This design comes from an exercise in tuning for small area, a short achievable clock period and few clock cycles on the open sky130 flow, not from production work. At most, simulation tests tie the RTL to the original design; equivalence was not proved. Some runs may be left out. An edit can pass the tests and still lose a function that they never use. Function not checked in runs 2 to 5 and 8: the RTL went through the layout flow alone.

`design.v`:
```
module branch_alu (A, B, opcode, bcond);
	input [16-1:0] A, B;
	input [3:0] opcode;
	output reg bcond;
	always @(*) begin
		case (opcode)
			0: bcond = A != B;
			1: bcond = A == B;
			2: bcond = (A[15] == 0) && (A != 0);
			3: bcond = A[15] == 1;
			default: bcond = 0;
		endcase
	end
endmodule		
module alu (A, B, func_code, alu_out);
	input [16-1:0] A;
	input [16-1:0] B;
	input [3:0] func_code;
	output reg [16-1:0] alu_out;
	always @(*) begin
		case (func_code)
			0 : alu_out = A + B;
			1 : alu_out = A - B;
			2 : alu_out = A & B;
			3 : alu_out = A | B;
			4 : alu_out = ~A;
			5 : alu_out = -A;
			6 : alu_out = A << 1;
			7 : alu_out = A >> 1;
			8 : alu_out = B << 8;
			9 : alu_out = A;
			default: alu_out = A + B;
		endcase
	end
endmodule
module register_file (read_out1, read_out2, read1, read2, dest, write_data, reg_write, clk, reset_n);
	input clk, reset_n;
	input [1:0] read1;
	input [1:0] read2;
	input [1:0] dest;
	input reg_write;
	input [16-1:0] write_data;
	output [16-1:0] read_out1;
	output [16-1:0] read_out2;
	reg [15:0] register[3:0];
	assign read_out1 = register[read1];
	assign read_out2 = register[read2];
	always @(negedge clk)begin
		if (!reset_n) begin
			register[0] <= 16'b0;
			register[1] <= 16'b0;
			register[2] <= 16'b0;
			register[3] <= 16'b0;	
		end
		else begin
			if (reg_write == 1)
				register[dest] <= write_data;
		end
	end
endmodule
module control_unit (opcode, func_code, is_available, clk, reset_n, branch, reg_dst, alu_op, alu_src, mem_write, mem_read, mem_to_reg, pc_src, pc_to_reg, halt, wwd, reg_write, alu,jr, use_rs, use_rt, id_use_rs, id_use_rt);
	input [3:0] opcode;
	input [5:0] func_code;
	input is_available;
	input clk;
	input reset_n;
	output branch, alu_src, mem_write, mem_read, mem_to_reg;
  	output pc_to_reg, halt, wwd, reg_write, alu, jr, use_rs, use_rt, id_use_rs, id_use_rt;
  	output [1:0] reg_dst, pc_src;
	output [3:0] alu_op;
	wire br, alui, lwd, swd, jmp, jal, jpr, jrl, rtype, jimm;
	assign rtype = opcode == 15;
	assign branch = is_available && opcode == 0 || opcode == 1 || opcode == 2 || opcode == 3;
	assign alu = rtype && ~func_code[5] && ~func_code[4] && ~func_code[3];
	assign alui = opcode == 4 || opcode == 5 || opcode == 6;
	assign lwd = opcode == 7;
	assign swd = opcode == 8;
	assign jmp = opcode == 9;
	assign jal = opcode == 10;
	assign jpr = rtype && func_code == 25;
	assign jrl = rtype && func_code == 26;
	assign jimm = jmp || jal;
	assign jr = jpr || jrl;
	assign reg_dst[1] = jal || jrl;
	assign reg_dst[0] = lwd || alui;  
	assign alu_src = ~rtype;
	assign mem_write = swd;
	assign mem_read = lwd;
	assign mem_to_reg = lwd;
	assign pc_to_reg = jal || jrl;
	assign pc_src[1] = jimm || jr;
	assign pc_src[0] = is_available && branch || jr;  
	assign wwd = rtype && func_code == 28;
	assign halt = rtype && func_code == 29; 
	assign reg_write = alu || alui || lwd || jal || jrl;
	assign alu_op = alu ? func_code[2:0] :
					(opcode == 5) ? 4'd3 :
					(opcode == 6) ? 4'd8 :
					(wwd || jr) ? 4'd9 : 4'd0;
	assign id_use_rs = branch || jr;
	assign id_use_rt = is_available && (opcode == 0 || opcode == 1);  
	assign use_rs = !(opcode == 6 || jmp || jal || halt);
	assign use_rt = rtype && !func_code[3] && !func_code[2] || mem_write || id_use_rt; 
endmodule
module forwarding(IDEX_rs, IDEX_rt, id_rs, id_rt, id_use_rs, id_use_rt, EXMEM_rdest, MEMWB_rdest, EXMEMC_regwrite, MEMWBC_regwrite, ALU1_sel, ALU2_sel, id1_sel, id2_sel);
	input [1:0] IDEX_rs, IDEX_rt, id_rs, id_rt, EXMEM_rdest, MEMWB_rdest;  
	input id_use_rs, id_use_rt;
	input EXMEMC_regwrite, MEMWBC_regwrite;
	output [1:0] ALU1_sel, ALU2_sel;
	output [1:0] id1_sel, id2_sel;
	assign ALU1_sel[1] = EXMEMC_regwrite && IDEX_rs == EXMEM_rdest;
	assign ALU1_sel[0] = MEMWBC_regwrite && IDEX_rs == MEMWB_rdest;
	assign ALU2_sel[1] = EXMEMC_regwrite && IDEX_rt == EXMEM_rdest;
	assign ALU2_sel[0] = MEMWBC_regwrite && IDEX_rt == MEMWB_rdest;
	assign id1_sel[1] = id_use_rs && EXMEMC_regwrite && id_rs == EXMEM_rdest;
	assign id1_sel[0] = id_use_rs && MEMWBC_regwrite && id_rs == MEMWB_rdest;
	assign id2_sel[1] = id_use_rt && EXMEMC_regwrite && id_rt == EXMEM_rdest;
	assign id2_sel[0] = id_use_rt && MEMWBC_regwrite && id_rt == MEMWB_rdest;
endmodule
module hazard_detect(id_rs, id_rt, id_jpr, id_branch, id_users, id_usert, idex_memread, exmem_memread, idex_rd, idex_rw, exmem_rd, exmem_rw, ex_datahazard, id_datahazard);
	input [1:0] id_rs, id_rt;
	input id_users, id_usert, id_jpr, id_branch, idex_memread, exmem_memread;
	input [1:0] idex_rd, exmem_rd;
	input idex_rw, exmem_rw;
	output ex_datahazard;
	output id_datahazard;
	wire ieh, emh, mwh;
	assign ieh = (idex_rd == id_rs && id_users || idex_rd == id_rt && id_usert) && idex_rw;
	assign emh = (exmem_rd == id_rs && id_users || exmem_rd == id_rt && id_usert) && exmem_rw;
	assign ex_datahazard = idex_memread && ieh;
	assign id_datahazard = (id_jpr || id_branch) && (ieh || emh && exmem_memread);
endmodule
module branch_predictor(clk, reset_n, PC, is_flush, taken, datahazard, is_branch, is_jump, actual_next_PC, actual_PC, next_PC);
	input clk;
	input reset_n;
	input [16-1:0] PC;
	input is_flush;
	input taken;
	input datahazard;
	input is_branch, is_jump;
	input [16-1:0] actual_next_PC;  
	input [16-1:0] actual_PC;  
	output [16-1:0] next_PC;
	wire [7:0] actual_pc_idx;
	wire [7:0] actual_pc_tag;
	wire [7:0] pc_idx;
	wire [7:0] pc_tag;
	wire cache_hit;
	reg [255:0] VALID;
	reg [7:0] TAG [0:255];
	reg [16-1:0] TARGET [0:255];
	reg [1:0] SATURATION;
	assign actual_pc_idx = actual_PC[7:0];
	assign actual_pc_tag = actual_PC[15:8];
	assign pc_idx = PC[7:0];
	assign pc_tag = PC[15:8];
	assign cache_hit = VALID[pc_idx] && pc_tag == TAG[pc_idx];
	assign next_PC = is_flush ? actual_next_PC : ((cache_hit && (SATURATION[1] || is_jump)) ? TARGET[pc_idx] : PC + 1);
	always @(posedge clk) begin
		if (!reset_n) begin
			VALID <= 0;
			SATURATION <= 2;
		end
		else begin
			if ((is_branch || is_jump) && !datahazard) begin
				if (is_branch) begin
					if (taken)
						SATURATION <= SATURATION == 3 ? 3 : SATURATION + 1;
					else
						SATURATION <= SATURATION == 0 ? 0 : SATURATION - 1;
				end
				VALID[actual_pc_idx] <= 1'b1;
			end	
		end
	end
	always @(posedge clk) begin
		if (reset_n && (is_branch || is_jump) && !datahazard) begin
			TAG[actual_pc_idx] <= actual_pc_tag;
			TARGET[actual_pc_idx] <= actual_next_PC;
		end
	end
endmodule
module datapath(clk, reset_n, read_m1, address1, data1, read_m2, write_m2, address2, data2_in, data2_out, num_inst, output_port, is_halted);
	input clk;
	input reset_n;
	output read_m1;
	output [16-1:0] address1;
	output read_m2;
	output write_m2;
	output [16-1:0] address2;
	input [16-1:0] data1;
	input [16-1:0] data2_in;
	output [16-1:0] data2_out;
	output reg [16-1:0] num_inst;
	output reg [16-1:0] output_port;
	output is_halted;
	reg [16-1:0] PRE_PC;
	reg IFID_EVAL_BCOND;
	reg [16-1:0] IFID_PC, IFID_INSTR;
	reg [16-1:0] IDEX_PC, IDEX_REG1, IDEX_REG2, IDEX_IMM;
	reg [16-1:0] EXMEM_PC, EXMEM_ALUOUT, EXMEM_ALUIN2;
	reg [16-1:0] MEMWB_PC, MEMWB_MEMOUT, MEMWB_OUT;
	reg [16-1:0] IDEX_INSTR, EXMEM_REG2, EXMEM_INSTR, MEMWB_INSTR;
	reg IDEX_FLUSH;
	reg IDEXC_ALUSRC, IDEXC_REGWRITE, IDEXC_MEMWRITE, IDEXC_MEMREAD, IDEXC_MEMTOREG, IDEXC_PCTOREG, IDEXC_WWD, IDEXC_NEWINST, IDEXC_ALU, IDEXC_HALTED, IDEXC_AVAILABLE;
	reg [1:0] IDEXC_REGDST;
	reg [3:0] IDEXC_ALUOP;
	reg EXMEMC_MEMWRITE, EXMEMC_MEMREAD, EXMEMC_REGWRITE, EXMEMC_MEMTOREG, EXMEMC_PCTOREG, EXMEMC_WWD, EXMEMC_NEWINST, EXMEMC_HALTED, EXMEMC_AVAILABLE;
	reg MEMWBC_PCTOREG, MEMWBC_WWD, MEMWBC_NEWINST, MEMWBC_MEMTOREG, MEMWBC_REGWRITE, MEMWBC_HALTED, MEMWBC_AVAILABLE;
	reg [1:0] IDEX_RS, IDEX_RT, IDEX_RDEST, EXMEM_RDEST, MEMWB_RDEST; 
	wire c_alusrc, c_memwrite, c_regwrite, c_memread, c_memtoreg, c_pctoreg, c_wwd, c_newinst, c_branch, c_alu, c_halted, c_available, c_users, c_usert, c_id_users, c_id_usert;
	wire [3:0] c_aluop;
	wire [1:0] c_pcsrc, c_regdst;
	wire c_jr;
	wire if_stall;
	wire [16-1:0] actual_next_pc, next_PC;
	wire is_flush;
	wire [16-1:0] id_next_pc, id_next_pc_branch, id_next_pc_jmp, id_next_pc_jalr;
	wire [16-1:0] id_instruction, id_immediate, id_reg1, id_reg2;
	wire [16-1:0] id_bj_input1, id_bj_input2;
	wire [3:0] id_instr_opcode;
	wire [1:0] id_instr_rs;
	wire [1:0] id_instr_rt;
	wire [1:0] id_instr_rd;
	wire [1:0] id_rdest;
	wire [5:0] id_instr_func;
	wire [7:0] id_instr_imm;
	wire [11:0] id_instr_jmp;
	wire [1:0] id1_sel;
	wire [1:0] id2_sel;
	wire id_bcond;
	wire ex_datahazard, id_datahazard;
	wire [16-1:0] ex_alu_input1;
	wire [16-1:0] ex_alu_input2;
	wire [16-1:0] ex_alu_output;
	wire [1:0] ex_alu_sel1;
	wire [1:0] ex_alu_sel2;
	wire [16-1:0] ex_alu2_temp;
	wire [16-1:0] ex_writedata;
	wire [16-1:0] wb_writedata;
	assign address1 = PRE_PC;
	assign id_instruction = IFID_INSTR;
	assign id_instr_opcode = id_instruction[15:12];
	assign id_instr_rs = id_instruction[11:10];
	assign id_instr_rt = id_instruction[9:8];
	assign id_instr_rd = id_instruction[7:6];
	assign id_instr_func = id_instruction[5:0];
	assign id_instr_imm = id_instruction[7:0];
	assign id_instr_jmp = id_instruction[11:0];
	assign id_immediate[7:0] = id_instr_imm;
	assign id_immediate[15:8] = id_instr_imm[7] == 1 ? 8'hff : 8'h00;
	assign data2_out = EXMEM_REG2;
	assign address2 = reset_n ? EXMEM_ALUOUT : 0;
	assign read_m1 = 1;
	assign read_m2 = reset_n && EXMEMC_MEMREAD;
	assign write_m2 = reset_n && EXMEMC_MEMWRITE;
	assign is_halted = MEMWBC_HALTED;
	assign c_available = (id_instruction != 0);
	assign c_newinst = !(id_datahazard || ex_datahazard || IDEX_FLUSH);
	assign ex_writedata = EXMEMC_PCTOREG ? EXMEM_PC + 1 : EXMEM_ALUOUT;
	assign wb_writedata = MEMWBC_PCTOREG ? MEMWB_PC + 1 : MEMWB_OUT;
	assign id_rdest = c_regdst == 0 ? id_instr_rd : c_regdst == 1 ? id_instr_rt : 2;
	assign id_bj_input1 = id1_sel[1] ? ex_writedata :
						  id1_sel[0] ? wb_writedata : id_reg1;
	assign id_bj_input2 = id2_sel[1] ? ex_writedata :
						  id2_sel[0] ? wb_writedata : id_reg2;
	assign id_next_pc_branch = id_bcond ? IFID_PC + id_immediate + 1 : IFID_PC + 1;
	assign id_next_pc = IFID_PC + 1;
	assign id_next_pc_jmp[11:0] = id_instr_jmp;
	assign id_next_pc_jmp[15:12] = 4'h0;
	assign id_next_pc_jalr = id_bj_input1;
	assign actual_next_pc = IDEX_FLUSH ? PRE_PC : 
				(c_pcsrc == 1 ? id_next_pc_branch :
				c_pcsrc == 2 ? id_next_pc_jmp :
				c_pcsrc == 3 ? id_next_pc_jalr :
				id_next_pc);
	assign is_flush = PRE_PC != actual_next_pc;
	assign ex_alu2_temp = ex_alu_sel2[1] ? ex_writedata :
						  ex_alu_sel2[0] ? wb_writedata : IDEX_REG2;
	assign ex_alu_input1 = ex_alu_sel1[1] ? ex_writedata :
						   ex_alu_sel1[0] ? wb_writedata : IDEX_REG1;
	assign ex_alu_input2 = IDEXC_ALUSRC ? IDEX_IMM : ex_alu2_temp;
	control_unit unit_control(
		.opcode(id_instr_opcode), 
		.func_code(id_instr_func), 
		.is_available(c_available),
		.clk(clk), 
		.reset_n(reset_n), 
		.branch(c_branch), 
		.reg_dst(c_regdst), 
		.alu_op(c_aluop), 
		.alu_src(c_alusrc), 
		.mem_write(c_memwrite), 
		.mem_read(c_memread), 
		.mem_to_reg(c_memtoreg), 
		.pc_src(c_pcsrc), 
		.pc_to_reg(c_pctoreg), 
		.halt(c_halted), 
		.wwd(c_wwd), 
		.reg_write(c_regwrite),
		.alu(c_alu),
		.jr(c_jr),
		.use_rs(c_users),
		.use_rt(c_usert),
		.id_use_rs(c_id_users),
		.id_use_rt(c_id_usert)
	);
	register_file unit_register(
		.read_out1(id_reg1), 
		.read_out2(id_reg2), 
		.read1(id_instr_rs), 
		.read2(id_instr_rt), 
		.dest(MEMWB_RDEST),
		.write_data(wb_writedata),
		.reg_write(MEMWBC_REGWRITE),
		.clk(clk), 
		.reset_n(reset_n)
	);
	branch_predictor unit_bp(clk, reset_n, PRE_PC, is_flush, id_bcond, id_datahazard, c_branch, c_pcsrc[1], actual_next_pc, IFID_PC, next_PC);
	branch_alu unit_branch_alu(id_bj_input1, id_bj_input2, id_instr_opcode, id_bcond);
	hazard_detect unit_hazard(id_instr_rs, id_instr_rt, c_jr, c_branch, c_users, c_usert, IDEXC_MEMREAD, EXMEMC_MEMREAD, IDEX_RDEST, IDEXC_REGWRITE, EXMEM_RDEST, EXMEMC_REGWRITE, ex_datahazard, id_datahazard);	
	alu unit_alu(ex_alu_input1, ex_alu_input2, IDEXC_ALUOP,ex_alu_output);
	forwarding forwarding_unit(IDEX_RS, IDEX_RT, id_instr_rs, id_instr_rt, c_id_users, c_id_usert, EXMEM_RDEST, MEMWB_RDEST, EXMEMC_REGWRITE, MEMWBC_REGWRITE, ex_alu_sel1, ex_alu_sel2, id1_sel, id2_sel);
	always @(posedge clk) begin
		if (!reset_n) begin
			PRE_PC <= 0;
			IFID_PC <= 0;
			num_inst <= 0;
			output_port <= 0;
			IFID_INSTR <= 16'h0000;
			IDEX_RDEST <= 0;
			IDEX_RS <= 0;
			IDEX_RT <= 0;
			IDEX_RDEST <= 0;
			IDEX_IMM <= 0;
			IDEX_REG1 <= 0;
			IDEX_REG2 <= 0;
			IDEX_PC <= 0;
			IDEX_FLUSH <= 1;
			EXMEM_ALUOUT <= 0;
			EXMEM_ALUIN2 <= 0;
			EXMEM_RDEST <= 0;
			EXMEM_PC <= 0;
			EXMEM_REG2 <= 0;
			MEMWB_MEMOUT <= 0;
			MEMWB_OUT <= 0;
			MEMWB_RDEST <= 0;
			MEMWB_PC <= 0;
			IDEXC_REGDST <= 0;
			IDEXC_ALUOP <= 0;
			IDEXC_ALUSRC <= 0;
			IDEXC_MEMWRITE <= 0;
			IDEXC_MEMREAD <= 0;
			IDEXC_MEMTOREG <= 0;
			IDEXC_PCTOREG <= 0;
			IDEXC_REGWRITE <= 0;
			IDEXC_WWD <= 0;
			IDEXC_NEWINST <= 0;
			IDEXC_ALU <= 0;
			IDEXC_HALTED <= 0;
			IDEXC_AVAILABLE <= 0;
			EXMEMC_MEMWRITE <= 0;
			EXMEMC_MEMREAD <= 0;
			EXMEMC_MEMTOREG <= 0;
			EXMEMC_PCTOREG <= 0;
			EXMEMC_REGWRITE <= 0;
			EXMEMC_WWD <= 0;
			EXMEMC_NEWINST <= 0;
			EXMEMC_HALTED <= 0;
			EXMEMC_AVAILABLE <= 0;
			MEMWBC_MEMTOREG <= 0;
			MEMWBC_PCTOREG <= 0;
			MEMWBC_REGWRITE <= 0;
			MEMWBC_WWD <= 0;
			MEMWBC_NEWINST <= 0;
			MEMWBC_HALTED <= 0;
			MEMWBC_AVAILABLE <= 0;
		end
		else begin	
			if (!id_datahazard && !ex_datahazard) begin
				PRE_PC <= next_PC;
				IFID_PC <= PRE_PC;
				IFID_INSTR <= (is_flush) ? 16'h0000 : data1;
				IDEX_RS <= id_instr_rs;
				IDEX_RT <= id_instr_rt;
				IDEX_RDEST <= id_rdest;
				IDEX_IMM <= id_immediate;
				IDEX_REG1 <= id_reg1;
				IDEX_REG2 <= id_reg2;
				IDEX_PC <= IFID_PC;
				IDEX_INSTR <= IFID_INSTR;
				IDEX_FLUSH <= is_flush;
				IDEXC_REGDST <= c_regdst;
				IDEXC_ALUOP <= c_aluop;
				IDEXC_ALUSRC <= c_alusrc;
				IDEXC_MEMWRITE <= c_memwrite;
				IDEXC_MEMREAD <= c_memread;
				IDEXC_MEMTOREG <= c_memtoreg;
				IDEXC_PCTOREG <= c_pctoreg;
				IDEXC_REGWRITE <= c_regwrite;
				IDEXC_WWD <= c_wwd;
				IDEXC_NEWINST <= c_newinst;
				IDEXC_ALU <= c_alu;
				IDEXC_HALTED <= c_halted;
				IDEXC_AVAILABLE <= c_available;
			end
			else begin
				IDEX_RS <= 0;
				IDEX_RT <= 0;
				IDEX_RDEST <= 0;
				IDEX_IMM <= 0;
				IDEX_REG1 <=0;
				IDEX_REG2 <= 0;
				IDEX_PC <= 0;
				IDEX_INSTR <= 16'h0000;
				IDEXC_REGDST <= 0;
				IDEXC_ALUOP <= 0;
				IDEXC_ALUSRC <= 0;
				IDEXC_MEMWRITE <= 0;
				IDEXC_MEMREAD <= 0;
				IDEXC_MEMTOREG <= 0;
				IDEXC_PCTOREG <= 0;
				IDEXC_REGWRITE <= 0;
				IDEXC_WWD <= 0;
				IDEXC_NEWINST <= 0;
				IDEXC_ALU <= 0;
				IDEXC_HALTED <= 0;
				IDEXC_AVAILABLE <= 0;
			end
			EXMEM_ALUOUT <= ex_alu_output;
			EXMEM_ALUIN2 <= ex_alu_input2;
			EXMEM_RDEST <= IDEX_RDEST;
			EXMEM_PC <= IDEX_PC;
			EXMEM_INSTR <= IDEX_INSTR;
			EXMEM_REG2 <= ex_alu2_temp;
			MEMWB_MEMOUT <= data2_in;
			MEMWB_OUT <= EXMEMC_MEMTOREG ? data2_in : EXMEM_ALUOUT;
			MEMWB_RDEST <= EXMEM_RDEST;
			MEMWB_PC <= EXMEM_PC;
			MEMWB_INSTR <= EXMEM_INSTR;
			EXMEMC_MEMWRITE <= IDEXC_MEMWRITE;
			EXMEMC_MEMREAD <= IDEXC_MEMREAD;
			EXMEMC_MEMTOREG <= IDEXC_MEMTOREG;
			EXMEMC_PCTOREG <= IDEXC_PCTOREG;
			EXMEMC_REGWRITE <= IDEXC_REGWRITE;
			EXMEMC_WWD <= IDEXC_WWD;
			EXMEMC_NEWINST <= IDEXC_NEWINST;
			EXMEMC_HALTED <= IDEXC_HALTED;
			EXMEMC_AVAILABLE <= IDEXC_AVAILABLE;
			MEMWBC_MEMTOREG <= EXMEMC_MEMTOREG;
			MEMWBC_PCTOREG <= EXMEMC_PCTOREG;
			MEMWBC_REGWRITE <= EXMEMC_REGWRITE;
			MEMWBC_WWD <= EXMEMC_WWD;
			MEMWBC_NEWINST <= EXMEMC_NEWINST;
			MEMWBC_HALTED <= EXMEMC_HALTED;
			MEMWBC_AVAILABLE <= EXMEMC_AVAILABLE;
			if (MEMWBC_NEWINST)
				num_inst <= num_inst + 1;
			if (MEMWBC_WWD)
				output_port <= MEMWB_OUT;
		end
	end
endmodule
`timescale 1ns/1ns
module cpu(clk, reset_n, read_m1, address1, data1, read_m2, write_m2, address2, data2_in, data2_out, num_inst, output_port, is_halted);
	input clk;
	input reset_n;
	output read_m1;
	output [16-1:0] address1;
	output read_m2;
	output write_m2;
	output [16-1:0] address2;
	input [16-1:0] data1;
	input [16-1:0] data2_in;
	output [16-1:0] data2_out;
	output [16-1:0] num_inst;
	output [16-1:0] output_port;
	output is_halted;
	datapath main(clk, reset_n, read_m1, address1, data1, read_m2, write_m2, address2, data2_in, data2_out, num_inst, output_port, is_halted);
endmodule
```
`run.sh`:
```
#!/bin/bash
# synth_recipe.tcl (not shown) runs the flow's synth.tcl, then flattens the netlist and writes it again
# the make line also repeats each setting of config.mk as NAME=value (left out here)
make -C /OpenROAD-flow-scripts/flow DESIGN_CONFIG=/design/flow/config.mk WORK_HOME=/design/flow/orfs CLKGATE_MAP_FILE= SYNTH_SCRIPT=/design/flow/synth_recipe.tcl finish
```
`config.mk`:
```
export PLATFORM = sky130hd
export DESIGN_NAME = cpu
export DESIGN_NICKNAME = cpu
export VERILOG_FILES = /design/flow/design.v
export SDC_FILE = /design/flow/constraint.sdc
export NUM_CORES = 4
export LEC_CHECK = 0
export CAP_MARGIN = 20
export CORE_MARGIN = 2
export CORE_UTILIZATION = 40
export PLACE_DENSITY = 0.6
export SLEW_MARGIN = 20
```
`constraint.sdc`:
```
create_clock -name core_clock -period 15.0 [get_ports {clk}]
set_input_delay 3.0000 -clock core_clock [delete_from_list [all_inputs] [get_ports {clk}]]
set_output_delay 3.0000 -clock core_clock [all_outputs]
set_load 0.01 [all_outputs]
```
==> run_1/clk_routes.png <==
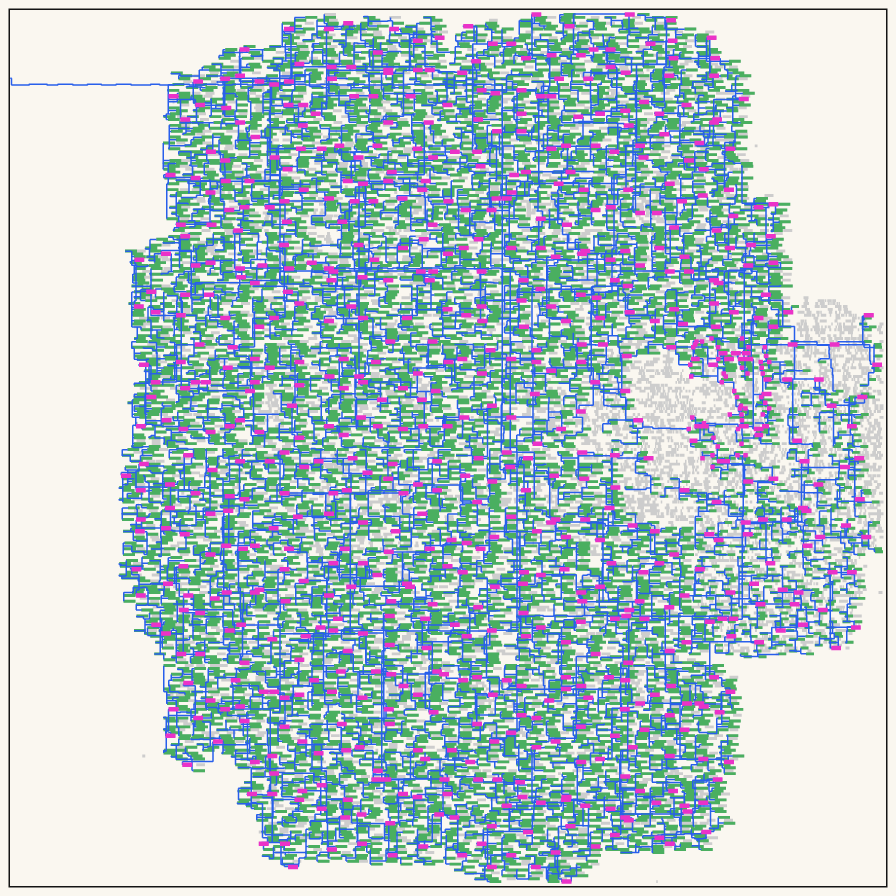
- flip-flops: green (count 6,725)
- clock drivers: magenta (count 732)
- clock wires: blue (length 77.1 mm)
- routed clock nets: 733
clock latency of the later-clocked register in the worst-skew pair: 1140 ps
Clock Skew: 94.4 ps

==> run_1/layer_met4.png <==
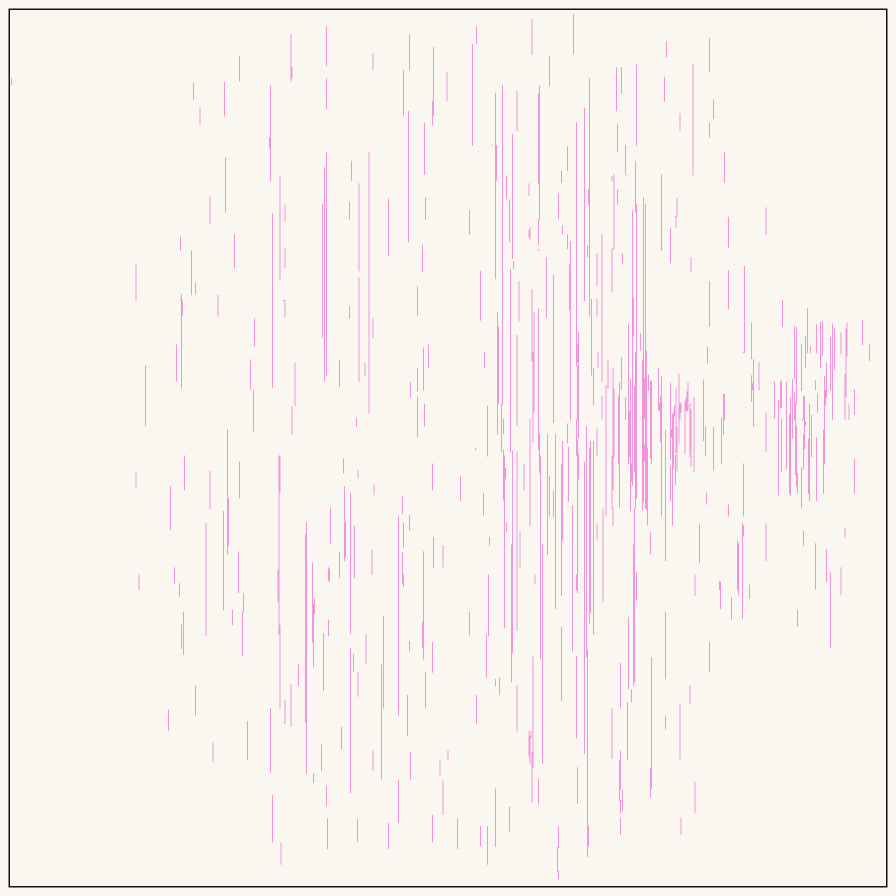
- main direction: vertical
- share of all routed wire: 3.3%
- wire length on this layer: 24.2 mm
- nets with wire on the layer: 262
Total Routed Length: 734,000 um
overall via count from detail_route: 132,217

==> results.txt, run 1 <==
Logic synthesis:
- In the synthesized netlist the dominant register cell turns out to be sky130_fd_sc_hd__edfxtp_1.
- The share of the Yosys chip area taken by registers is 0.746.
- Synthesis produced 12,437 cells.
- Of the total synthesized cell area, the portion taken by XOR and XNOR cells is 0.00481.
- The number of flops mapped to enable cells by yosys is 6,208.
- The synthesized netlist contains 94 unique library cells.
- The share of synthesized flip-flops with an asynchronous set or reset is 0.

Cells and area:
- Non-clock inverters in the final layout number 58.
- The fraction of area in clock buffers and inverters is 0.0720.
- The post-synthesis to final-layout area growth is 14.3%.
- In the layout the commonest cells are sky130_fd_sc_hd__edfxtp_1 (6,208), sky130_fd_sc_hd__mux4_2 (2,157), sky130_fd_sc_hd__clkbuf_16 (685), sky130_fd_sc_hd__nor2_1 (589), sky130_fd_sc_hd__dfxtp_1 (499).

Critical path:
- The kind of capture point of the worst setup path is a register.
- The critical path startpoint category is a register.
- Counting both buffers and inverters, the worst setup path holds a total of 1.
- The standard cell with the maximum stage delay on the critical path is sky130_fd_sc_hd__nand3_1.
- Of all nets on the critical path, the largest fanout is 30.

Timing:
- At the pin with the least slew margin, the transition time is 1350 ps.
- The smallest hold slack is 428 ps.
- After routing, the total negative slack on setup checks comes to 0 ps.

Drt:
- The routed length on met3 is 60,600 um.
- The number of iterations in the first detailed-routing pass is 8.

Global routing:
- Entering global routing, the biggest net connects 194 pins.
- The met1 track demand over resource in global routing is 0.304.
- The number of global-route vias before repair came to 130,163.

Placed design:
- Summing all placed instances gives a cell area of 0.279 sq mm.

Status:
- The run finished with no timing, DRC or antenna violations.

CTS:
- TritonCTS built the clock tree.
- The cell sitting at the root of the clock tree is a sky130_fd_sc_hd__clkbuf_16.
- The clock-pin slew of the registers on the worst-case setup and hold paths is 60 ps.

Floorplanning:
- The boundary pin count is 118.
- The floorplan step defined a core boundary enclosing 0.658 sq mm.
Testbench counts for the RTL of run 1, summed over its fixed seeds: cycles 42,788.
==> run_1/power_grid.png <==
Pins as bars on the die edge.
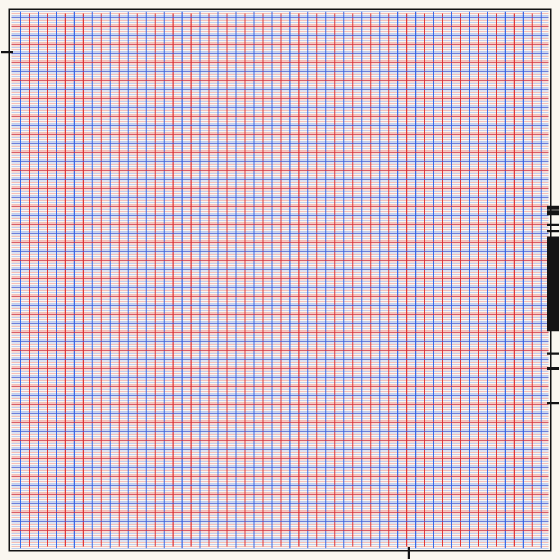
- VSS: blue
- VDD: red
- rows: 298
- met4 straps: 59
- met5 straps: 59
- met1 rails: 299
Die Height: 816 um

[run 1: sequential cells by signal, summed over array words and instances (netlist names), 64 cells and up, named ones only]
register                     count
main.unit_bp.TAG              2048
main.unit_bp.TARGET           4096
main.unit_register.register     64
main.unit_bp.VALID             256
[run 1: cells in the mapped netlist (7+ instances only)]
master and number:
sky130_fd_sc_hd__a211oi_1 19, sky130_fd_sc_hd__a21boi_0 13, sky130_fd_sc_hd__a21o_1 19, sky130_fd_sc_hd__a21oi_1 273
sky130_fd_sc_hd__a221oi_1 10, sky130_fd_sc_hd__a22o_1 8, sky130_fd_sc_hd__a22oi_1 14, sky130_fd_sc_hd__a2bb2oi_1 20
sky130_fd_sc_hd__a31o_2 7, sky130_fd_sc_hd__a31oi_1 158, sky130_fd_sc_hd__a32oi_1 9, sky130_fd_sc_hd__and2_1 103
sky130_fd_sc_hd__and3_1 75, sky130_fd_sc_hd__buf_1 207, sky130_fd_sc_hd__buf_2 14, sky130_fd_sc_hd__clkbuf_1 570
sky130_fd_sc_hd__dfxtp_1 517, sky130_fd_sc_hd__edfxtp_1 6208, sky130_fd_sc_hd__ha_1 44, sky130_fd_sc_hd__inv_1 57
sky130_fd_sc_hd__mux2_2 17, sky130_fd_sc_hd__mux2i_1 79, sky130_fd_sc_hd__mux4_2 2157, sky130_fd_sc_hd__nand2_1 243
sky130_fd_sc_hd__nand2b_1 21, sky130_fd_sc_hd__nand3_1 83, sky130_fd_sc_hd__nand3b_1 12, sky130_fd_sc_hd__nand4_1 18
sky130_fd_sc_hd__nor2_1 850, sky130_fd_sc_hd__nor2b_1 21, sky130_fd_sc_hd__nor3_1 51, sky130_fd_sc_hd__nor4_1 22
sky130_fd_sc_hd__o211ai_1 31, sky130_fd_sc_hd__o21a_1 14, sky130_fd_sc_hd__o21ai_0 140, sky130_fd_sc_hd__o21ai_1 7
sky130_fd_sc_hd__o221ai_1 7, sky130_fd_sc_hd__o22ai_1 17, sky130_fd_sc_hd__o2bb2ai_1 7, sky130_fd_sc_hd__o31ai_1 13
sky130_fd_sc_hd__or2_0 10, sky130_fd_sc_hd__or2_2 7, sky130_fd_sc_hd__or3_1 15, sky130_fd_sc_hd__xnor2_1 84
sky130_fd_sc_hd__xor2_1 61
--- run 2 (changed files replaced; the others as in run 1) ---
==> design.v <==
`timescale 1ns/1ns
module cpu(clk, reset_n, read_m1, address1, data1, read_m2, write_m2, address2, data2_in, data2_out, num_inst, output_port, is_halted);
	input clk;
	input reset_n;
	output read_m1;
	output [16-1:0] address1;
	output read_m2;
	output write_m2;
	output [16-1:0] address2;
	input [16-1:0] data1;
	input [16-1:0] data2_in;
	output [16-1:0] data2_out;
	output reg [16-1:0] num_inst;
	output reg [16-1:0] output_port;
	output is_halted;
	reg [15:0] pc;                  
	reg        dv;                  
	reg [15:0] di;                  
	reg [15:0] dpc1;                
	reg        mv, m_we, m_ld, m_st, m_wwd, m_hlt;
	reg [1:0]  m_dst;
	reg [15:0] m_res;               
	reg [15:0] m_sd;                
	reg [15:0] r0, r1, r2, r3;
	assign read_m1 = 1'b1;
	assign address1 = pc;
	assign read_m2 = m_ld;
	assign write_m2 = m_st;
	assign address2 = m_res;
	assign data2_out = m_sd;
	assign is_halted = m_hlt;
	wire [3:0] op = di[15:12];
	wire [1:0] rs = di[11:10];
	wire [1:0] rt = di[9:8];
	wire [1:0] rd = di[7:6];
	wire [5:0] fn = di[5:0];
	wire [15:0] imm = {{8{di[7]}}, di[7:0]};
	wire op_br   = (op[3:2] == 2'b00);           
	wire op_adi  = (op == 4'd4);
	wire op_ori  = (op == 4'd5);
	wire op_lhi  = (op == 4'd6);
	wire op_lwd  = (op == 4'd7);
	wire op_swd  = (op == 4'd8);
	wire op_jal  = (op == 4'd10);
	wire op_r    = (op == 4'd15);
	wire r_alu   = op_r & ~fn[3];                
	wire r_spec  = op_r &  fn[3];                
	wire r_jpr   = r_spec & ~fn[2] & ~fn[1];
	wire r_jrl   = r_spec & ~fn[2] &  fn[1];
	wire r_wwd   = r_spec &  fn[2] & ~fn[0];
	wire r_hlt   = r_spec &  fn[2] &  fn[0];
	wire jr      = r_jpr | r_jrl;
	wire use_rs  = ~(op_lhi | op == 4'd9 | op_jal);
	wire use_rt  = (op_br & ~op[1]) | op_swd | (r_alu & ~fn[2]);
	wire we      = op_adi | op_ori | op_lhi | op_lwd | r_alu | op_jal | r_jrl;
	wire [1:0] dst = (op_jal | r_jrl) ? 2'd2 : op_r ? rd : rt;
	wire fwd_ok = mv & m_we & ~m_ld;
	wire [15:0] rf_a = rs[1] ? (rs[0] ? r3 : r2) : (rs[0] ? r1 : r0);
	wire [15:0] rf_b = rt[1] ? (rt[0] ? r3 : r2) : (rt[0] ? r1 : r0);
	wire [15:0] A = (fwd_ok && m_dst == rs) ? m_res : rf_a;
	wire [15:0] B = (fwd_ok && m_dst == rt) ? m_res : rf_b;
	wire stall = dv & mv & m_ld & ((use_rs && m_dst == rs) || (use_rt && m_dst == rt));
	wire d_hlt = dv & r_hlt;
	wire hold  = stall | d_hlt;
	wire issue = dv & ~hold;
	wire is_sub = r_alu & (fn[2:0] == 3'd1);
	wire is_tcp = r_alu & (fn[2:0] == 3'd5);
	wire [15:0] add_x = is_tcp ? ~A : A;
	wire [15:0] add_y = is_tcp ? 16'd0 : r_alu ? (is_sub ? ~B : B) : imm;
	wire [15:0] sum = add_x + add_y + {15'd0, is_sub | is_tcp};
	reg [15:0] res;
	always @(*) begin
		if (op_r) begin
			case (fn[2:0])
				3'd2: res = A & B;
				3'd3: res = A | B;
				3'd4: res = ~A;
				3'd6: res = {A[14:0], 1'b0};
				3'd7: res = {1'b0, A[15:1]};
				default: res = sum;
			endcase
			if (r_spec) res = fn[1] ? dpc1 : A;       
		end
		else if (op_ori) res = A | imm;
		else if (op_lhi) res = {di[7:0], 8'h00};
		else if (op_jal) res = dpc1;
		else res = sum;
	end
	wire a_zero = (A == 16'd0);
	wire eq = (A == B);
	reg taken;
	always @(*) begin
		case (op[1:0])
			2'd0: taken = ~eq;
			2'd1: taken = eq;
			2'd2: taken = ~A[15] & ~a_zero;
			default: taken = A[15];
		endcase
	end
	wire [15:0] btarget = dpc1 + imm;
	wire br_redirect = issue & op_br & taken & (di[7:0] != 8'd0);
	wire jr_redirect = issue & jr;
	wire redirect = br_redirect | jr_redirect;
	wire f_jump = (data1[15:12] == 4'd9) | (data1[15:12] == 4'd10);
	wire [15:0] pc_inc = pc + 16'd1;
	wire [15:0] pc_next = hold ? pc :
	                      br_redirect ? btarget :
	                      jr_redirect ? A :
	                      f_jump ? {4'h0, data1[11:0]} : pc_inc;
	always @(posedge clk) begin
		if (!reset_n) begin
			pc <= 16'd0;
			dv <= 1'b0;
			mv <= 1'b0;
			m_we <= 1'b0;
			m_ld <= 1'b0;
			m_st <= 1'b0;
			m_wwd <= 1'b0;
			m_hlt <= 1'b0;
			num_inst <= 16'd0;
			output_port <= 16'd0;
			r0 <= 16'd0; r1 <= 16'd0; r2 <= 16'd0; r3 <= 16'd0;
		end
		else begin
			pc <= pc_next;
			if (!hold) begin
				dv <= ~redirect;
				di <= data1;
				dpc1 <= pc_inc;
			end
			mv <= issue;
			m_we <= issue & we;
			m_ld <= issue & op_lwd;
			m_st <= issue & op_swd;
			m_wwd <= issue & r_wwd;
			m_hlt <= d_hlt;
			m_dst <= dst;
			m_res <= res;
			m_sd <= B;
			if (mv & m_we) begin
				case (m_dst)
					2'd0: r0 <= m_ld ? data2_in : m_res;
					2'd1: r1 <= m_ld ? data2_in : m_res;
					2'd2: r2 <= m_ld ? data2_in : m_res;
					2'd3: r3 <= m_ld ? data2_in : m_res;
				endcase
			end
			if (mv) num_inst <= num_inst + 16'd1;
			if (mv & m_wwd) output_port <= m_res;
		end
	end
endmodule
==> run_2/sizes.png <==
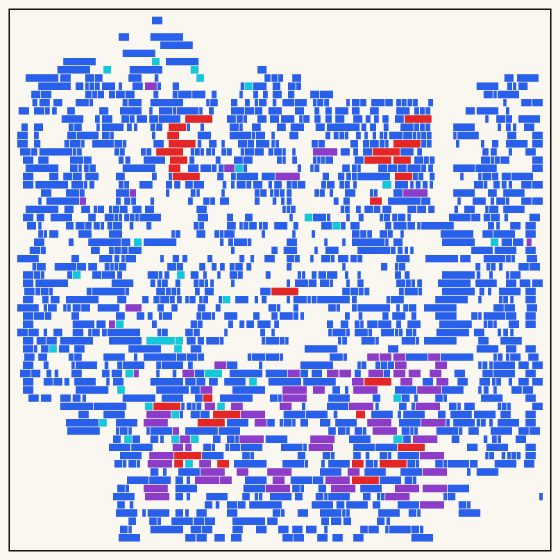
- _0 and _1 cells: blue (cells 1,298; most used nor2_1)
- _6 and larger: red (cells 29; most used clkbuf_16)
- _3 and _4 cells: cyan (cells 33; most used buf_4)
- _2 cells: purple (cells 76; most used mux4_2)
worst path setup slack after routing: 9290 ps
final instance area: 0.0144 sq mm
Non-clock buffers: 145

==> run_2/layer_met4.png <==
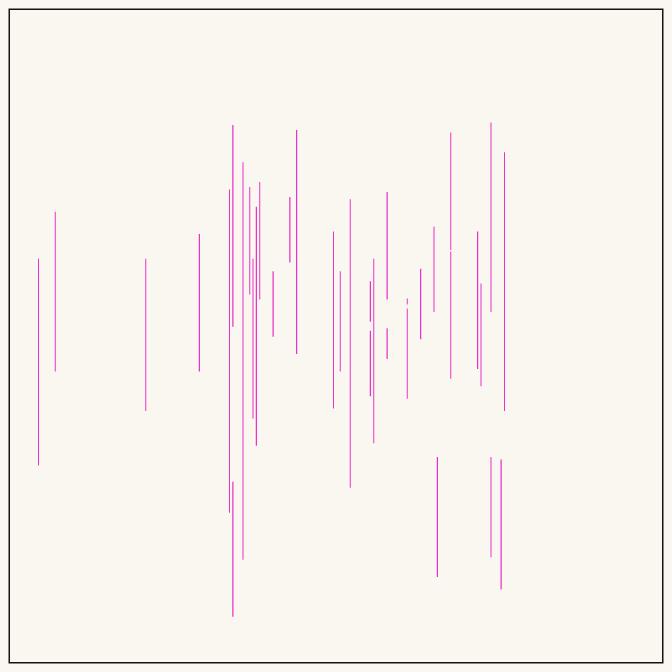
- nets with wire on the layer: 34
- main direction: vertical
Total Routed Length: 42,400 um
overall via count from detail_route: 11,030

==> run 2 against run 1 <==
Largest cell class is now multi-input gates. Synthesized cell count fell by 89%. Final cell count fell by 92%. Flip-flop and latch count fell by 6540. Highest routed layer is now met4. Design area shrank 95%. Worst hold slack better by 30 ps. Wire length fell by 94%. Critical path type unchanged.
==> results.txt, run 2 <==
Floorplanning:
- The initial utilization of the core area, before any placement, comes to 0.403.
- The vertical die dimension is 179 um (-78%).
- The boundary pin count is 118 (unchanged).
- The standard cell core area came to 0.0303 sq mm (-95%).

Cells and area:
- The post-synthesis to final-layout area growth is 17.4%.
- The utilization of the core after routing is 0.473.
- The library cells used most frequently in the layout, excluding fill and tap cells, are sky130_fd_sc_hd__nor2_1 (136), sky130_fd_sc_hd__nand2_1 (120), sky130_fd_sc_hd__dfxtp_1 (119), sky130_fd_sc_hd__clkdlybuf4s50_1 (115), sky130_fd_sc_hd__o21ai_0 (88).
- The count of non-filler cells in the finished layout is 1,833.

Drt:
- The number of iterations in the first detailed-routing pass is 6 (-2).
- The routed length on met3 is 3730 um (-94%).
- After detailed routing, the average wire length per cell comes to 23.2 um.

Logic synthesis:
- The synthesized netlist cell count is 1,348 (-89%).
- The share of synthesized flip-flops with an asynchronous set or reset is 0 (unchanged).
- The post-synthesis sequential area ratio is 0.357 (-0.389).
- The post-synthesis cell type count came to 69 (-27%).
- After synthesis the netlist holds a flip-flop and latch count of 185.
- By instance count, the leading cell after synthesis is sky130_fd_sc_hd__nor2_1.
- The number of flops mapped to enable cells by yosys is 66 (-99%).
- The most used flip-flop cell after synthesis is sky130_fd_sc_hd__dfxtp_1.
- Counting instances in the post-synthesis netlist gives the leading cell types as sky130_fd_sc_hd__nor2_1 (139), sky130_fd_sc_hd__nand2_1 (120), sky130_fd_sc_hd__dfxtp_1 (119).

CTS:
- The buffer depth of the longest clock path is 2.
- The clock tree from TritonCTS is yes.
- The root buffer cell chosen for the clock tree is sky130_fd_sc_hd__clkbuf_16.
- The clock-pin slew of the registers on the worst-case setup and hold paths was 90 ps (+30 ps).
- The insertion delay of the later-clocked pin in the worst-skew pair came to 450 ps (-690 ps).

Critical path:
- The cell depth of the worst setup path is 13.
- The worst path buffer plus inverter count is 2 (+1).
- Counting stages on the worst path, the most repeated cell is sky130_fd_sc_hd__xor2_1.
- The most critical setup path has its endpoint at pc[14]$_SDFFE_PN0N_.
- The slowest stage of the critical path belongs to the cell sky130_fd_sc_hd__mux2i_1.
- The critical path startpoint category is a register.
- In this run the critical register-to-register path is launched from di[11]$_DFFE_PP_.
- STA classifies the critical path endpoint as a register.
- The maximum fanout encountered on the critical timing path came to 27 (-10%).

Status:
- The run finished with no timing, DRC or antenna violations.

Timing:
- The worst clock skew on the final layout is 13.6 ps (-80.8 ps).
- The smallest hold slack is 458 ps (+29.7 ps).
- Setup repair after global routing left no endpoint under its margin.
- The transition at the pin with the smallest max-transition slack is 1130 ps (-228 ps).
- The sum of negative setup slack came to 0 ps (unchanged).
- Dividing the final minimum period by the clock period gives 0.380.

Global routing:
- The number of global-route vias before repair is 10,560 (-92%).
- For this run the aggregate overflow at the end of global routing stands at 0.
- For met3 alone, demand over resource in global routing was 0.0494.
- The total routing resource utilization after global routing is 0.268.
- The met1 track demand over resource in global routing is 0.357 (+0.0529).
- The first global-routing pass estimated 64,300 um of wire.
- The largest net degree at the start of global routing was 97 (-50%).

Placed design:
- Prior to clock tree synthesis, the placed netlist has a worst setup slack of 9390 ps.
- The instance area after placement is 0.0138 sq mm (-95%).

Job:
- Max-cap violations in this run came to 0.
==> run 2: cell families after synthesis <==
family,after synthesis,share of synthesized area
other cells,1,0.000306
buf+inv,146,0.0483
simple gates,406,0.150
flops,185,0.356
xor+xnor,79,0.0565
fa+ha+maj,66,0.0693
compound gates,362,0.196
mux,103,0.123
==> run 2: worst min path at each step <==
stage                                        end                    startpoint  depth (start not counted)  slack, ps
floorplan            output_port[0]$_SDFFE_PN0P_   output_port[0]$_SDFFE_PN0P_                          2        480
global placement     output_port[3]$_SDFFE_PN0P_   output_port[3]$_SDFFE_PN0P_                          2        440
detailed placement  output_port[10]$_SDFFE_PN0P_  output_port[10]$_SDFFE_PN0P_                          2        450
CTS                 output_port[10]$_SDFFE_PN0P_  output_port[10]$_SDFFE_PN0P_                          2        460
global route         output_port[3]$_SDFFE_PN0P_   output_port[3]$_SDFFE_PN0P_                          2        480
finish              output_port[10]$_SDFFE_PN0P_  output_port[10]$_SDFFE_PN0P_                          2        460
==> run 2: worst register-to-register path, cell delays in order, from the launching register on <==
cell and delay, ps:
sky130_fd_sc_hd__edfxtp_1 970, sky130_fd_sc_hd__xor2_1 280, sky130_fd_sc_hd__nor3_4 790, sky130_fd_sc_hd__mux2i_1 990
sky130_fd_sc_hd__inv_1 210, sky130_fd_sc_hd__ha_1 330, sky130_fd_sc_hd__nor4_1 400, sky130_fd_sc_hd__nand4_1 220
sky130_fd_sc_hd__xor2_1 200, sky130_fd_sc_hd__o2111ai_1 170, sky130_fd_sc_hd__a311oi_4 230, sky130_fd_sc_hd__buf_4 370
sky130_fd_sc_hd__o21ai_1 150, sky130_fd_sc_hd__a311oi_1 300
==> run 2: layout make-up <==
class | count | area, sq um | area share
repair buffers | 145 | 1370 | 0.0956
diodes | 1 | 2.50 | 0.000174
multi-input cells | 1017 | 7320 | 0.510
well taps | 396 | 495 | 0.0345
flip-flops and latches | 185 | 4360 | 0.304
clock buffers | 17 | 425 | 0.0296
clock inverters | 15 | 169 | 0.0118
inverters | 57 | 215 | 0.0150
## Run 3: what changed since run 2
==> flow/run.sh (new file) <==
#!/bin/bash
# Standard ORFS layout, with repair_timing asked for extra setup margin so that the
# resizer works on the critical paths even though the clock constraint is loose.
set -euo pipefail
bash standard.sh SETUP_SLACK_MARGIN=11 finish > standard_flow.log 2>&1
==> standard.sh (new file) <==
#!/bin/bash
# synth_recipe.tcl (not shown) runs the flow's synth.tcl, then flattens the netlist and writes it again
# the make line also repeats each setting of config.mk as NAME=value (left out here)
make -C /OpenROAD-flow-scripts/flow DESIGN_CONFIG=/design/flow/config.mk WORK_HOME=/design/flow/orfs CLKGATE_MAP_FILE= SYNTH_SCRIPT=/design/flow/synth_recipe.tcl "${@:-finish}"
removed: run.sh
==> run_3/layer_met4.png <==
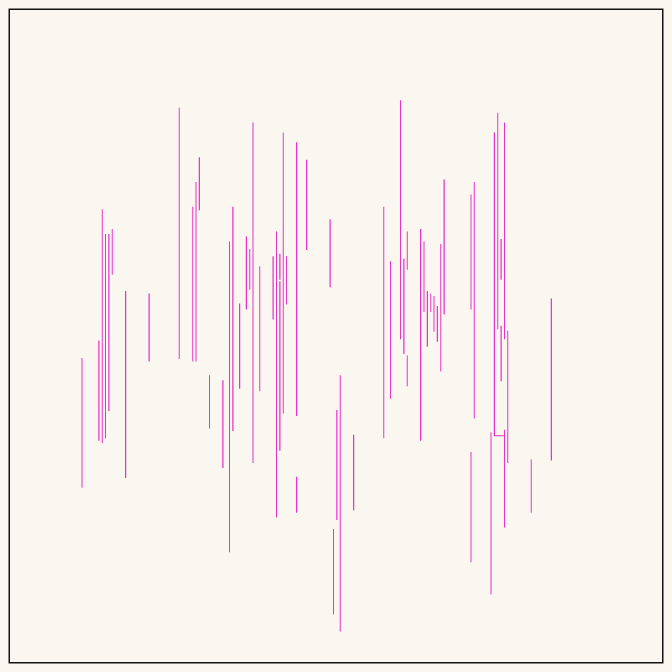
- nets with wire on the layer: 55
- main direction: vertical
- longest straight run: 93.2 um
- wire length on this layer: 2,280 um
overall via count from detail_route: 12,140
Total Routed Length: 48,200 um

==> run_3/power_grid.png <==
Pins as bars on the die edge.
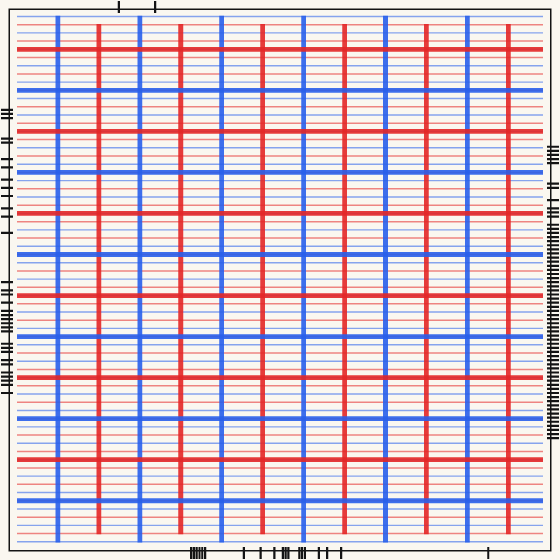
core area: 0.0303 sq mm
die boundary width: 179 um

==> run 3 against run 2 <==
Fmax rose by 33%. Wire length rose by 14%. Still clean. Setup slack improved by 1400 ps.
==> results.txt, run 3 <==
Floorplanning:
- The initial core utilization is 0.403 (unchanged).
- The boundary pin count is 118 (unchanged).

Hold path:
- The worst hold path begins at output_port[8]$_SDFFE_PN0P_.
- The sink of the worst hold path is output_port[8]$_SDFFE_PN0P_.
- The number of instances on the worst hold path is 2 (unchanged).

CTS:
- The tree is rooted in a sky130_fd_sc_hd__clkbuf_16.
- The clock tree from TritonCTS is yes.
- The number of hold buffers added after CTS is 0.
- The insertion delay of the later-clocked pin in the worst-skew pair came to 440 ps (about the same).
- The clock-pin slew of the registers on the worst-case setup and hold paths was 80 ps (about the same).
- Counting every sink on the clock net gives 185.
- The buffer depth of the longest clock path was 2 (unchanged).

Logic synthesis:
- The register bit count reported by yosys came to 185 (unchanged).
- The post-synthesis sequential area ratio is 0.357 (unchanged).
- The most used flip-flop cell after synthesis is sky130_fd_sc_hd__dfxtp_1.
- The post-synthesis cell type count came to 69 (unchanged).
- The cell area that synthesis handed to floorplanning was 0.0122 sq mm.
- Among all cell types in the netlist, the one instantiated most often is sky130_fd_sc_hd__nor2_1.
- The commonest cells after synthesis are sky130_fd_sc_hd__nor2_1 (139), sky130_fd_sc_hd__nand2_1 (120), sky130_fd_sc_hd__dfxtp_1 (119).

Cells and area:
- The utilization of the core after routing is 0.535 (+0.0620).
- The count of non-filler cells in the finished layout is 1,972 (+7.6%).
- The number of antenna cells inserted is 0 (-1).
- The post-synthesis to final-layout area growth is 32.8%.
- In the layout the commonest cells are sky130_fd_sc_hd__nor2_1 (132), sky130_fd_sc_hd__buf_4 (132), sky130_fd_sc_hd__nand2_1 (116), sky130_fd_sc_hd__buf_2 (82), sky130_fd_sc_hd__o21ai_0 (78).

Timing:
- The transition at the pin with the smallest max-transition slack came to 1030 ps (-96.4 ps).
- Setup repair after global routing could not meet its margin everywhere.
- The sum of negative setup slack was 0 ps (unchanged).
- The final worst setup slack is 10,720 ps (+1420 ps).
- The worst clock skew on the final layout is 10.4 ps (-3.18 ps).

Global routing:
- The total grt overflow came to 0 (unchanged).
- The largest net degree at the start of global routing was 108 (+11%).
- The wire length of the first global-routing pass came to 71,200 um (+11%).
- The total routing resource utilization after global routing was 0.300 (+0.0316).
- The number of global-route vias before repair was 11,537 (+9.3%).

Job:
- The number of max-cap violations is 0 (unchanged).

Placed design:
- The post-place setup slack was 9420 ps (+27.2 ps).

Critical path:
- The worst path buffer plus inverter count is 3 (+1).
- The critical path startpoint category is a register.
- The standard cell with the maximum stage delay on the critical path is sky130_fd_sc_hd__nor2_1.
- The reg-to-reg critical path startpoint is di[15]$_DFFE_PP_.
- The worst setup path is captured at a register.
- The maximum fanout encountered on the critical timing path is 19 (-30%).

Drt:
- The number of iterations in the first detailed-routing pass was 8 (+2).
- The wire length per cell after detailed routing is 24.5 um (+5.7%).

Status:
- The run finished with no timing, DRC or antenna violations.
run 3: cell counts after synthesis:
Identical to the previous run, type by type.
run 3: final cells by class:
cell class	instances	area, sq um
Clock buffer	18	439
Multi-Input combinational cell	1018	8120
Fill cell	2695	14100
Inverter	57	236
Tap cell	396	495
Sequential cell	185	4460
Timing Repair Buffer	284	2380
Clock inverter	14	129
run 3: kinds of logic (layout without fill, tap and decap cells):
logic type                 count (synthesis)  after routing  share of synthesized area
DFF                                      185            185                      0.356
other                                      1              1                   0.000306
AOI/OAI and AO/OA                        362            362                      0.196
and+or+nand+nor                          406            407                      0.150
muxes                                    103            103                      0.123
buffers and inverters                    146            373                     0.0483
adders and majority gates                 66             66                     0.0693
xor gates and xnor gates                  79             79                     0.0565
run 3: stage by stage:
step	area (sq um)
2_1_floorplan	12400
3_3_place_gp	13800
3_5_place_dp	13800
4_1_cts	15800
5_1_grt	16300
6_report	16300
run 3: what timing repair did:
item                       4_1_cts  5_1_grt
setup endpoints to repair      152       66
gates resized for setup        522       72
pin swaps                       56       38
setup buffers                  117       21
gates cloned                     6        1
run 3: how the worst max path moves through the flow:
stage,start,endpoint,slack (ps),cells past startpoint
finish,di[15]$_DFFE_PP_,m_res[11]$_DFFE_PP_,10720,15
global route,di[15]$_DFFE_PP_,m_res[11]$_DFFE_PP_,10580,15
CTS,m_ld$_SDFF_PN0_,m_res[12]$_DFFE_PP_,10720,17
detailed placement,di[11]$_DFFE_PP_,pc[11]$_SDFFE_PN0N_,9420,13
global placement,di[11]$_DFFE_PP_,pc[11]$_SDFFE_PN0N_,9440,13
floorplan,m_ld$_SDFF_PN0_,m_res[12]$_DFFE_PP_,10790,17
run 3: routing by layer:
layer  share of wire  track usage  wire (um)
met4           0.047        0.146       2280
met3           0.093       0.0503       4470
met2            0.46        0.481      22000
met5               0            0          0
met1            0.40        0.392      19500
## Run 4: what changed since run 3
==> flow/run.sh (replaced) <==
#!/bin/bash
# Standard ORFS layout; flow/args adds make variables (a larger SETUP_SLACK_MARGIN makes the
# resizer work on the critical paths even though the clock constraint is loose).
set -euo pipefail
bash standard.sh $(cat flow/args) finish > standard_flow.log 2>&1
==> flow/args (new file) <==
SETUP_SLACK_MARGIN=11
--- a/config.mk
+++ b/config.mk
@@ -5,6 +5,7 @@
 export SDC_FILE = /design/flow/constraint.sdc
 export NUM_CORES = 4
 export LEC_CHECK = 0
+export ABC_AREA = 1
 export CAP_MARGIN = 20
 export CORE_MARGIN = 2
 export CORE_UTILIZATION = 40
==> run_4/power_grid.png <==
Pins as bars on the die edge.
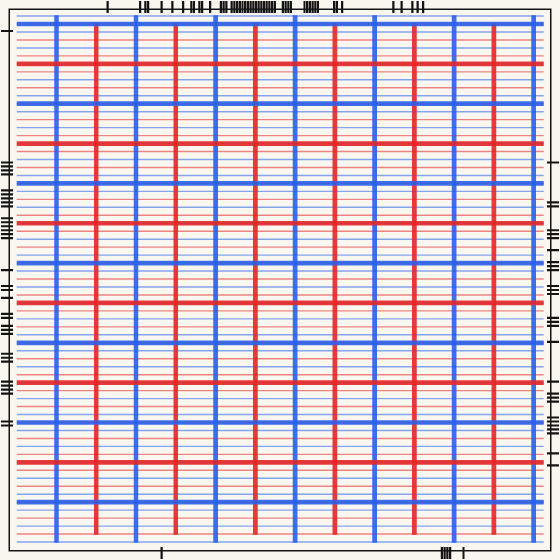
- VSS: blue
- VDD: red
- signal pins: 118
- met4 straps: 13
- met5 straps: 13
- met1 rails: 67
- rows: 66
die boundary width: 184 um
core area: 0.0323 sq mm
Die Height: 184 um

==> run_4/layer_met4.png <==
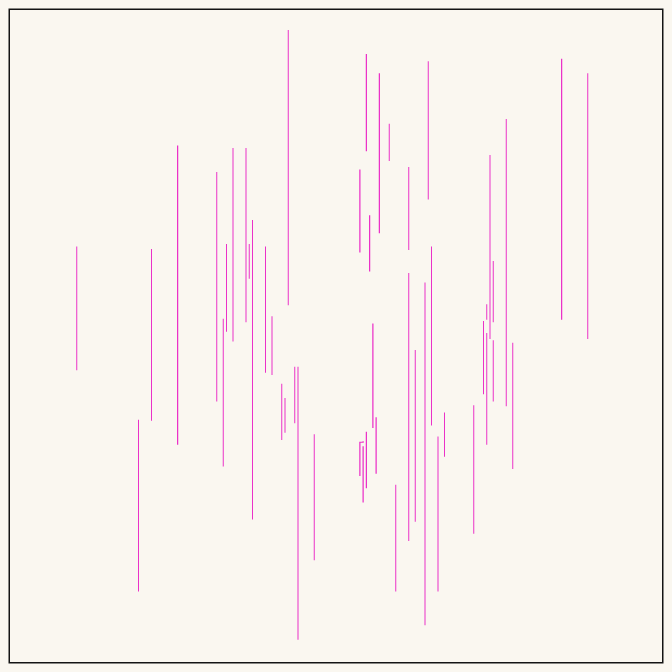
- nets with wire on the layer: 44
- longest straight run: 96.6 um
- share of all routed wire: 3.7%
- wire length on this layer: 1,890 um
- main direction: vertical
overall via count from detail_route: 13,884
Total Routed Length: 51,700 um

==> run 4 against run 3 <==
Still clean. Clock skew is 10 ps higher. First-iteration DRC count rose by 13%. Critical path depth decreased by 14. Synthesized cell count is 39% higher. Worst hold slack improved by 3.7 ps. Critical endpoint is now address2[15].
==> results.txt, run 4 <==
Global routing:
- The number of global-route vias before repair came to 12,725 (+10%).
- The largest net degree at the start of global routing came to 71 (-34%).
- The total grt overflow came to 0 (unchanged).
- The wire length of the first global-routing pass is 77,400 um (+8.7%).
- The total routing resource utilization after global routing is 0.303 (+0.00288).

CTS:
- The insertion delay of the later-clocked pin in the worst-skew pair is 470 ps (+30 ps).
- The buffer depth of the longest clock path is 2 (unchanged).
- The cell at the root of the clock tree is sky130_fd_sc_hd__clkbuf_16.
- The clock tree from TritonCTS is yes.
- The clock-pin slew of the registers on the worst-case setup and hold paths is 80 ps (about the same).
- The number of clock sinks is 185 (unchanged).
- The number of hold buffers added after CTS is 0 (unchanged).

Placed design:
- The post-place setup slack came to 9360 ps (-60.4 ps).
- Routability-driven placement finished with a final weighted congestion of 1.01.
- The detailed-placement wirelength estimate is 36,200 um.
- The quantity of I/O buffers inserted on ports is 116.

Hold path:
- The number of instances on the worst hold path is 1 (-1).
- The launch instance of the worst min-delay path is num_inst[5]$_SDFFE_PN0P_.
- The worst hold path terminates at num_inst[5]$_SDFFE_PN0P_.

Drt:
- The wire length per cell after detailed routing is 20.8 um (-15%).
- The first-iteration detailed-routing DRC count is 1,409.
- The number of iterations in the first detailed-routing pass came to 5 (-3).
- Once detail routing completed, the nets flagged for antenna violations numbered 0.

Logic synthesis:
- The register bit count reported by yosys was 185 (unchanged).
- The combined area of all synthesized cells is 0.0130 sq mm (+6.2%).
- By count the netlist is led by sky130_fd_sc_hd__nand2_1 (367), sky130_fd_sc_hd__nor2_1 (221), sky130_fd_sc_hd__inv_1 (208).
- Sorting the synthesized cells by area gives the leading types as sky130_fd_sc_hd__dfxtp_1 (18%), sky130_fd_sc_hd__edfxtp_1 (15%), sky130_fd_sc_hd__nand2_1 (11%).
- The post-synthesis sequential area ratio is 0.336 (-0.0209).
- The most used flip-flop cell after synthesis is sky130_fd_sc_hd__dfxtp_1.
- The number of synthesis warnings is 1.
- Synthesis produced 1,874 cells.
- By instance count, the leading cell after synthesis is sky130_fd_sc_hd__nand2_1.
- The post-synthesis cell type count was 56 (-19%).

Cells and area:
- Leaving out fill and tap cells, the most frequent cells in the layout are sky130_fd_sc_hd__nand2_1 (357), sky130_fd_sc_hd__nor2_1 (219), sky130_fd_sc_hd__inv_1 (202), sky130_fd_sc_hd__o21ai_0 (183), sky130_fd_sc_hd__a21oi_1 (141).
- The post-synthesis to final-layout area growth is 23.1%.
- The number of antenna cells inserted is 0 (unchanged).

Critical path:
- The reg-to-reg critical path startpoint is di[10]$_DFFE_PP_.
- The required time at the worst-slack endpoint is 12,000 ps.
- The kind of capture point of the worst setup path is an output port.
- The cell family contributing the most delay on the critical path is flip-flops.
- The maximum fanout encountered on the critical timing path is 2 (-17).
- The worst path buffer plus inverter count came to 1 (-2).
- The critical path startpoint category is a register.
- Among all stages on the critical path, the largest delay is contributed by sky130_fd_sc_hd__edfxtp_1.

Floorplanning:
- The die outline area is 0.0340 sq mm.
- The initial core utilization came to 0.403 (-0.000628).
- The boundary pin count came to 118 (unchanged).
- Row generation in the floorplan step produced 66 rows.

Timing:
- The final-report max-slew violation count is 0.
- The final worst setup slack is 10,810 ps (+91.3 ps).
- The worst clock skew on the final layout is 20.4 ps (+9.99 ps).
- Hold is met by 454 ps.
- Setup repair after global routing could not meet its margin everywhere.
- The sum of negative setup slack is 0 ps (unchanged).
- The transition at the pin with the smallest max-transition slack is 971 ps (-58.9 ps).
- Of the available clock period, the critical path in the final layout requires 0.279.

Job:
- The number of max-cap violations was 0 (unchanged).

Status:
- The flow ran to the end and the layout has no timing, DRC or antenna violations.
-- run 4: metal layers --
| layer | routed length [um] | vias to the layer above | global-route usage |
|---|---|---|---|
| met5 | 0 | - | 0 |
| met4 | 1890 | 0 | 0.121 |
| met3 | 4370 | 113 | 0.0587 |
| met2 | 23200 | 697 | 0.474 |
| met1 | 22200 | 6463 | 0.410 |
| li1 | - | 6611 | - |
-- run 4: timing repair --
action	CTS	global route
setup buffers	67	26
gates resized for setup	430	83
endpoints found under the setup margin	206	85
pin swaps	12	20
gates cloned	9	0
-- run 4: layout make-up --
type / instances / area, sq um
Clock buffer: 18 / 439
Clock inverter: 14 / 150
Fill cell: 3246 / 16300
Inverter: 217 / 852
Multi-Input combinational cell: 1381 / 7780
Sequential cell: 185 / 4430
Tap cell: 442 / 553
Timing Repair Buffer: 231 / 1790
Timing Repair inverter: 2 / 13.8
-- run 4: stage by stage --
stage,area (sq um),std cells,util
finish,16000,2490,0.496
floorplan,13100,1874,-
global route,16000,2490,0.496
CTS,15600,2464,0.482
detailed placement,14500,2356,0.449
global placement,14500,2356,0.449
-- run 4: worst max-delay path by stage --
stage	to	depth (start not counted)	slack, ps	startpoint
5_1_grt	address2[15]	1	10800	m_res[15]$_DFFE_PP_
4_1_cts	address2[15]	1	10800	m_res[15]$_DFFE_PP_
2_1_floorplan	pc[7]$_SDFFE_PN0N_	10	10840	data1[13]
3_5_place_dp	m_res[12]$_DFFE_PP_	22	9360	di[9]$_DFFE_PP_
6_report	address2[15]	1	10810	m_res[15]$_DFFE_PP_
3_3_place_gp	m_res[12]$_DFFE_PP_	22	9580	di[9]$_DFFE_PP_
-- run 4: logic make-up after synthesis --
kind of cell               after synthesis  share of synthesized area
and+or+nand+nor                        786                      0.260
DFF                                    185                      0.336
muxes                                    9                    0.00760
adders and majority gates               66                     0.0652
AOI/OAI and AO/OA                      458                      0.197
xor gates and xnor gates                56                     0.0392
other                                    1                   0.000288
buffers and inverters                  313                     0.0954
## Run 5: what changed since run 4
==> flow/args (replaced) <==
SETUP_SLACK_MARGIN=10.5
--- a/config.mk
+++ b/config.mk
@@ -5,7 +5,6 @@
 export SDC_FILE = /design/flow/constraint.sdc
 export NUM_CORES = 4
 export LEC_CHECK = 0
-export ABC_AREA = 1
 export CAP_MARGIN = 20
 export CORE_MARGIN = 2
 export CORE_UTILIZATION = 40
==> run_5/clk_routes.png <==
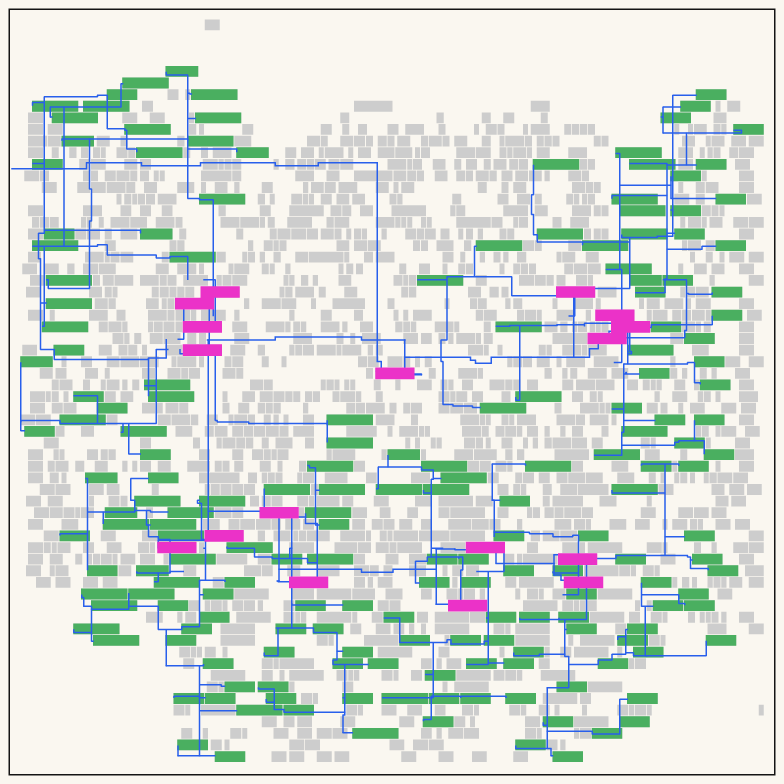
- clock drivers: magenta (count 17)
- clock wires: blue (length 2,870 um)
- flip-flops: green (count 185)
- routed clock nets: 18
clock latency of the later-clocked register in the worst-skew pair: 460 ps
Clock Skew: 16.5 ps

==> run_5/layer_met4.png <==
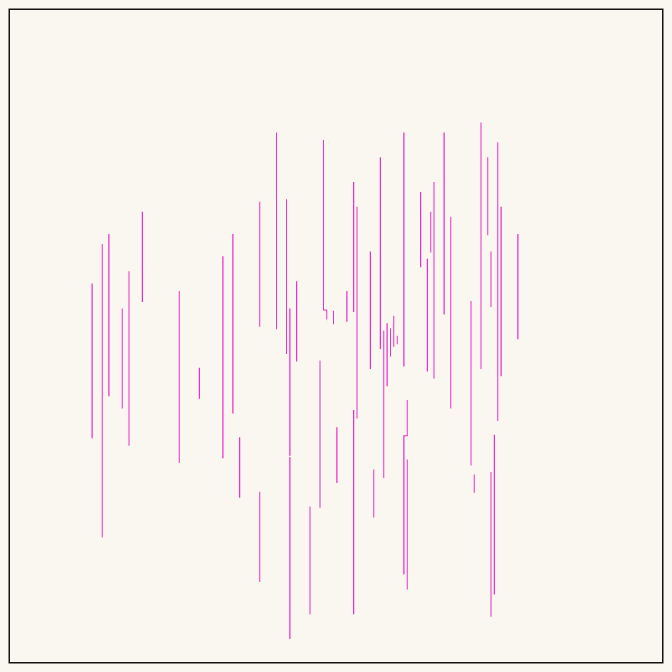
- wire length on this layer: 1,930 um
- longest straight run: 80.2 um
- share of all routed wire: 4.3%
overall via count from detail_route: 11,437
Total Routed Length: 44,500 um

==> run 5 against run 4 <==
Wire length shrank 14%. First-iteration DRC count shrank 17%. Fmax shrank 6.7%. Worst hold slack gained 2.1 ps. Critical endpoint is now address2[1]. Highest routed layer unchanged.
==> results.txt, run 5 <==
Status:
- The run finished with no timing, DRC or antenna violations.

Timing:
- The smallest hold slack came to 456 ps (+2.05 ps).
- The final worst setup slack is 10,510 ps (-301 ps).
- Setup repair after global routing could not meet its margin everywhere.
- The sum of negative setup slack is 0 ps (unchanged).

Cells and area:
- Compared with the post-synthesis result, the final layout area differs by 23.6%.
- The summed area of non-filler cells in the final layout is 0.0151 sq mm (-5.5%).
- In the layout the commonest cells are sky130_fd_sc_hd__nor2_1 (132), sky130_fd_sc_hd__nand2_1 (119), sky130_fd_sc_hd__dfxtp_1 (109), sky130_fd_sc_hd__clkdlybuf4s50_1 (107), sky130_fd_sc_hd__o21ai_0 (85).
- The combined area of the multi-input logic cells is 0.00755 sq mm (-3.0%).
- The filler cell count is 2,857 (-12%).

Drt:
- The number of iterations in the first detailed-routing pass is 6 (+1).
- The first-iteration detailed-routing DRC count is 1,174 (-17%).
- The count of antenna-violating nets left after detailed routing is 0 (unchanged).

Global routing:
- The number of global-route vias before repair came to 10,616 (-17%).
- The total routing resource utilization after global routing is 0.274 (-0.0286).
- The total grt overflow is 0 (unchanged).
- The largest net degree at the start of global routing is 97 (+37%).
- The wire length of the first global-routing pass is 65,100 um (-16%).

Floorplanning:
- The standard cell core area is 0.0303 sq mm (-6.0%).
- The die outline area is 0.0320 sq mm (-5.7%).
- The boundary pin count came to 118 (unchanged).
- The initial core utilization is 0.403 (+0.000628).

CTS:
- TritonCTS built the clock tree.
- The clock-pin slew of the registers on the worst-case setup and hold paths is 80 ps (about the same).
- The number of hold buffers added after CTS came to 0 (unchanged).
- The number of clock sinks is 185 (unchanged).

Placed design:
- The instance area after placement was 0.0138 sq mm (-5.1%).
- The detailed-placement wirelength estimate is 30,800 um (-15%).
- The quantity of I/O buffers inserted on ports came to 116 (unchanged).
- The post-place setup slack is 9430 ps (+74.9 ps).
- The cell total after placement is 1,797 (-24%).

Critical path:
- The maximum fanout encountered on the critical timing path is 2 (unchanged).
- The family with the most delay on the worst path is buffers and inverters.
- The worst setup path is captured at an output port.
- The worst setup path is launched from a register.
- The worst path buffer plus inverter count is 1 (unchanged).
- Among all stages on the critical path, the largest delay is contributed by sky130_fd_sc_hd__clkdlybuf4s50_1.
- The required time at the worst-slack endpoint was 12,000 ps (about the same).

Job:
- The number of max-cap violations was 0 (unchanged).

Logic synthesis:
- The register bit count reported by yosys was 185 (unchanged).
- The post-synthesis cell type count is 69 (+23%).
- The most used flip-flop cell after synthesis is sky130_fd_sc_hd__dfxtp_1.
- Sorting the synthesized cells by how often they occur yields sky130_fd_sc_hd__nor2_1 (139), sky130_fd_sc_hd__nand2_1 (120), sky130_fd_sc_hd__dfxtp_1 (119).
- The number of synthesis warnings was 1 (unchanged).
- The post-synthesis sequential area ratio came to 0.357 (+0.0209).
- The combined area of all synthesized cells is 0.0122 sq mm (-5.9%).
==> run 5: changes by cell type after synthesis, sizes merged, moves of 21 or more <==
cell    change
nand3      -66
o211ai     -24
mux2i      +38
inv       -158
mux4       +35
nor2       -87
mux2       +21
a21oi      -74
nand2     -269
o21ai     -117
nand4      -21
a211oi     +69
==> run 5: through the flow <==
stage / utilization
floorplan: -
global placement: 0.453
detailed placement: 0.453
CTS: 0.484
global route: 0.498
finish: 0.498
==> run 5: area by class of cell <==
type / instances / area share
diodes: 1 / 0.000165
clock buffers: 18 / 0.0284
multi-input cells: 1018 / 0.499
inverters: 57 / 0.0142
clock inverters: 14 / 0.0111
flip-flops and latches: 185 / 0.289
well taps: 396 / 0.0328
repair buffers: 199 / 0.125
==> run 5: kinds of logic (layout without fill, tap and decap cells) <==
kind of cell | Yosys count | after routing | synth area share
xor+xnor | 79 | 79 | 0.0565
compound gates | 362 | 362 | 0.196
fa+ha+maj | 66 | 66 | 0.0693
buf+inv | 146 | 288 | 0.0483
other cells | 1 | 2 | 0.000306
simple gates | 406 | 407 | 0.150
flops | 185 | 185 | 0.356
mux | 103 | 103 | 0.123
==> run 5: what timing repair did <==
item / 4_1_cts / 5_1_grt
pin swaps: 4 / 19
buffers inserted: 28 / 29
setup endpoints to repair: 148 / 47
gates cloned: 1 / 0
gates resized for setup: 32 / 51
==> run 5: path summary, 6_finish.rpt <==
kind                                start                      endpoint  slack, ps  cells past startpoint
min reg2reg  output_port[15]$_SDFFE_PN0P_  output_port[15]$_SDFFE_PN0P_        460                      2
max                    m_res[1]$_DFFE_PP_                   address2[1]      10510                      1
max reg2reg               m_ld$_SDFF_PN0_           pc[14]$_SDFFE_PN0N_      10570                     16
min          output_port[15]$_SDFFE_PN0P_  output_port[15]$_SDFFE_PN0P_        460                      2
==> run 5: metal layers <==
layer	wire length [um]	share of wire	global-route usage
met5	0	0	0
met4	1930	0.043	0.112
met1	18400	0.41	0.369
met2	20000	0.45	0.430
met3	4130	0.093	0.0560
## Run 6: what changed since run 5
--- a/design.v
+++ b/design.v
@@ -119,34 +119,36 @@
 			m_hlt <= 1'b0;
 			num_inst <= 16'd0;
 			output_port <= 16'd0;
-			r0 <= 16'd0; r1 <= 16'd0; r2 <= 16'd0; r3 <= 16'd0;
 		end
 		else begin
 			pc <= pc_next;
-			if (!hold) begin
+			if (!hold)
 				dv <= ~redirect;
-				di <= data1;
-				dpc1 <= pc_inc;
-			end
 			mv <= issue;
 			m_we <= issue & we;
 			m_ld <= issue & op_lwd;
 			m_st <= issue & op_swd;
 			m_wwd <= issue & r_wwd;
 			m_hlt <= d_hlt;
-			m_dst <= dst;
-			m_res <= res;
-			m_sd <= B;
-			if (mv & m_we) begin
-				case (m_dst)
-					2'd0: r0 <= m_ld ? data2_in : m_res;
-					2'd1: r1 <= m_ld ? data2_in : m_res;
-					2'd2: r2 <= m_ld ? data2_in : m_res;
-					2'd3: r3 <= m_ld ? data2_in : m_res;
-				endcase
-			end
 			if (mv) num_inst <= num_inst + 16'd1;
 			if (mv & m_wwd) output_port <= m_res;
 		end
 	end
+	always @(posedge clk) begin
+		if (!hold) begin
+			di <= data1;
+			dpc1 <= pc_inc;
+		end
+		m_dst <= dst;
+		m_res <= res;
+		m_sd <= B;
+	end
+	wire [15:0] wd = reset_n ? (m_ld ? data2_in : m_res) : 16'd0;
+	wire wr = m_we | ~reset_n;
+	always @(posedge clk) begin
+		if (wr && (m_dst == 2'd0 || !reset_n)) r0 <= wd;
+		if (wr && (m_dst == 2'd1 || !reset_n)) r1 <= wd;
+		if (wr && (m_dst == 2'd2 || !reset_n)) r2 <= wd;
+		if (wr && (m_dst == 2'd3 || !reset_n)) r3 <= wd;
+	end
 endmodule
==> flow/args (replaced) <==
SETUP_SLACK_MARGIN=11
--- a/config.mk
+++ b/config.mk
@@ -5,6 +5,7 @@
 export SDC_FILE = /design/flow/constraint.sdc
 export NUM_CORES = 4
 export LEC_CHECK = 0
+export ABC_AREA = 1
 export CAP_MARGIN = 20
 export CORE_MARGIN = 2
 export CORE_UTILIZATION = 40
==> run_6/layer_met4.png <==
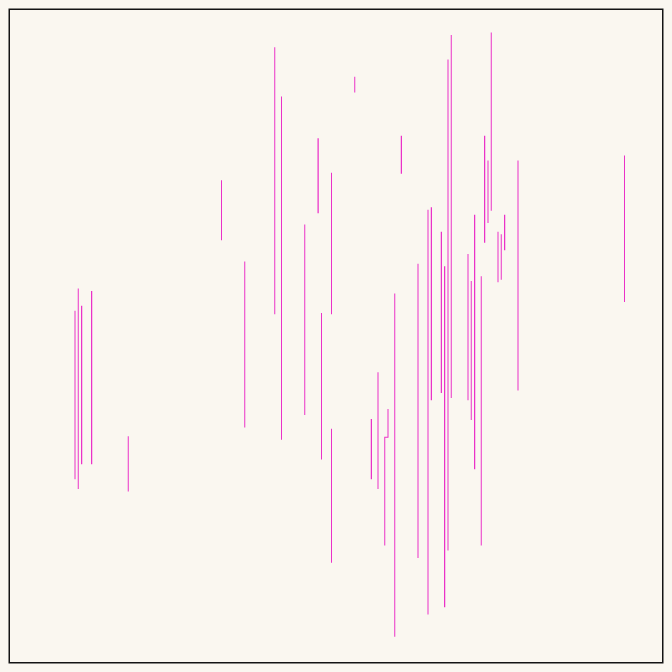
Total Routed Length: 47,700 um
overall via count from detail_route: 12,866

==> run_6/sizes.png <==
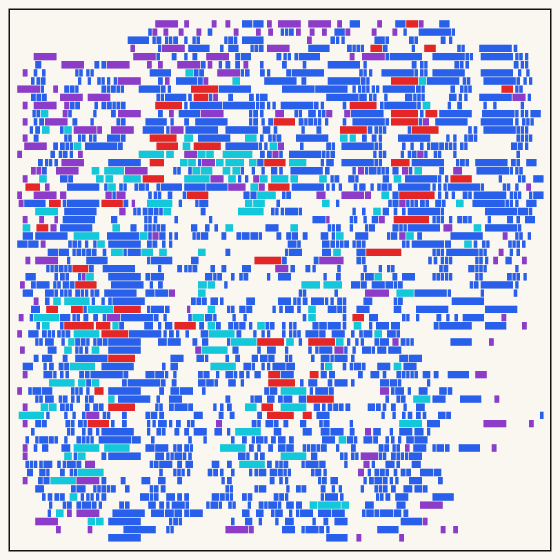
- _3 and _4 cells: cyan (cells 137; most used buf_4)
- _6 and larger: red (cells 56; most used clkbuf_16)
- _2 cells: purple (cells 172; most used buf_2)
- _0 and _1 cells: blue (cells 1,514; most used nand2_1)
worst path setup slack after routing: 11,020 ps
final instance area: 0.0154 sq mm
area added between synthesis and finish: 24.3%

==> run 6 against run 5 <==
Sequential share of layout area is 2.2 points higher. Largest cell class unchanged. Non-clock buffer count rose by 17. Global-route usage increased by 0.91 points. Synthesized area is 1.3% higher. Wire length up 7.2%. Clock skew decreased by 6.2 ps. Synthesized cell count up 26%. Critical endpoint is now address2[5]. Via count rose by 12%. Worst hold slack better by 15 ps.
==> results.txt, run 6 <==
Status:
- The flow ran to the end and the layout has no timing, DRC or antenna violations.

Global routing:
- The layer flagged by global routing as most heavily used is met2.
- The total grt overflow is 0 (unchanged).
- The met1 track demand over resource in global routing is 0.401 (+0.0322).
- The total routing resource utilization after global routing is 0.283 (+0.00912).
- The wire length of the first global-routing pass is 71,000 um (+9.0%).

Timing:
- The smallest hold slack is 471 ps (+15.3 ps).
- Setup repair after global routing could not meet its margin everywhere.
- The worst clock skew on the final layout is 10.3 ps (-6.19 ps).
- The sum of negative setup slack came to 0 ps (unchanged).

Floorplanning:
- The die outline area is 0.0324 sq mm (+1.3%).
- The initial core utilization was 0.405 (+0.00211).

Cells and area:
- In the layout the commonest cells are sky130_fd_sc_hd__nand2_1 (375), sky130_fd_sc_hd__nor2_1 (227), sky130_fd_sc_hd__inv_1 (164), sky130_fd_sc_hd__o21ai_0 (107), sky130_fd_sc_hd__edfxtp_1 (96).

CTS:
- The number of hold buffers added after CTS is 0 (unchanged).
- The insertion delay of the later-clocked pin in the worst-skew pair was 440 ps (-20 ps).
- The clock tree from TritonCTS is yes.

Critical path:
- The required time at the worst-slack endpoint is 12,000 ps (about the same).
- The kind of capture point of the worst setup path is an output port.
- The largest individual stage delay along the critical path comes from the cell sky130_fd_sc_hd__dfxtp_4.
- Grouping stages by cell kind, the critical path spends the most delay in flip-flops.
- The worst setup path is launched from a register.
- The worst path buffer plus inverter count is 1 (unchanged).

Logic synthesis:
- The commonest cells after synthesis are sky130_fd_sc_hd__nand2_1 (392), sky130_fd_sc_hd__nor2_1 (229), sky130_fd_sc_hd__inv_1 (174).
- The combined area of all synthesized cells is 0.0124 sq mm (+1.3%).
- The register bit count reported by yosys came to 185 (unchanged).
- For this run, the leading register cell type out of synthesis is sky130_fd_sc_hd__edfxtp_1.

Placed design:
- The post-place setup slack is 9670 ps (+238 ps).
- The instance area after placement came to 0.0139 sq mm (+1.3%).
- The detailed-placement wirelength estimate is 32,600 um (+5.9%).

Drt:
- The number of iterations in the first detailed-routing pass is 8 (+2).

Job:
- The number of max-cap violations came to 0 (unchanged).
Testbench counts for the RTL of run 6, summed over its fixed seeds: cycles 39,662.
==> run 6: changes by cell type in the layout (fill, tap and decap cells not counted), moves of 75 or more <==
| cell | delta |
|---|---|
| sky130_fd_sc_hd__nand2_1 | +256 |
| sky130_fd_sc_hd__inv_1 | +109 |
| sky130_fd_sc_hd__nor2_1 | +95 |
| sky130_fd_sc_hd__dfxtp_1 | -82 |
| sky130_fd_sc_hd__clkdlybuf4s50_1 | -79 |
| sky130_fd_sc_hd__buf_2 | +75 |
==> run 6: cell type report <==
class                   instances  area, sq um
fillers                      3033        15200
multi-input cells            1262         7000
flip-flops and latches        185         4810
repair buffers                216         1800
inverters                     182          733
well taps                     396          495
clock buffers                  22          474
clock inverters                10         93.8
repair inverters                2         11.3
==> run 6: what timing repair did <==
action,4_1_cts,5_1_grt
gates resized for setup,455,86
pin swaps,12,17
buffers inserted,57,15
gates cloned,6,3
endpoints found under the setup margin,120,53
==> run 6: path summary, 6_finish.rpt <==
kind,cells past startpoint,end,start,slack (ps)
worst min-delay path,1,num_inst[0]$_SDFFE_PN0P_,num_inst[0]$_SDFFE_PN0P_,470
worst max-delay path,1,address2[5],m_res[5]$_DFF_P_,11020
worst max register to register,25,m_res[12]$_DFF_P_,di[9]$_DFFE_PN_,11120
worst min register to register,1,num_inst[0]$_SDFFE_PN0P_,num_inst[0]$_SDFFE_PN0P_,470
==> run 6: routing by layer <==
| metal | up-vias | wire length, um |
|---|---|---|
| li1 | 6063 | - |
| met1 | 6131 | 21200 |
| met2 | 585 | 21000 |
| met3 | 87 | 3550 |
| met4 | 0 | 1900 |
| met5 | - | 0 |
==> run 6: cell families (layout without fill, tap and decap cells) <==
kind of cell	Yosys count	after routing	synth area share
simple gates	800	800	0.272
fa+ha+maj	66	66	0.0684
other cells	1	1	0.000302
flops	185	185	0.376
buf+inv	255	432	0.0809
compound gates	341	341	0.164
xor+xnor	54	54	0.0387
## Run 7: what changed since run 6
==> flow/args (replaced) <==
SETUP_SLACK_MARGIN=11.5
==> run_7/sizes.png <==
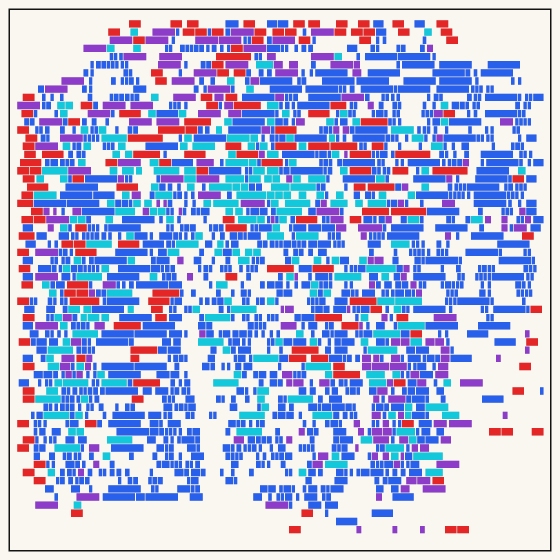
worst path setup slack after routing: 11,020 ps
area added between synthesis and finish: 41.1%
Non-clock buffers: 299
final instance area: 0.0175 sq mm

==> run_7/clk_routes.png <==
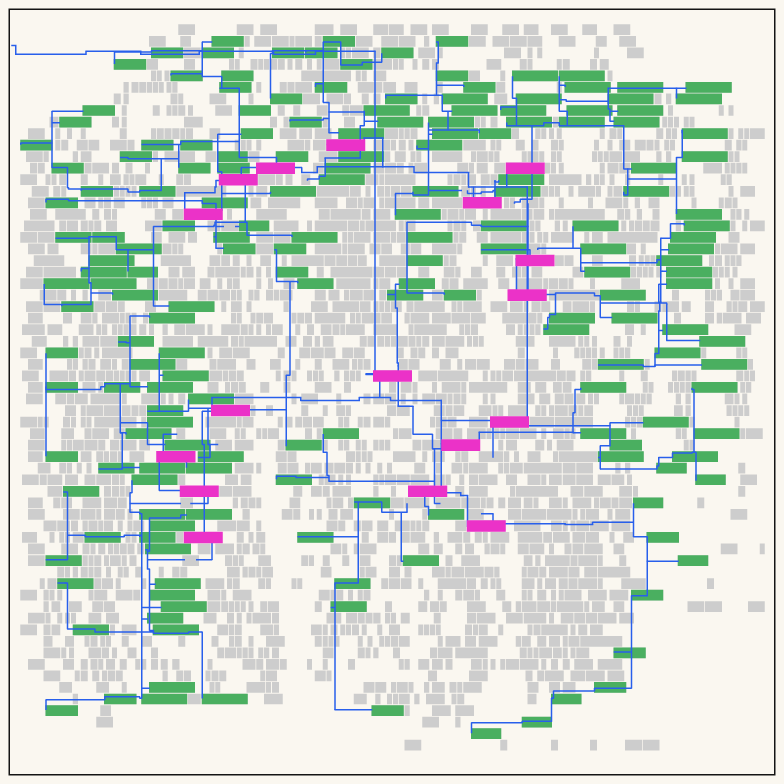
- clock wires: blue (length 2,750 um)
- clock drivers: magenta (count 17)
- flip-flops: green (count 185)
- routed clock nets: 18
clock latency of the later-clocked register in the worst-skew pair: 450 ps
Clock Skew: 14.7 ps

==> run 7 against run 6 <==
Synthesized cell count unchanged. Count of clock-buffer cells in the layout is 4 lower. Critical path depth is the same. Fmax grew 0.12%. Design area increased by 13%. Highest routed layer unchanged.
==> results.txt, run 7 <==
Cells and area:
- The sequential standard cell area is 0.00483 sq mm (+0.49%).
- The library cells used most frequently in the layout, excluding fill and tap cells, are sky130_fd_sc_hd__nand2_1 (344), sky130_fd_sc_hd__nor2_1 (211), sky130_fd_sc_hd__inv_1 (155), sky130_fd_sc_hd__buf_4 (136), sky130_fd_sc_hd__buf_6 (98).
- The combined area of the multi-input logic cells is 0.00775 sq mm (+11%).
- The filler cell count was 2,696 (-11%).

Placed design:
- The quantity of I/O buffers inserted on ports is 116.

Timing:
- The smallest hold slack is 491 ps (+19.9 ps).
- The maximum achievable frequency is 251 MHz.
- Setup repair after global routing could not meet its margin everywhere.

Critical path:
- The family with the most delay on the worst path is flip-flops.
- The worst setup path is launched from a register.
- The worst path buffer plus inverter count was 1 (unchanged).
- The required time at the worst-slack endpoint is 12,000 ps (about the same).
- For this design, the slowest cell found on the critical path is sky130_fd_sc_hd__dfxtp_4.

CTS:
- TritonCTS built the clock tree.

Drt:
- The overall via count from detail_route is 13,591 (+5.6%).
- The total routed wirelength is 51,100 um (+7.1%).
- The number of iterations in the first detailed-routing pass was 6 (-2).

Global routing:
- The met1 track demand over resource in global routing is 0.418 (+0.0171).
- The total grt overflow is 0 (unchanged).
- The wire length of the first global-routing pass is 74,700 um (+5.2%).
- In this run the most used layer during global routing was met2.

Logic synthesis:
- The commonest cells after synthesis are sky130_fd_sc_hd__nand2_1 (392), sky130_fd_sc_hd__nor2_1 (229), sky130_fd_sc_hd__inv_1 (174).
- The register bit count reported by yosys is 185 (unchanged).
- The most used flip-flop cell after synthesis is sky130_fd_sc_hd__edfxtp_1.
- The combined area of all synthesized cells is 0.0124 sq mm (unchanged).

Floorplanning:
- The initial core utilization is 0.405 (unchanged).

Job:
- The number of max-cap violations is 0 (unchanged).

Status:
- The run finished with no timing, DRC or antenna violations.
-- run 7: layout make-up --
class	instances	share of cell area
Clock buffer	18	0.0245
Multi-Input combinational cell	1265	0.443
Timing Repair inverter	2	0.000858
Tap cell	396	0.0283
Timing Repair Buffer	299	0.177
Clock inverter	14	0.00858
Sequential cell	185	0.276
Inverter	182	0.0423
-- run 7: path summary, 6_finish.rpt --
path	start	slack (ps)	to	cells after the start
setup / recovery	m_res[6]$_DFF_P_	11020	address2[6]	1
hold / removal	output_port[12]$_SDFFE_PN0P_	490	output_port[12]$_SDFFE_PN0P_	2
setup reg to reg	di[9]$_DFFE_PN_	11170	m_res[12]$_DFF_P_	25
hold reg to reg	output_port[12]$_SDFFE_PN0P_	490	output_port[12]$_SDFFE_PN0P_	2
-- run 7: metal layers --
layer | wire length (um) | part of all wire
met3 | 5340 | 0.10
met1 | 21200 | 0.42
met4 | 2810 | 0.055
met2 | 21700 | 0.43
met5 | 0 | 0
-- run 7: cell families (layout without fill, tap and decap cells) --
family                     count (synthesis)  count (layout)  share of synthesized area
and+or+nand+nor                          800             802                      0.272
adders and majority gates                 66              66                     0.0684
buffers and inverters                    255             515                     0.0809
other                                      1               1                   0.000302
DFF                                      185             185                      0.376
AOI/OAI and AO/OA                        341             342                      0.164
xor gates and xnor gates                  54              54                     0.0387
-- run 7: metrics by stage --
stage | instances | area [sq um] | utilization | worst slack [ps]
2_1_floorplan | 1702 | 12700 | - | 10900
3_3_place_gp | 2155 | 14000 | 0.458 | 9680
3_5_place_dp | 2155 | 14000 | 0.458 | 9670
4_1_cts | 2332 | 16700 | 0.547 | 11020
5_1_grt | 2361 | 17500 | 0.572 | 10910
6_report | 2361 | 17500 | 0.572 | 11020
-- run 7: timing repair --
item,CTS,global route
pin swaps,64,66
endpoints found under the hold margin,0,0
buffers inserted,134,29
resized for setup,679,133
cloned,11,0
setup endpoints to repair,275,191
hold buffers,0,0
## Run 8: what changed since run 7
--- a/design.v
+++ b/design.v
@@ -16,7 +16,6 @@
 	reg [15:0] pc;                  
 	reg        dv;                  
 	reg [15:0] di;                  
-	reg [15:0] dpc1;                
 	reg        mv, m_we, m_ld, m_st, m_wwd, m_hlt;
 	reg [1:0]  m_dst;
 	reg [15:0] m_res;               
@@ -79,11 +78,11 @@
 				3'd7: res = {1'b0, A[15:1]};
 				default: res = sum;
 			endcase
-			if (r_spec) res = fn[1] ? dpc1 : A;       
+			if (r_spec) res = fn[1] ? pc : A;         
 		end
 		else if (op_ori) res = A | imm;
 		else if (op_lhi) res = {di[7:0], 8'h00};
-		else if (op_jal) res = dpc1;
+		else if (op_jal) res = pc;
 		else res = sum;
 	end
 	wire a_zero = (A == 16'd0);
@@ -97,15 +96,15 @@
 			default: taken = A[15];
 		endcase
 	end
-	wire [15:0] btarget = dpc1 + imm;
+	wire [15:0] btarget = pc + imm;
 	wire br_redirect = issue & op_br & taken & (di[7:0] != 8'd0);
-	wire jr_redirect = issue & jr;
+	wire jr_redirect = issue & (jr | op_jal);
 	wire redirect = br_redirect | jr_redirect;
-	wire f_jump = (data1[15:12] == 4'd9) | (data1[15:12] == 4'd10);
+	wire f_jump = (data1[15:12] == 4'd9);
 	wire [15:0] pc_inc = pc + 16'd1;
 	wire [15:0] pc_next = hold ? pc :
 	                      br_redirect ? btarget :
-	                      jr_redirect ? A :
+	                      jr_redirect ? (op_jal ? {4'h0, di[11:0]} : A) :
 	                      f_jump ? {4'h0, data1[11:0]} : pc_inc;
 	always @(posedge clk) begin
 		if (!reset_n) begin
@@ -137,7 +136,6 @@
 	always @(posedge clk) begin
 		if (!hold) begin
 			di <= data1;
-			dpc1 <= pc_inc;
 		end
 		m_dst <= dst;
 		m_res <= res;
==> flow/args (replaced) <==
SETUP_SLACK_MARGIN=11
==> run_8/sizes.png <==
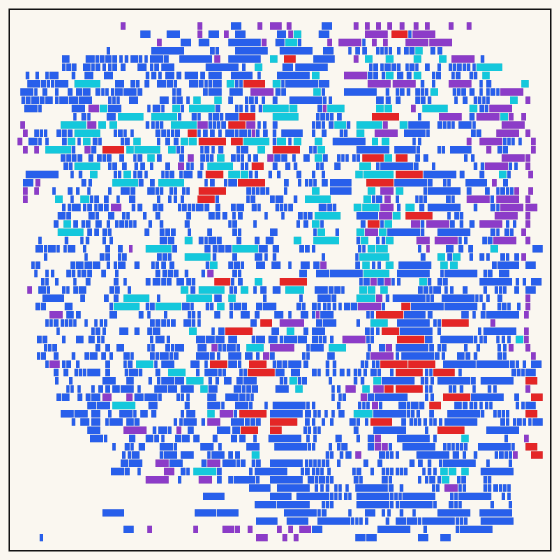
- _6 and larger: red (cells 53; most used clkbuf_16)
- _3 and _4 cells: cyan (cells 158; most used buf_4)
- _2 cells: purple (cells 165; most used buf_2)
- _0 and _1 cells: blue (cells 1,541; most used nand2_1)
Non-clock buffers: 226
area added between synthesis and finish: 25.3%
worst path setup slack after routing: 11,000 ps

==> run_8/clk_routes.png <==
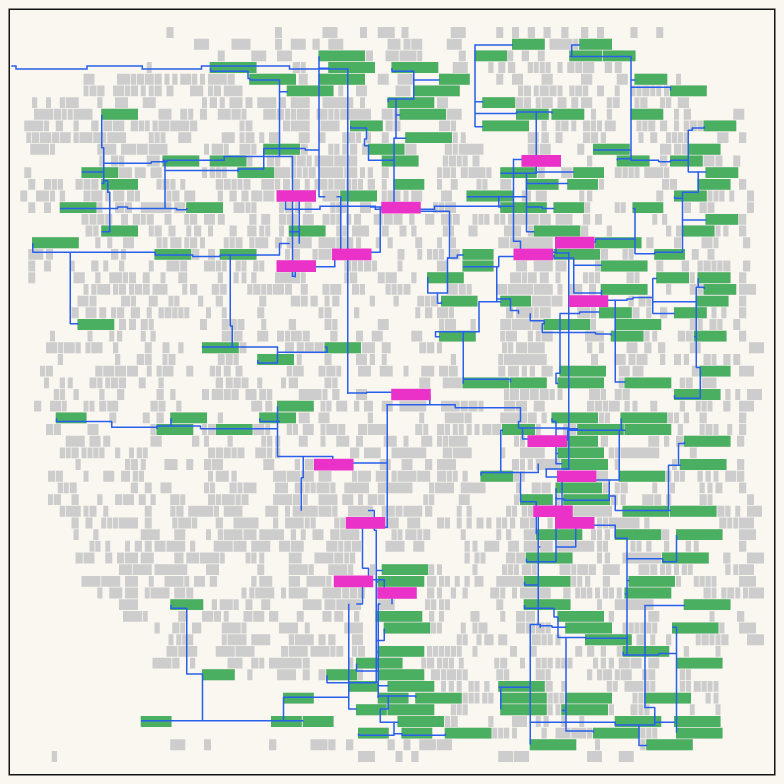
- clock wires: blue (length 2,550 um)
- flip-flops: green (count 169)
- clock drivers: magenta (count 17)
- routed clock nets: 18
Clock Skew: 19.0 ps

==> run 8 against run 7 <==
Highest routed layer is now met5. Still clean. Count of clock-buffer cells in the layout did not move. Setup slack got worse by 22 ps.
==> results.txt, run 8 <==
Cells and area:
- The top cell types in the final layout, fill and taps aside, are sky130_fd_sc_hd__nand2_1 (388), sky130_fd_sc_hd__nor2_1 (225), sky130_fd_sc_hd__inv_1 (171), sky130_fd_sc_hd__o21ai_0 (125), sky130_fd_sc_hd__nand3_1 (103).
- The filler cell count is 2,993 (+11%).
- The utilization of the core after routing came to 0.510 (-0.0616).
- The summed area of non-filler cells in the final layout is 0.0152 sq mm (-13%).
- The count of non-filler cells in the finished layout was 2,308 (-2.2%).
- The number of nets in the finished design is 2,004.

Floorplanning:
- The die outline area is 0.0317 sq mm.
- The floorplan has 63 rows.
- The initial core utilization is 0.407 (+0.00188).
- The boundary pin count is 118.

Status:
- The flow ran to the end and the layout has no timing, DRC or antenna violations.

Placed design:
- The cell total after placement is 2,178 (+1.1%).
- The post-place setup slack is 9480 ps (-195 ps).
- The instance area after placement is 0.0135 sq mm (-3.5%).
- The routability congestion estimate from global placement is 0.973.
- The quantity of I/O buffers inserted on ports came to 116 (unchanged).

Global routing:
- The wire length of the first global-routing pass was 74,200 um (-0.65%).
- The total grt overflow is 0 (unchanged).
- In the global route stage, overall resource usage came out at 0.313.
- The met1 track demand over resource in global routing is 0.416 (-0.00243).
- The most used routing layer is met2.

Drt:
- The number of iterations in the first detailed-routing pass is 6 (unchanged).
- The detail route stage leaves a number of antenna-violating nets equal to 0.
- Using the TritonRoute via totals, the vias-per-cell ratio works out to 5.80.
- The total routed wirelength is 50,600 um (-0.98%).
- The overall via count from detail_route is 13,384 (-1.5%).

Logic synthesis:
- A synthesized cell averages 6.97 sq um.
- For this run, the number of Yosys warnings is 1.
- The combined area of all synthesized cells is 0.0121 sq mm (-2.4%).
- In the synthesized netlist the dominant register cell turns out to be sky130_fd_sc_hd__dfxtp_1.
- In the synthesized netlist the async set-or-reset flop fraction comes to 0.
- In the synthesized netlist, the cells that appear most often are sky130_fd_sc_hd__nand2_1 (396), sky130_fd_sc_hd__nor2_1 (226), sky130_fd_sc_hd__inv_1 (179).
- The register bit count reported by yosys is 169 (-8.6%).

Job:
- The number of max-cap violations is 0 (unchanged).

CTS:
- The number of hold buffers added after CTS was 0 (unchanged).
- The count of cells resized by post-cts repair is 453 (-33%).
- TritonCTS built the clock tree.
- The insertion delay of the later-clocked pin in the worst-skew pair was 450 ps (about the same).
- The total setup buffers inserted after CTS is 68 (-49%).

Critical path:
- The required time at the worst-slack endpoint came to 12,000 ps (about the same).
- The worst path buffer plus inverter count is 1 (unchanged).
- The family with the most delay on the worst path is flip-flops.
- On the critical path, the stage with the largest delay is an instance of sky130_fd_sc_hd__dfxtp_4.
- The data arrival time at the worst-slack endpoint is 1000 ps.
- The critical path startpoint category is a register.

Timing:
- The final-report max-slew violation count came to 0.
- The maximum achievable frequency is 250 MHz (-0.55%).
- The smallest hold slack is 477 ps (-14.2 ps).
- The final critical path time including I/O delays and setup is 4000 ps.
- Setup repair after global routing could not meet its margin everywhere.

Hold path:
- The worst min-delay path category is reg -> reg.
-- run 8: changes by cell type in the layout (fill, tap and decap cells not counted), moves of 20 or more --
cell	change
sky130_fd_sc_hd__buf_6	-89
sky130_fd_sc_hd__buf_2	+63
sky130_fd_sc_hd__nand2_1	+44
sky130_fd_sc_hd__buf_4	-41
sky130_fd_sc_hd__o21ai_0	+40
sky130_fd_sc_hd__nand3_1	+27
sky130_fd_sc_hd__nand2_2	-23
sky130_fd_sc_hd__a21oi_1	+20
-- run 8: worst paths after layout --
path / end / cells past startpoint / startpoint / slack [ps]
max: address2[6] / 1 / m_res[6]$_DFF_P_ / 11000
min: output_port[5]$_SDFFE_PN0P_ / 2 / output_port[5]$_SDFFE_PN0P_ / 480
max reg2reg: m_res[8]$_DFF_P_ / 23 / di[8]$_DFFE_PN_ / 11170
min reg2reg: output_port[5]$_SDFFE_PN0P_ / 2 / output_port[5]$_SDFFE_PN0P_ / 480
-- run 8: final cells by class --
cell class | instances | area [sq um] | share of cell area
Multi-Input combinational cell | 1299 | 7150 | 0.471
Tap cell | 390 | 488 | 0.0322
Antenna cell | 1 | 2.50 | 0.000165
Clock buffer | 18 | 450 | 0.0297
Clock inverter | 14 | 173 | 0.0114
Timing Repair Buffer | 226 | 1780 | 0.118
Sequential cell | 169 | 4350 | 0.287
Timing Repair inverter | 3 | 21.3 | 0.00140
Inverter | 188 | 753 | 0.0497
-- run 8: cells by family (layout without fill, tap and decap cells) --
kind of cell / Yosys count / in the layout / synth area share
other: 1 / 2 / 0.000310
xor gates and xnor gates: 45 / 45 / 0.0341
AOI/OAI and AO/OA: 359 / 359 / 0.172
DFF: 169 / 169 / 0.346
and+or+nand+nor: 826 / 828 / 0.288
adders and majority gates: 66 / 66 / 0.0701
buffers and inverters: 271 / 449 / 0.0896
-- run 8: per-layer routing --
layer | vias up | routed length (um)
met5 | - | 13
met4 | 2 | 2490
met3 | 144 | 5220
met2 | 764 | 22200
met1 | 6301 | 20600
li1 | 6173 | -
## Run 9: what changed since run 8
--- a/design.v
+++ b/design.v
@@ -16,6 +16,7 @@
 	reg [15:0] pc;                  
 	reg        dv;                  
 	reg [15:0] di;                  
+	reg [15:0] dpc1;                
 	reg        mv, m_we, m_ld, m_st, m_wwd, m_hlt;
 	reg [1:0]  m_dst;
 	reg [15:0] m_res;               
@@ -78,11 +79,11 @@
 				3'd7: res = {1'b0, A[15:1]};
 				default: res = sum;
 			endcase
-			if (r_spec) res = fn[1] ? pc : A;         
+			if (r_spec) res = fn[1] ? dpc1 : A;       
 		end
 		else if (op_ori) res = A | imm;
 		else if (op_lhi) res = {di[7:0], 8'h00};
-		else if (op_jal) res = pc;
+		else if (op_jal) res = dpc1;
 		else res = sum;
 	end
 	wire a_zero = (A == 16'd0);
@@ -96,15 +97,15 @@
 			default: taken = A[15];
 		endcase
 	end
-	wire [15:0] btarget = pc + imm;
+	wire [15:0] btarget = dpc1 + imm;
 	wire br_redirect = issue & op_br & taken & (di[7:0] != 8'd0);
-	wire jr_redirect = issue & (jr | op_jal);
+	wire jr_redirect = issue & jr;
 	wire redirect = br_redirect | jr_redirect;
-	wire f_jump = (data1[15:12] == 4'd9);
+	wire f_jump = (data1[15:12] == 4'd9) | (data1[15:12] == 4'd10);
 	wire [15:0] pc_inc = pc + 16'd1;
 	wire [15:0] pc_next = hold ? pc :
 	                      br_redirect ? btarget :
-	                      jr_redirect ? (op_jal ? {4'h0, di[11:0]} : A) :
+	                      jr_redirect ? A :
 	                      f_jump ? {4'h0, data1[11:0]} : pc_inc;
 	always @(posedge clk) begin
 		if (!reset_n) begin
@@ -136,6 +137,7 @@
 	always @(posedge clk) begin
 		if (!hold) begin
 			di <= data1;
+			dpc1 <= pc_inc;
 		end
 		m_dst <= dst;
 		m_res <= res;
==> flow/run.sh (replaced) <==
#!/bin/bash
# Standard ORFS layout (standard.sh) with extra make variables from flow/args, one per
# line: a larger SETUP_SLACK_MARGIN makes the resizer work on the critical paths even though the
# clock constraint is loose, and BUFFER_PORTS_ARGS picks the port buffer cell.
set -euo pipefail
mapfile -t extra < flow/args
bash standard.sh "${extra[@]}" finish > standard_flow.log 2>&1
==> flow/args (replaced) <==
SETUP_SLACK_MARGIN=11
BUFFER_PORTS_ARGS=-buffer_cell sky130_fd_sc_hd__buf_2
--- a/config.mk
+++ b/config.mk
@@ -9,5 +9,6 @@
 export CAP_MARGIN = 20
 export CORE_MARGIN = 2
 export CORE_UTILIZATION = 40
-export PLACE_DENSITY = 0.6
+export CTS_CLUSTER_DIAMETER = 150
+export CTS_CLUSTER_SIZE = 50
 export SLEW_MARGIN = 20
==> run_9/layer_met4.png <==
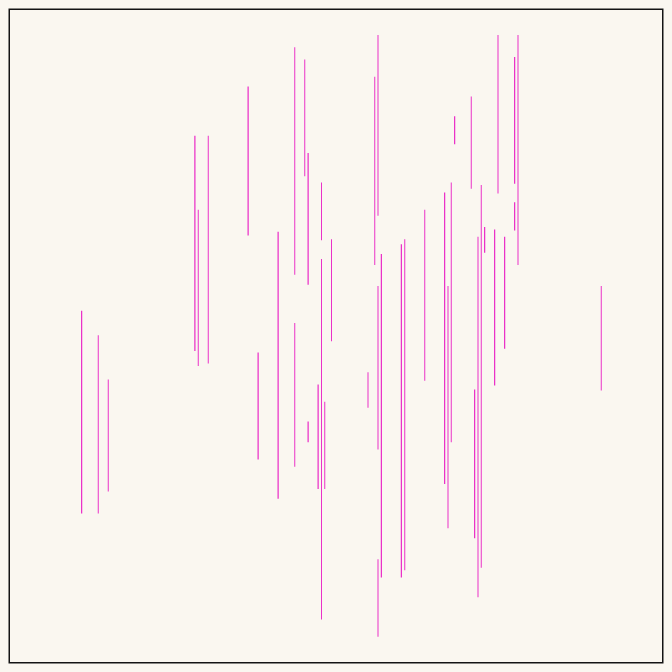
- main direction: vertical
- wire length on this layer: 2,060 um
- longest straight run: 105 um
Total Routed Length: 47,000 um
overall via count from detail_route: 12,663

==> run_9/sizes.png <==
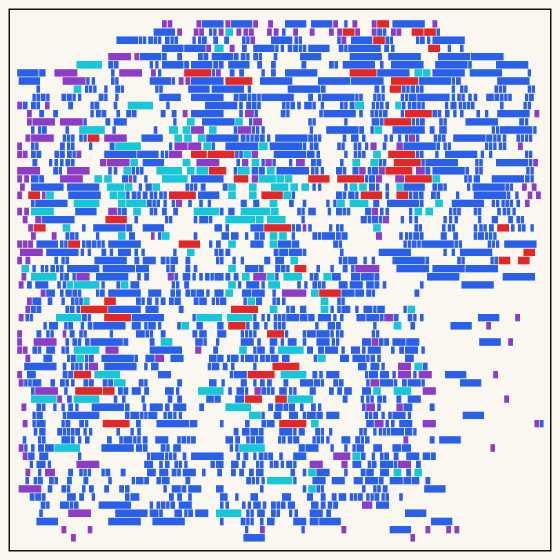
- _2 cells: purple (cells 183; most used buf_2)
- _3 and _4 cells: cyan (cells 139; most used buf_4)
- _6 and larger: red (cells 55; most used clkbuf_16)
- _0 and _1 cells: blue (cells 1,498; most used nand2_1)
final instance area: 0.0152 sq mm
area added between synthesis and finish: 22.3%
worst path setup slack after routing: 10,990 ps
Non-clock buffers: 213

==> run 9 against run 8 <==
Critical endpoint is now address2[13]. Still clean on timing, DRC and antenna. Synthesized area is 2.5% higher. Die area rose by 2.4%. Design area barely moved.
==> results.txt, run 9 <==
Critical path:
- The data arrival time at the worst-slack endpoint came to 1010 ps (about the same).
- The critical path startpoint category is a register.
- The required time at the worst-slack endpoint is 12,000 ps (about the same).

Cells and area:
- The sequential standard cell area was 0.00479 sq mm (+10%).
- The filler cell count was 3,045 (+1.7%).
- The combined area of the multi-input logic cells is 0.00700 sq mm (-2.1%).
- The count of non-filler cells in the finished layout is 2,271 (-1.6%).
- In the layout the commonest cells are sky130_fd_sc_hd__nand2_1 (379), sky130_fd_sc_hd__nor2_1 (228), sky130_fd_sc_hd__inv_1 (165), sky130_fd_sc_hd__o21ai_0 (111), sky130_fd_sc_hd__buf_2 (104).

Placed design:
- The cell total after placement was 2,161 (-0.78%).
- The routability congestion estimate from global placement is 0.961 (-1.2%).

CTS:
- The clock tree from TritonCTS is yes.
- The insertion delay of the later-clocked pin in the worst-skew pair came to 460 ps (about the same).
- The number of hold buffers added after CTS is 0 (unchanged).

Global routing:
- The wire length of the first global-routing pass is 68,600 um (-7.5%).
- The total routing resource utilization after global routing is 0.276 (-0.0373).

Logic synthesis:
- The number of synthesis warnings is 1 (unchanged).
- The share of synthesized flip-flops with an asynchronous set or reset is 0 (unchanged).
- Sorting the synthesized cells by how often they occur yields sky130_fd_sc_hd__nand2_1 (392), sky130_fd_sc_hd__nor2_1 (229), sky130_fd_sc_hd__inv_1 (174).
- The most used flip-flop cell after synthesis is sky130_fd_sc_hd__edfxtp_1.

Floorplanning:
- The cell row count is 64 (+1.6%).
- The initial core utilization was 0.405 (-0.00188).

Status:
- The run finished with no timing, DRC or antenna violations.

Drt:
- The top layer used by detailed routing is met4.
- The wire length on met2 was 20,300 um (-8.5%).
- The routed length on met3 was 4040 um (-23%).
- The ratio of routed vias to standard cells is 5.58 (-3.8%).

Timing:
- The smallest hold slack came to 472 ps (-5.07 ps).
- The final critical path time including I/O delays and setup is 4010 ps (+9.70 ps).
- The final-report max-slew violation count came to 0 (unchanged).
Testbench counts for the RTL of run 9, summed over its fixed seeds: cycles 39,662.
run 9: cell count changes after synthesis, sizes merged, moves of 4 or more:
cell,change
edfxtp,+16
nand3,-15
o21ai,-10
a21oi,-9
nand2,-7
xor2,+7
clkbuf,-6
inv,-6
a31oi,-5
nor3,-5
buf,-4
nor2,+4
run 9: timing repair:
item	CTS	global route
gates resized for setup	99	79
pin swaps	6	12
endpoints found under the setup margin	67	54
gates cloned	1	5
setup buffers	35	37
run 9: area by class of cell:
type,count,share of cell area
Clock inverter,15,0.0113
Multi-Input combinational cell,1262,0.462
Timing Repair inverter,1,0.000330
Tap cell,396,0.0327
Clock buffer,17,0.0281
Inverter,182,0.0478
Sequential cell,185,0.316
Timing Repair Buffer,213,0.103
run 9: kinds of logic (layout without fill, tap and decap cells):
kind of cell    after synthesis  in the layout  synth area share
xor+xnor                     54             54            0.0387
fa+ha+maj                    66             66            0.0684
buf+inv                     255            428            0.0809
other cells                   1              1          0.000302
compound gates              341            341             0.164
flops                       185            185             0.376
simple gates                800            800             0.272
run 9: through the flow:
| step | instance area, sq um | utilization |
|---|---|---|
| after detailed placement | 13400 | 0.437 |
| after global routing | 15200 | 0.496 |
| after global placement | 13400 | 0.437 |
| final | 15200 | 0.496 |
| after floorplan | 12500 | - |
| after CTS | 14500 | 0.475 |
run 9: path summary, 6_finish.rpt:
path	startpoint	to	slack (ps)	cells after the start
min reg2reg	num_inst[0]$_SDFFE_PN0P_	num_inst[0]$_SDFFE_PN0P_	470	1
max reg2reg	di[9]$_DFFE_PN_	pc[11]$_SDFFE_PN0N_	11080	19
max	m_res[13]$_DFF_P_	address2[13]	10990	1
min	num_inst[0]$_SDFFE_PN0P_	num_inst[0]$_SDFFE_PN0P_	470	1
run 9: layer usage:
layer  vias up  global-route usage
li1       6055                   -
met1      5922               0.381
met2       587               0.419
met3        99              0.0576
met4         0               0.117
met5         -                   0
## Run 10: what changed since run 9
--- a/config.mk
+++ b/config.mk
@@ -9,6 +9,4 @@
 export CAP_MARGIN = 20
 export CORE_MARGIN = 2
 export CORE_UTILIZATION = 40
-export CTS_CLUSTER_DIAMETER = 150
-export CTS_CLUSTER_SIZE = 50
 export SLEW_MARGIN = 20
==> run_10/clk_routes.png <==
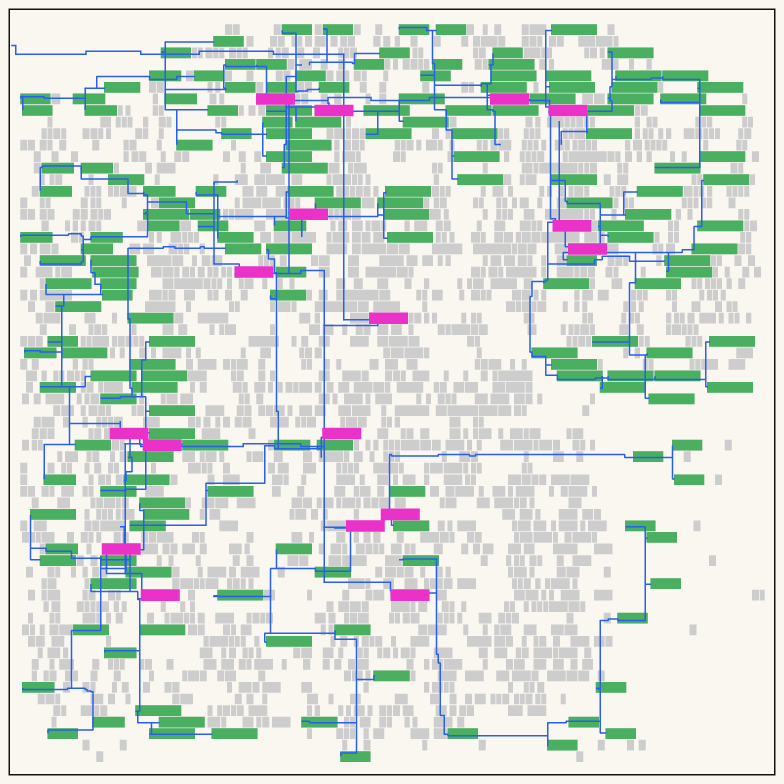
clock latency of the later-clocked register in the worst-skew pair: 460 ps

==> run_10/power_grid.png <==
Pins as bars on the die edge.
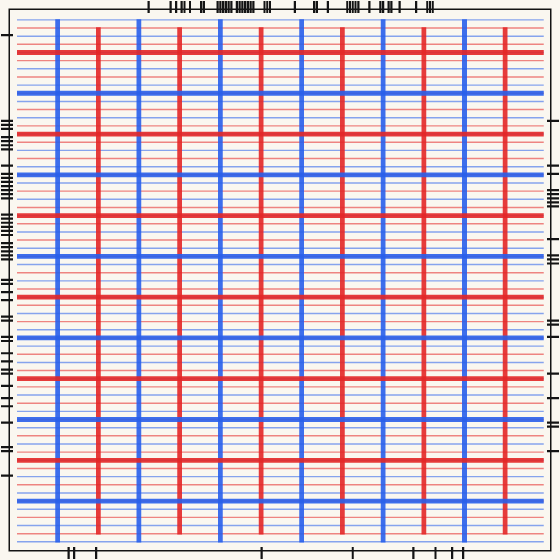
- VSS: blue
- VDD: red
- met1 rails: 65
- signal pins: 118
core area: 0.0306 sq mm
die boundary width: 180 um
Die Height: 180 um

==> run 10 against run 9 <==
Via count unchanged. Worst hold slack unchanged. Register-to-register slack about the same. Final cell count unchanged. Synthesized cell count unchanged. Design area unchanged. Global-route usage unchanged.
==> results.txt, run 10 <==
CTS:
- Counting along the longest clock path gives a buffer depth of 2.
- The tree built by TritonCTS fans out to 185 sinks.
- The clock tree from TritonCTS is yes.
- The H-tree was split into 4 levels.
- The number of buffers added by the clock tree synthesis step is 17.

Cells and area:
- The sequential standard cell area was 0.00479 sq mm (unchanged).
- The post-synthesis to final-layout area growth is 22.3% (unchanged).
- The count of non-filler cells in the finished layout is 2,271 (unchanged).
- The summed area of non-filler cells in the final layout is 0.0152 sq mm (unchanged).
- The utilization of the core after routing is 0.496 (unchanged).
- In the layout the commonest cells are sky130_fd_sc_hd__nand2_1 (379), sky130_fd_sc_hd__nor2_1 (228), sky130_fd_sc_hd__inv_1 (165), sky130_fd_sc_hd__o21ai_0 (111), sky130_fd_sc_hd__buf_2 (104).
- The combined area of the multi-input logic cells was 0.00700 sq mm (unchanged).
- The filler cell count came to 3,045 (unchanged).

Logic synthesis:
- The most used flip-flop cell after synthesis is sky130_fd_sc_hd__edfxtp_1.
- The most numerous cell in the Yosys netlist is sky130_fd_sc_hd__nand2_1.
- The commonest cells after synthesis are sky130_fd_sc_hd__nand2_1 (392), sky130_fd_sc_hd__nor2_1 (229), sky130_fd_sc_hd__inv_1 (174).
- The number of synthesis warnings is 1 (unchanged).
- The cell area that synthesis handed to floorplanning was 0.0124 sq mm.
- The share of synthesized flip-flops with an asynchronous set or reset was 0 (unchanged).
- The share of the Yosys chip area taken by registers is 0.376.

Critical path:
- The required time at the worst-slack endpoint is 12,000 ps (about the same).
- The data arrival time at the worst-slack endpoint is 1010 ps (about the same).
- STA classifies the critical path startpoint as a register.
- The worst setup slack for register-to-register paths was 11,080 ps (about the same).
- The reg-to-reg critical path startpoint is di[9]$_DFFE_PN_.
- The worst register-to-register path ends at pc[11]$_SDFFE_PN0N_.
- The cell depth of the worst flop-to-flop path is 19 (unchanged).

Global routing:
- The global routing usage on met3 is 0.0576 (unchanged).
- The global routing usage on met2 is 0.419 (unchanged).
- The layer flagged by global routing as most heavily used is met2.
- The wire length of the first global-routing pass is 68,600 um (unchanged).
- The total routing resource utilization after global routing is 0.276 (unchanged).
- The met1 track demand over resource in global routing is 0.381 (unchanged).

Placed design:
- The detailed-placement wirelength estimate is 32,600 um.
- The instance area after placement is 0.0134 sq mm (unchanged).
- The routability congestion estimate from global placement is 0.961 (unchanged).
- The cell total after placement was 2,161 (unchanged).
- Input and output buffers added on the ports amount to 116.

Drt:
- The overall via count from detail_route is 12,663 (unchanged).
- The wire length per cell after detailed routing is 20.7 um.
- The ratio of routed vias to standard cells was 5.58 (unchanged).
- The total routed wirelength is 47,000 um (unchanged).

Timing:
- The smallest hold slack is 472 ps (unchanged).
- The final critical path time including I/O delays and setup is 4010 ps (unchanged).
- The final-report max-slew violation count is 0 (unchanged).

Status:
- The run finished with no timing, DRC or antenna violations.

Hold path:
- The startpoint identified for the worst hold timing path is num_inst[0]$_SDFFE_PN0P_.
- The sink of the worst hold path is num_inst[0]$_SDFFE_PN0P_.
- The number of instances on the worst hold path is 1 (unchanged).

Floorplanning:
- The initial core utilization is 0.405 (unchanged).
- The cell row count came to 64 (unchanged).
==> run 10: cell counts after synthesis <==
No cell type changed its count.
==> run 10: worst max path at each step <==
stage	start	end	slack [ps]	cells after the start
floorplan	data1[15]	pc[15]$_SDFFE_PN0N_	10900	10
global placement	di[12]$_DFFE_PN_	m_res[13]$_DFF_P_	10150	20
detailed placement	di[12]$_DFFE_PN_	m_res[13]$_DFF_P_	10140	20
CTS	m_res[13]$_DFF_P_	address2[13]	10980	1
global route	di[8]$_DFFE_PN_	m_res[15]$_DFF_P_	10890	22
finish	m_res[13]$_DFF_P_	address2[13]	10990	1
==> run 10: layout make-up <==
class	count	area share
timing repair buffer	213	0.103
clock buffer	17	0.0281
timing repair inverter	1	0.000330
inverter	182	0.0478
sequential	185	0.316
clock inverter	15	0.0113
multi-input combinational	1262	0.462
tap	396	0.0327
==> run 10: timing repair <==
action                                  in CTS  in global routing
pin swaps                                    6                 12
cloned                                       1                  5
endpoints found under the hold margin        0                  0
gates resized for setup                     99                 79
hold buffers                                 0                  0
setup buffers                               35                 37
endpoints found under the setup margin      67                 54
==> run 10: logic make-up after synthesis <==
| family | count (synthesis) | share of synthesized area |
|---|---|---|
| flip-flops | 185 | 0.376 |
| XOR/XNOR | 54 | 0.0387 |
| AND/OR/NAND/NOR | 800 | 0.272 |
| other | 1 | 0.000302 |
| buffers and inverters | 255 | 0.0809 |
| adder cells (fa/ha/maj) | 66 | 0.0684 |
| AO/OA/AOI/OAI | 341 | 0.164 |
==> run 10: per-layer routing <==
| metal | up-vias | part of all wire |
|---|---|---|
| li1 | 6055 | - |
| met1 | 5922 | 0.44 |
| met2 | 587 | 0.43 |
| met3 | 99 | 0.086 |
| met4 | 0 | 0.044 |
| met5 | - | 0 |
## Run 11: what changed since run 10
--- a/config.mk
+++ b/config.mk
@@ -8,5 +8,6 @@
 export ABC_AREA = 1
 export CAP_MARGIN = 20
 export CORE_MARGIN = 2
-export CORE_UTILIZATION = 40
+export CORE_UTILIZATION = 65
+export PLACE_DENSITY = 0.8
 export SLEW_MARGIN = 20
==> run_11/power_grid.png <==
Pins as bars on the die edge.
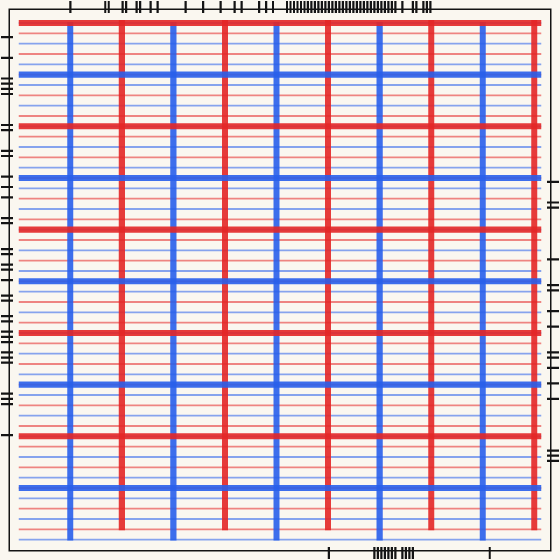
- VSS: blue
- VDD: red
- met4 straps: 10
- signal pins: 118
die boundary width: 142 um
Die Height: 142 um
core area: 0.0187 sq mm

==> run_11/layer_met4.png <==
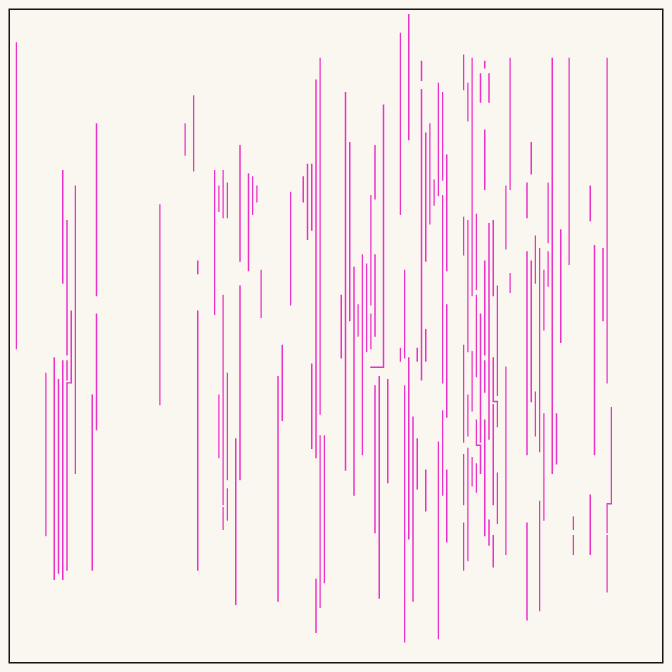
- main direction: vertical
- share of all routed wire: 7.9%
- nets with wire on the layer: 121
- wire length on this layer: 3,600 um
Total Routed Length: 45,800 um
overall via count from detail_route: 13,645

==> run 11 against run 10 <==
Critical path type unchanged. Design area decreased by 2.4%. Final cell count decreased by 7.2%. Setup slack got worse by 4.4 ps. Highest routed layer is now met5. Synthesized area unchanged.
==> results.txt, run 11 <==
Critical path:
- The standard cell with the maximum stage delay on the critical path is sky130_fd_sc_hd__dfxtp_4.
- The required time at the worst-slack endpoint is 12,000 ps (about the same).
- In this run the critical register-to-register path is captured at pc[5]$_SDFFE_PN0N_.
- The timing endpoint of the critical path is address2[14].
- The worst setup slack for register-to-register paths is 11,010 ps (-70 ps).
- The data arrival time at the worst-slack endpoint came to 1020 ps (about the same).
- The critical path startpoint category is a register.
- The reg-to-reg critical path startpoint is di[8]$_DFFE_PN_.
- The cell depth of the worst flop-to-flop path is 21 (+2).

Placed design:
- The routability congestion estimate from global placement came to 1.01 (+4.6%).
- The instance area after placement is 0.0131 sq mm (-1.9%).
- The quantity of I/O buffers inserted on ports came to 116 (unchanged).
- The cell total after placement came to 1,992 (-7.8%).
- The detailed-placement wirelength estimate is 30,300 um (-7.2%).

CTS:
- The number of buffers added by the clock tree synthesis step is 17 (unchanged).
- The number of clock sinks is 185 (unchanged).
- The H-tree depth reported by CTS was 4 (unchanged).
- The buffer depth of the longest clock path came to 2 (unchanged).
- The insertion delay of the later-clocked pin in the worst-skew pair is 460 ps (about the same).

Logic synthesis:
- The post-synthesis sequential area ratio is 0.376 (unchanged).
- The combined area of all synthesized cells is 0.0124 sq mm (unchanged).
- By count the netlist is led by sky130_fd_sc_hd__nand2_1 (392), sky130_fd_sc_hd__nor2_1 (229), sky130_fd_sc_hd__inv_1 (174).
- sky130_fd_sc_hd__nand2_1 is the most common cell in the netlist.
- The most used flip-flop cell after synthesis is sky130_fd_sc_hd__edfxtp_1.
- The share of synthesized flip-flops with an asynchronous set or reset was 0 (unchanged).
- The number of synthesis warnings was 1 (unchanged).

Timing:
- The final-report max-slew violation count is 0 (unchanged).
- The smallest hold slack came to 480 ps (+7.86 ps).
- The final critical path time including I/O delays and setup was 4020 ps (+4.40 ps).

Global routing:
- The total routing resource utilization after global routing came to 0.425 (+0.150).
- The wire length of the first global-routing pass came to 65,500 um (-4.6%).
- The number of antenna violations at the first check in global routing was 2.

Drt:
- The ratio of routed vias to standard cells is 6.48 (+16%).
- The wire length per cell after detailed routing is 21.7 um (+5.0%).

Cells and area:
- The area growth from synthesis to layout is 19.3%.
- The top cell types in the final layout, fill and taps aside, are sky130_fd_sc_hd__nand2_1 (385), sky130_fd_sc_hd__nor2_1 (227), sky130_fd_sc_hd__inv_1 (165), sky130_fd_sc_hd__o21ai_0 (116), sky130_fd_sc_hd__buf_2 (112).
- Of the cells placed in the final design, the portion with a size suffix greater than 1 is 0.187.
- The summed area of non-filler cells in the final layout was 0.0148 sq mm (-2.4%).
- The count of non-filler cells in the finished layout is 2,107 (-7.2%).

Hold path:
- The number of instances on the worst hold path came to 1 (unchanged).

Floorplanning:
- The cell row count is 50 (-22%).
- The initial core utilization came to 0.663 (+0.258).

Status:
- The flow ran to the end and the layout has no timing, DRC or antenna violations.
[run 11: how the worst min path moves through the flow]
stage,from,to,slack (ps)
floorplan,di[15]$_DFFE_PN_,m_ld$_SDFF_PN0_,490
global placement,output_port[9]$_SDFFE_PN0P_,output_port[9]$_SDFFE_PN0P_,460
detailed placement,output_port[10]$_SDFFE_PN0P_,output_port[10]$_SDFFE_PN0P_,470
CTS,num_inst[0]$_SDFFE_PN0P_,num_inst[0]$_SDFFE_PN0P_,490
global route,output_port[9]$_SDFFE_PN0P_,output_port[9]$_SDFFE_PN0P_,500
finish,num_inst[0]$_SDFFE_PN0P_,num_inst[0]$_SDFFE_PN0P_,480
[run 11: routing by layer]
layer / wire (um) / share of wire / global-route usage / vias to the layer above
met1: 16000 / 0.35 / 0.530 / 6097
li1: - / - / - / 6039
met4: 3600 / 0.079 / 0.271 / 2
met5: 13 / 0.00028 / 0 / -
met3: 5960 / 0.13 / 0.0952 / 318
met2: 20200 / 0.44 / 0.669 / 1189
[run 11: final cells by class]
class / instances / area [sq um]
sequential: 185 / 4750
timing repair inverter: 2 / 12.5
multi-input combinational: 1264 / 6990
antenna: 2 / 5.00
clock inverter: 14 / 179
inverter: 182 / 719
fill: 1312 / 3910
timing repair buffer: 206 / 1410
tap: 234 / 293
clock buffer: 18 / 439
[run 11: logic make-up after synthesis]
kind of cell | after synthesis | synth area share
buffers and inverters | 255 | 0.0809
XOR/XNOR | 54 | 0.0387
adder cells (fa/ha/maj) | 66 | 0.0684
other | 1 | 0.000302
flip-flops | 185 | 0.376
AND/OR/NAND/NOR | 800 | 0.272
AO/OA/AOI/OAI | 341 | 0.164
[run 11: through the flow]
step	util
after global placement	0.701
final	0.791
after detailed placement	0.701
after floorplan	-
after CTS	0.759
after global routing	0.791
[run 11: what timing repair did]
action,CTS,global route
setup buffers,30,44
pin swaps,5,14
endpoints found under the setup margin,63,50
hold buffers,0,0
gates cloned,3,4
resized for setup,66,68

## static timing again, ports no longer ideal
No port has a modelled driver above. Below, the same layouts with a new extraction and two added sets of constraints. Step 1, drivers: a clkbuf_16 drives clk and a buf_2 each remaining input, both assumed. Step 2, shift: input delay + t, output delay - t, t = (earliest + latest rising clock arrival at the registers) / 2. This alone moves slack from input paths to output paths. a / b / c = no drivers / after step 1 / after step 2; a / b = the first two.
run | t, ns | slack for setup (ns) | latest minus earliest clock arrival (ns) | worst register clock-pin slew, ns | worst slew at a driven data input, ns
run 2 | 0.495 | 9.293 / 9.293 / 9.293 | 0.014 / 0.014 | 0.09 / 0.09 | 0.06
run 3 | 0.494 | 10.717 / 10.717 / 10.478 | 0.010 / 0.010 | 0.08 / 0.08 | 0.06
run 4 | 0.517 | 10.809 / 10.754 / 10.554 | 0.020 / 0.020 | 0.09 / 0.09 | 0.04
run 5 | 0.499 | 10.508 / 10.458 / 10.141 | 0.017 / 0.017 | 0.09 / 0.09 | 0.05
run 6 | 0.486 | 11.016 / 10.965 / 10.665 | 0.012 / 0.012 | 0.08 / 0.08 | 0.04
run 7 | 0.500 | 11.020 / 10.966 / 10.553 | 0.015 / 0.015 | 0.09 / 0.09 | 0.06
run 8 | 0.491 | 10.998 / 10.947 / 10.657 | 0.019 / 0.019 | 0.08 / 0.08 | 0.04
run 9 | 0.501 | 10.989 / 10.939 / 10.626 | 0.014 / 0.014 | 0.08 / 0.08 | 0.04
run 10 | 0.501 | 10.989 / 10.939 / 10.626 | 0.014 / 0.014 | 0.08 / 0.08 | 0.04
run 11 | 0.494 | 10.984 / 10.937 / 10.589 | 0.019 / 0.019 | 0.09 / 0.09 | 0.04
After both steps every run listed still meets setup and hold. The setup slack of run 7, which loses most, moves by -0.054 ns with the drivers and by -0.467 ns with both steps.
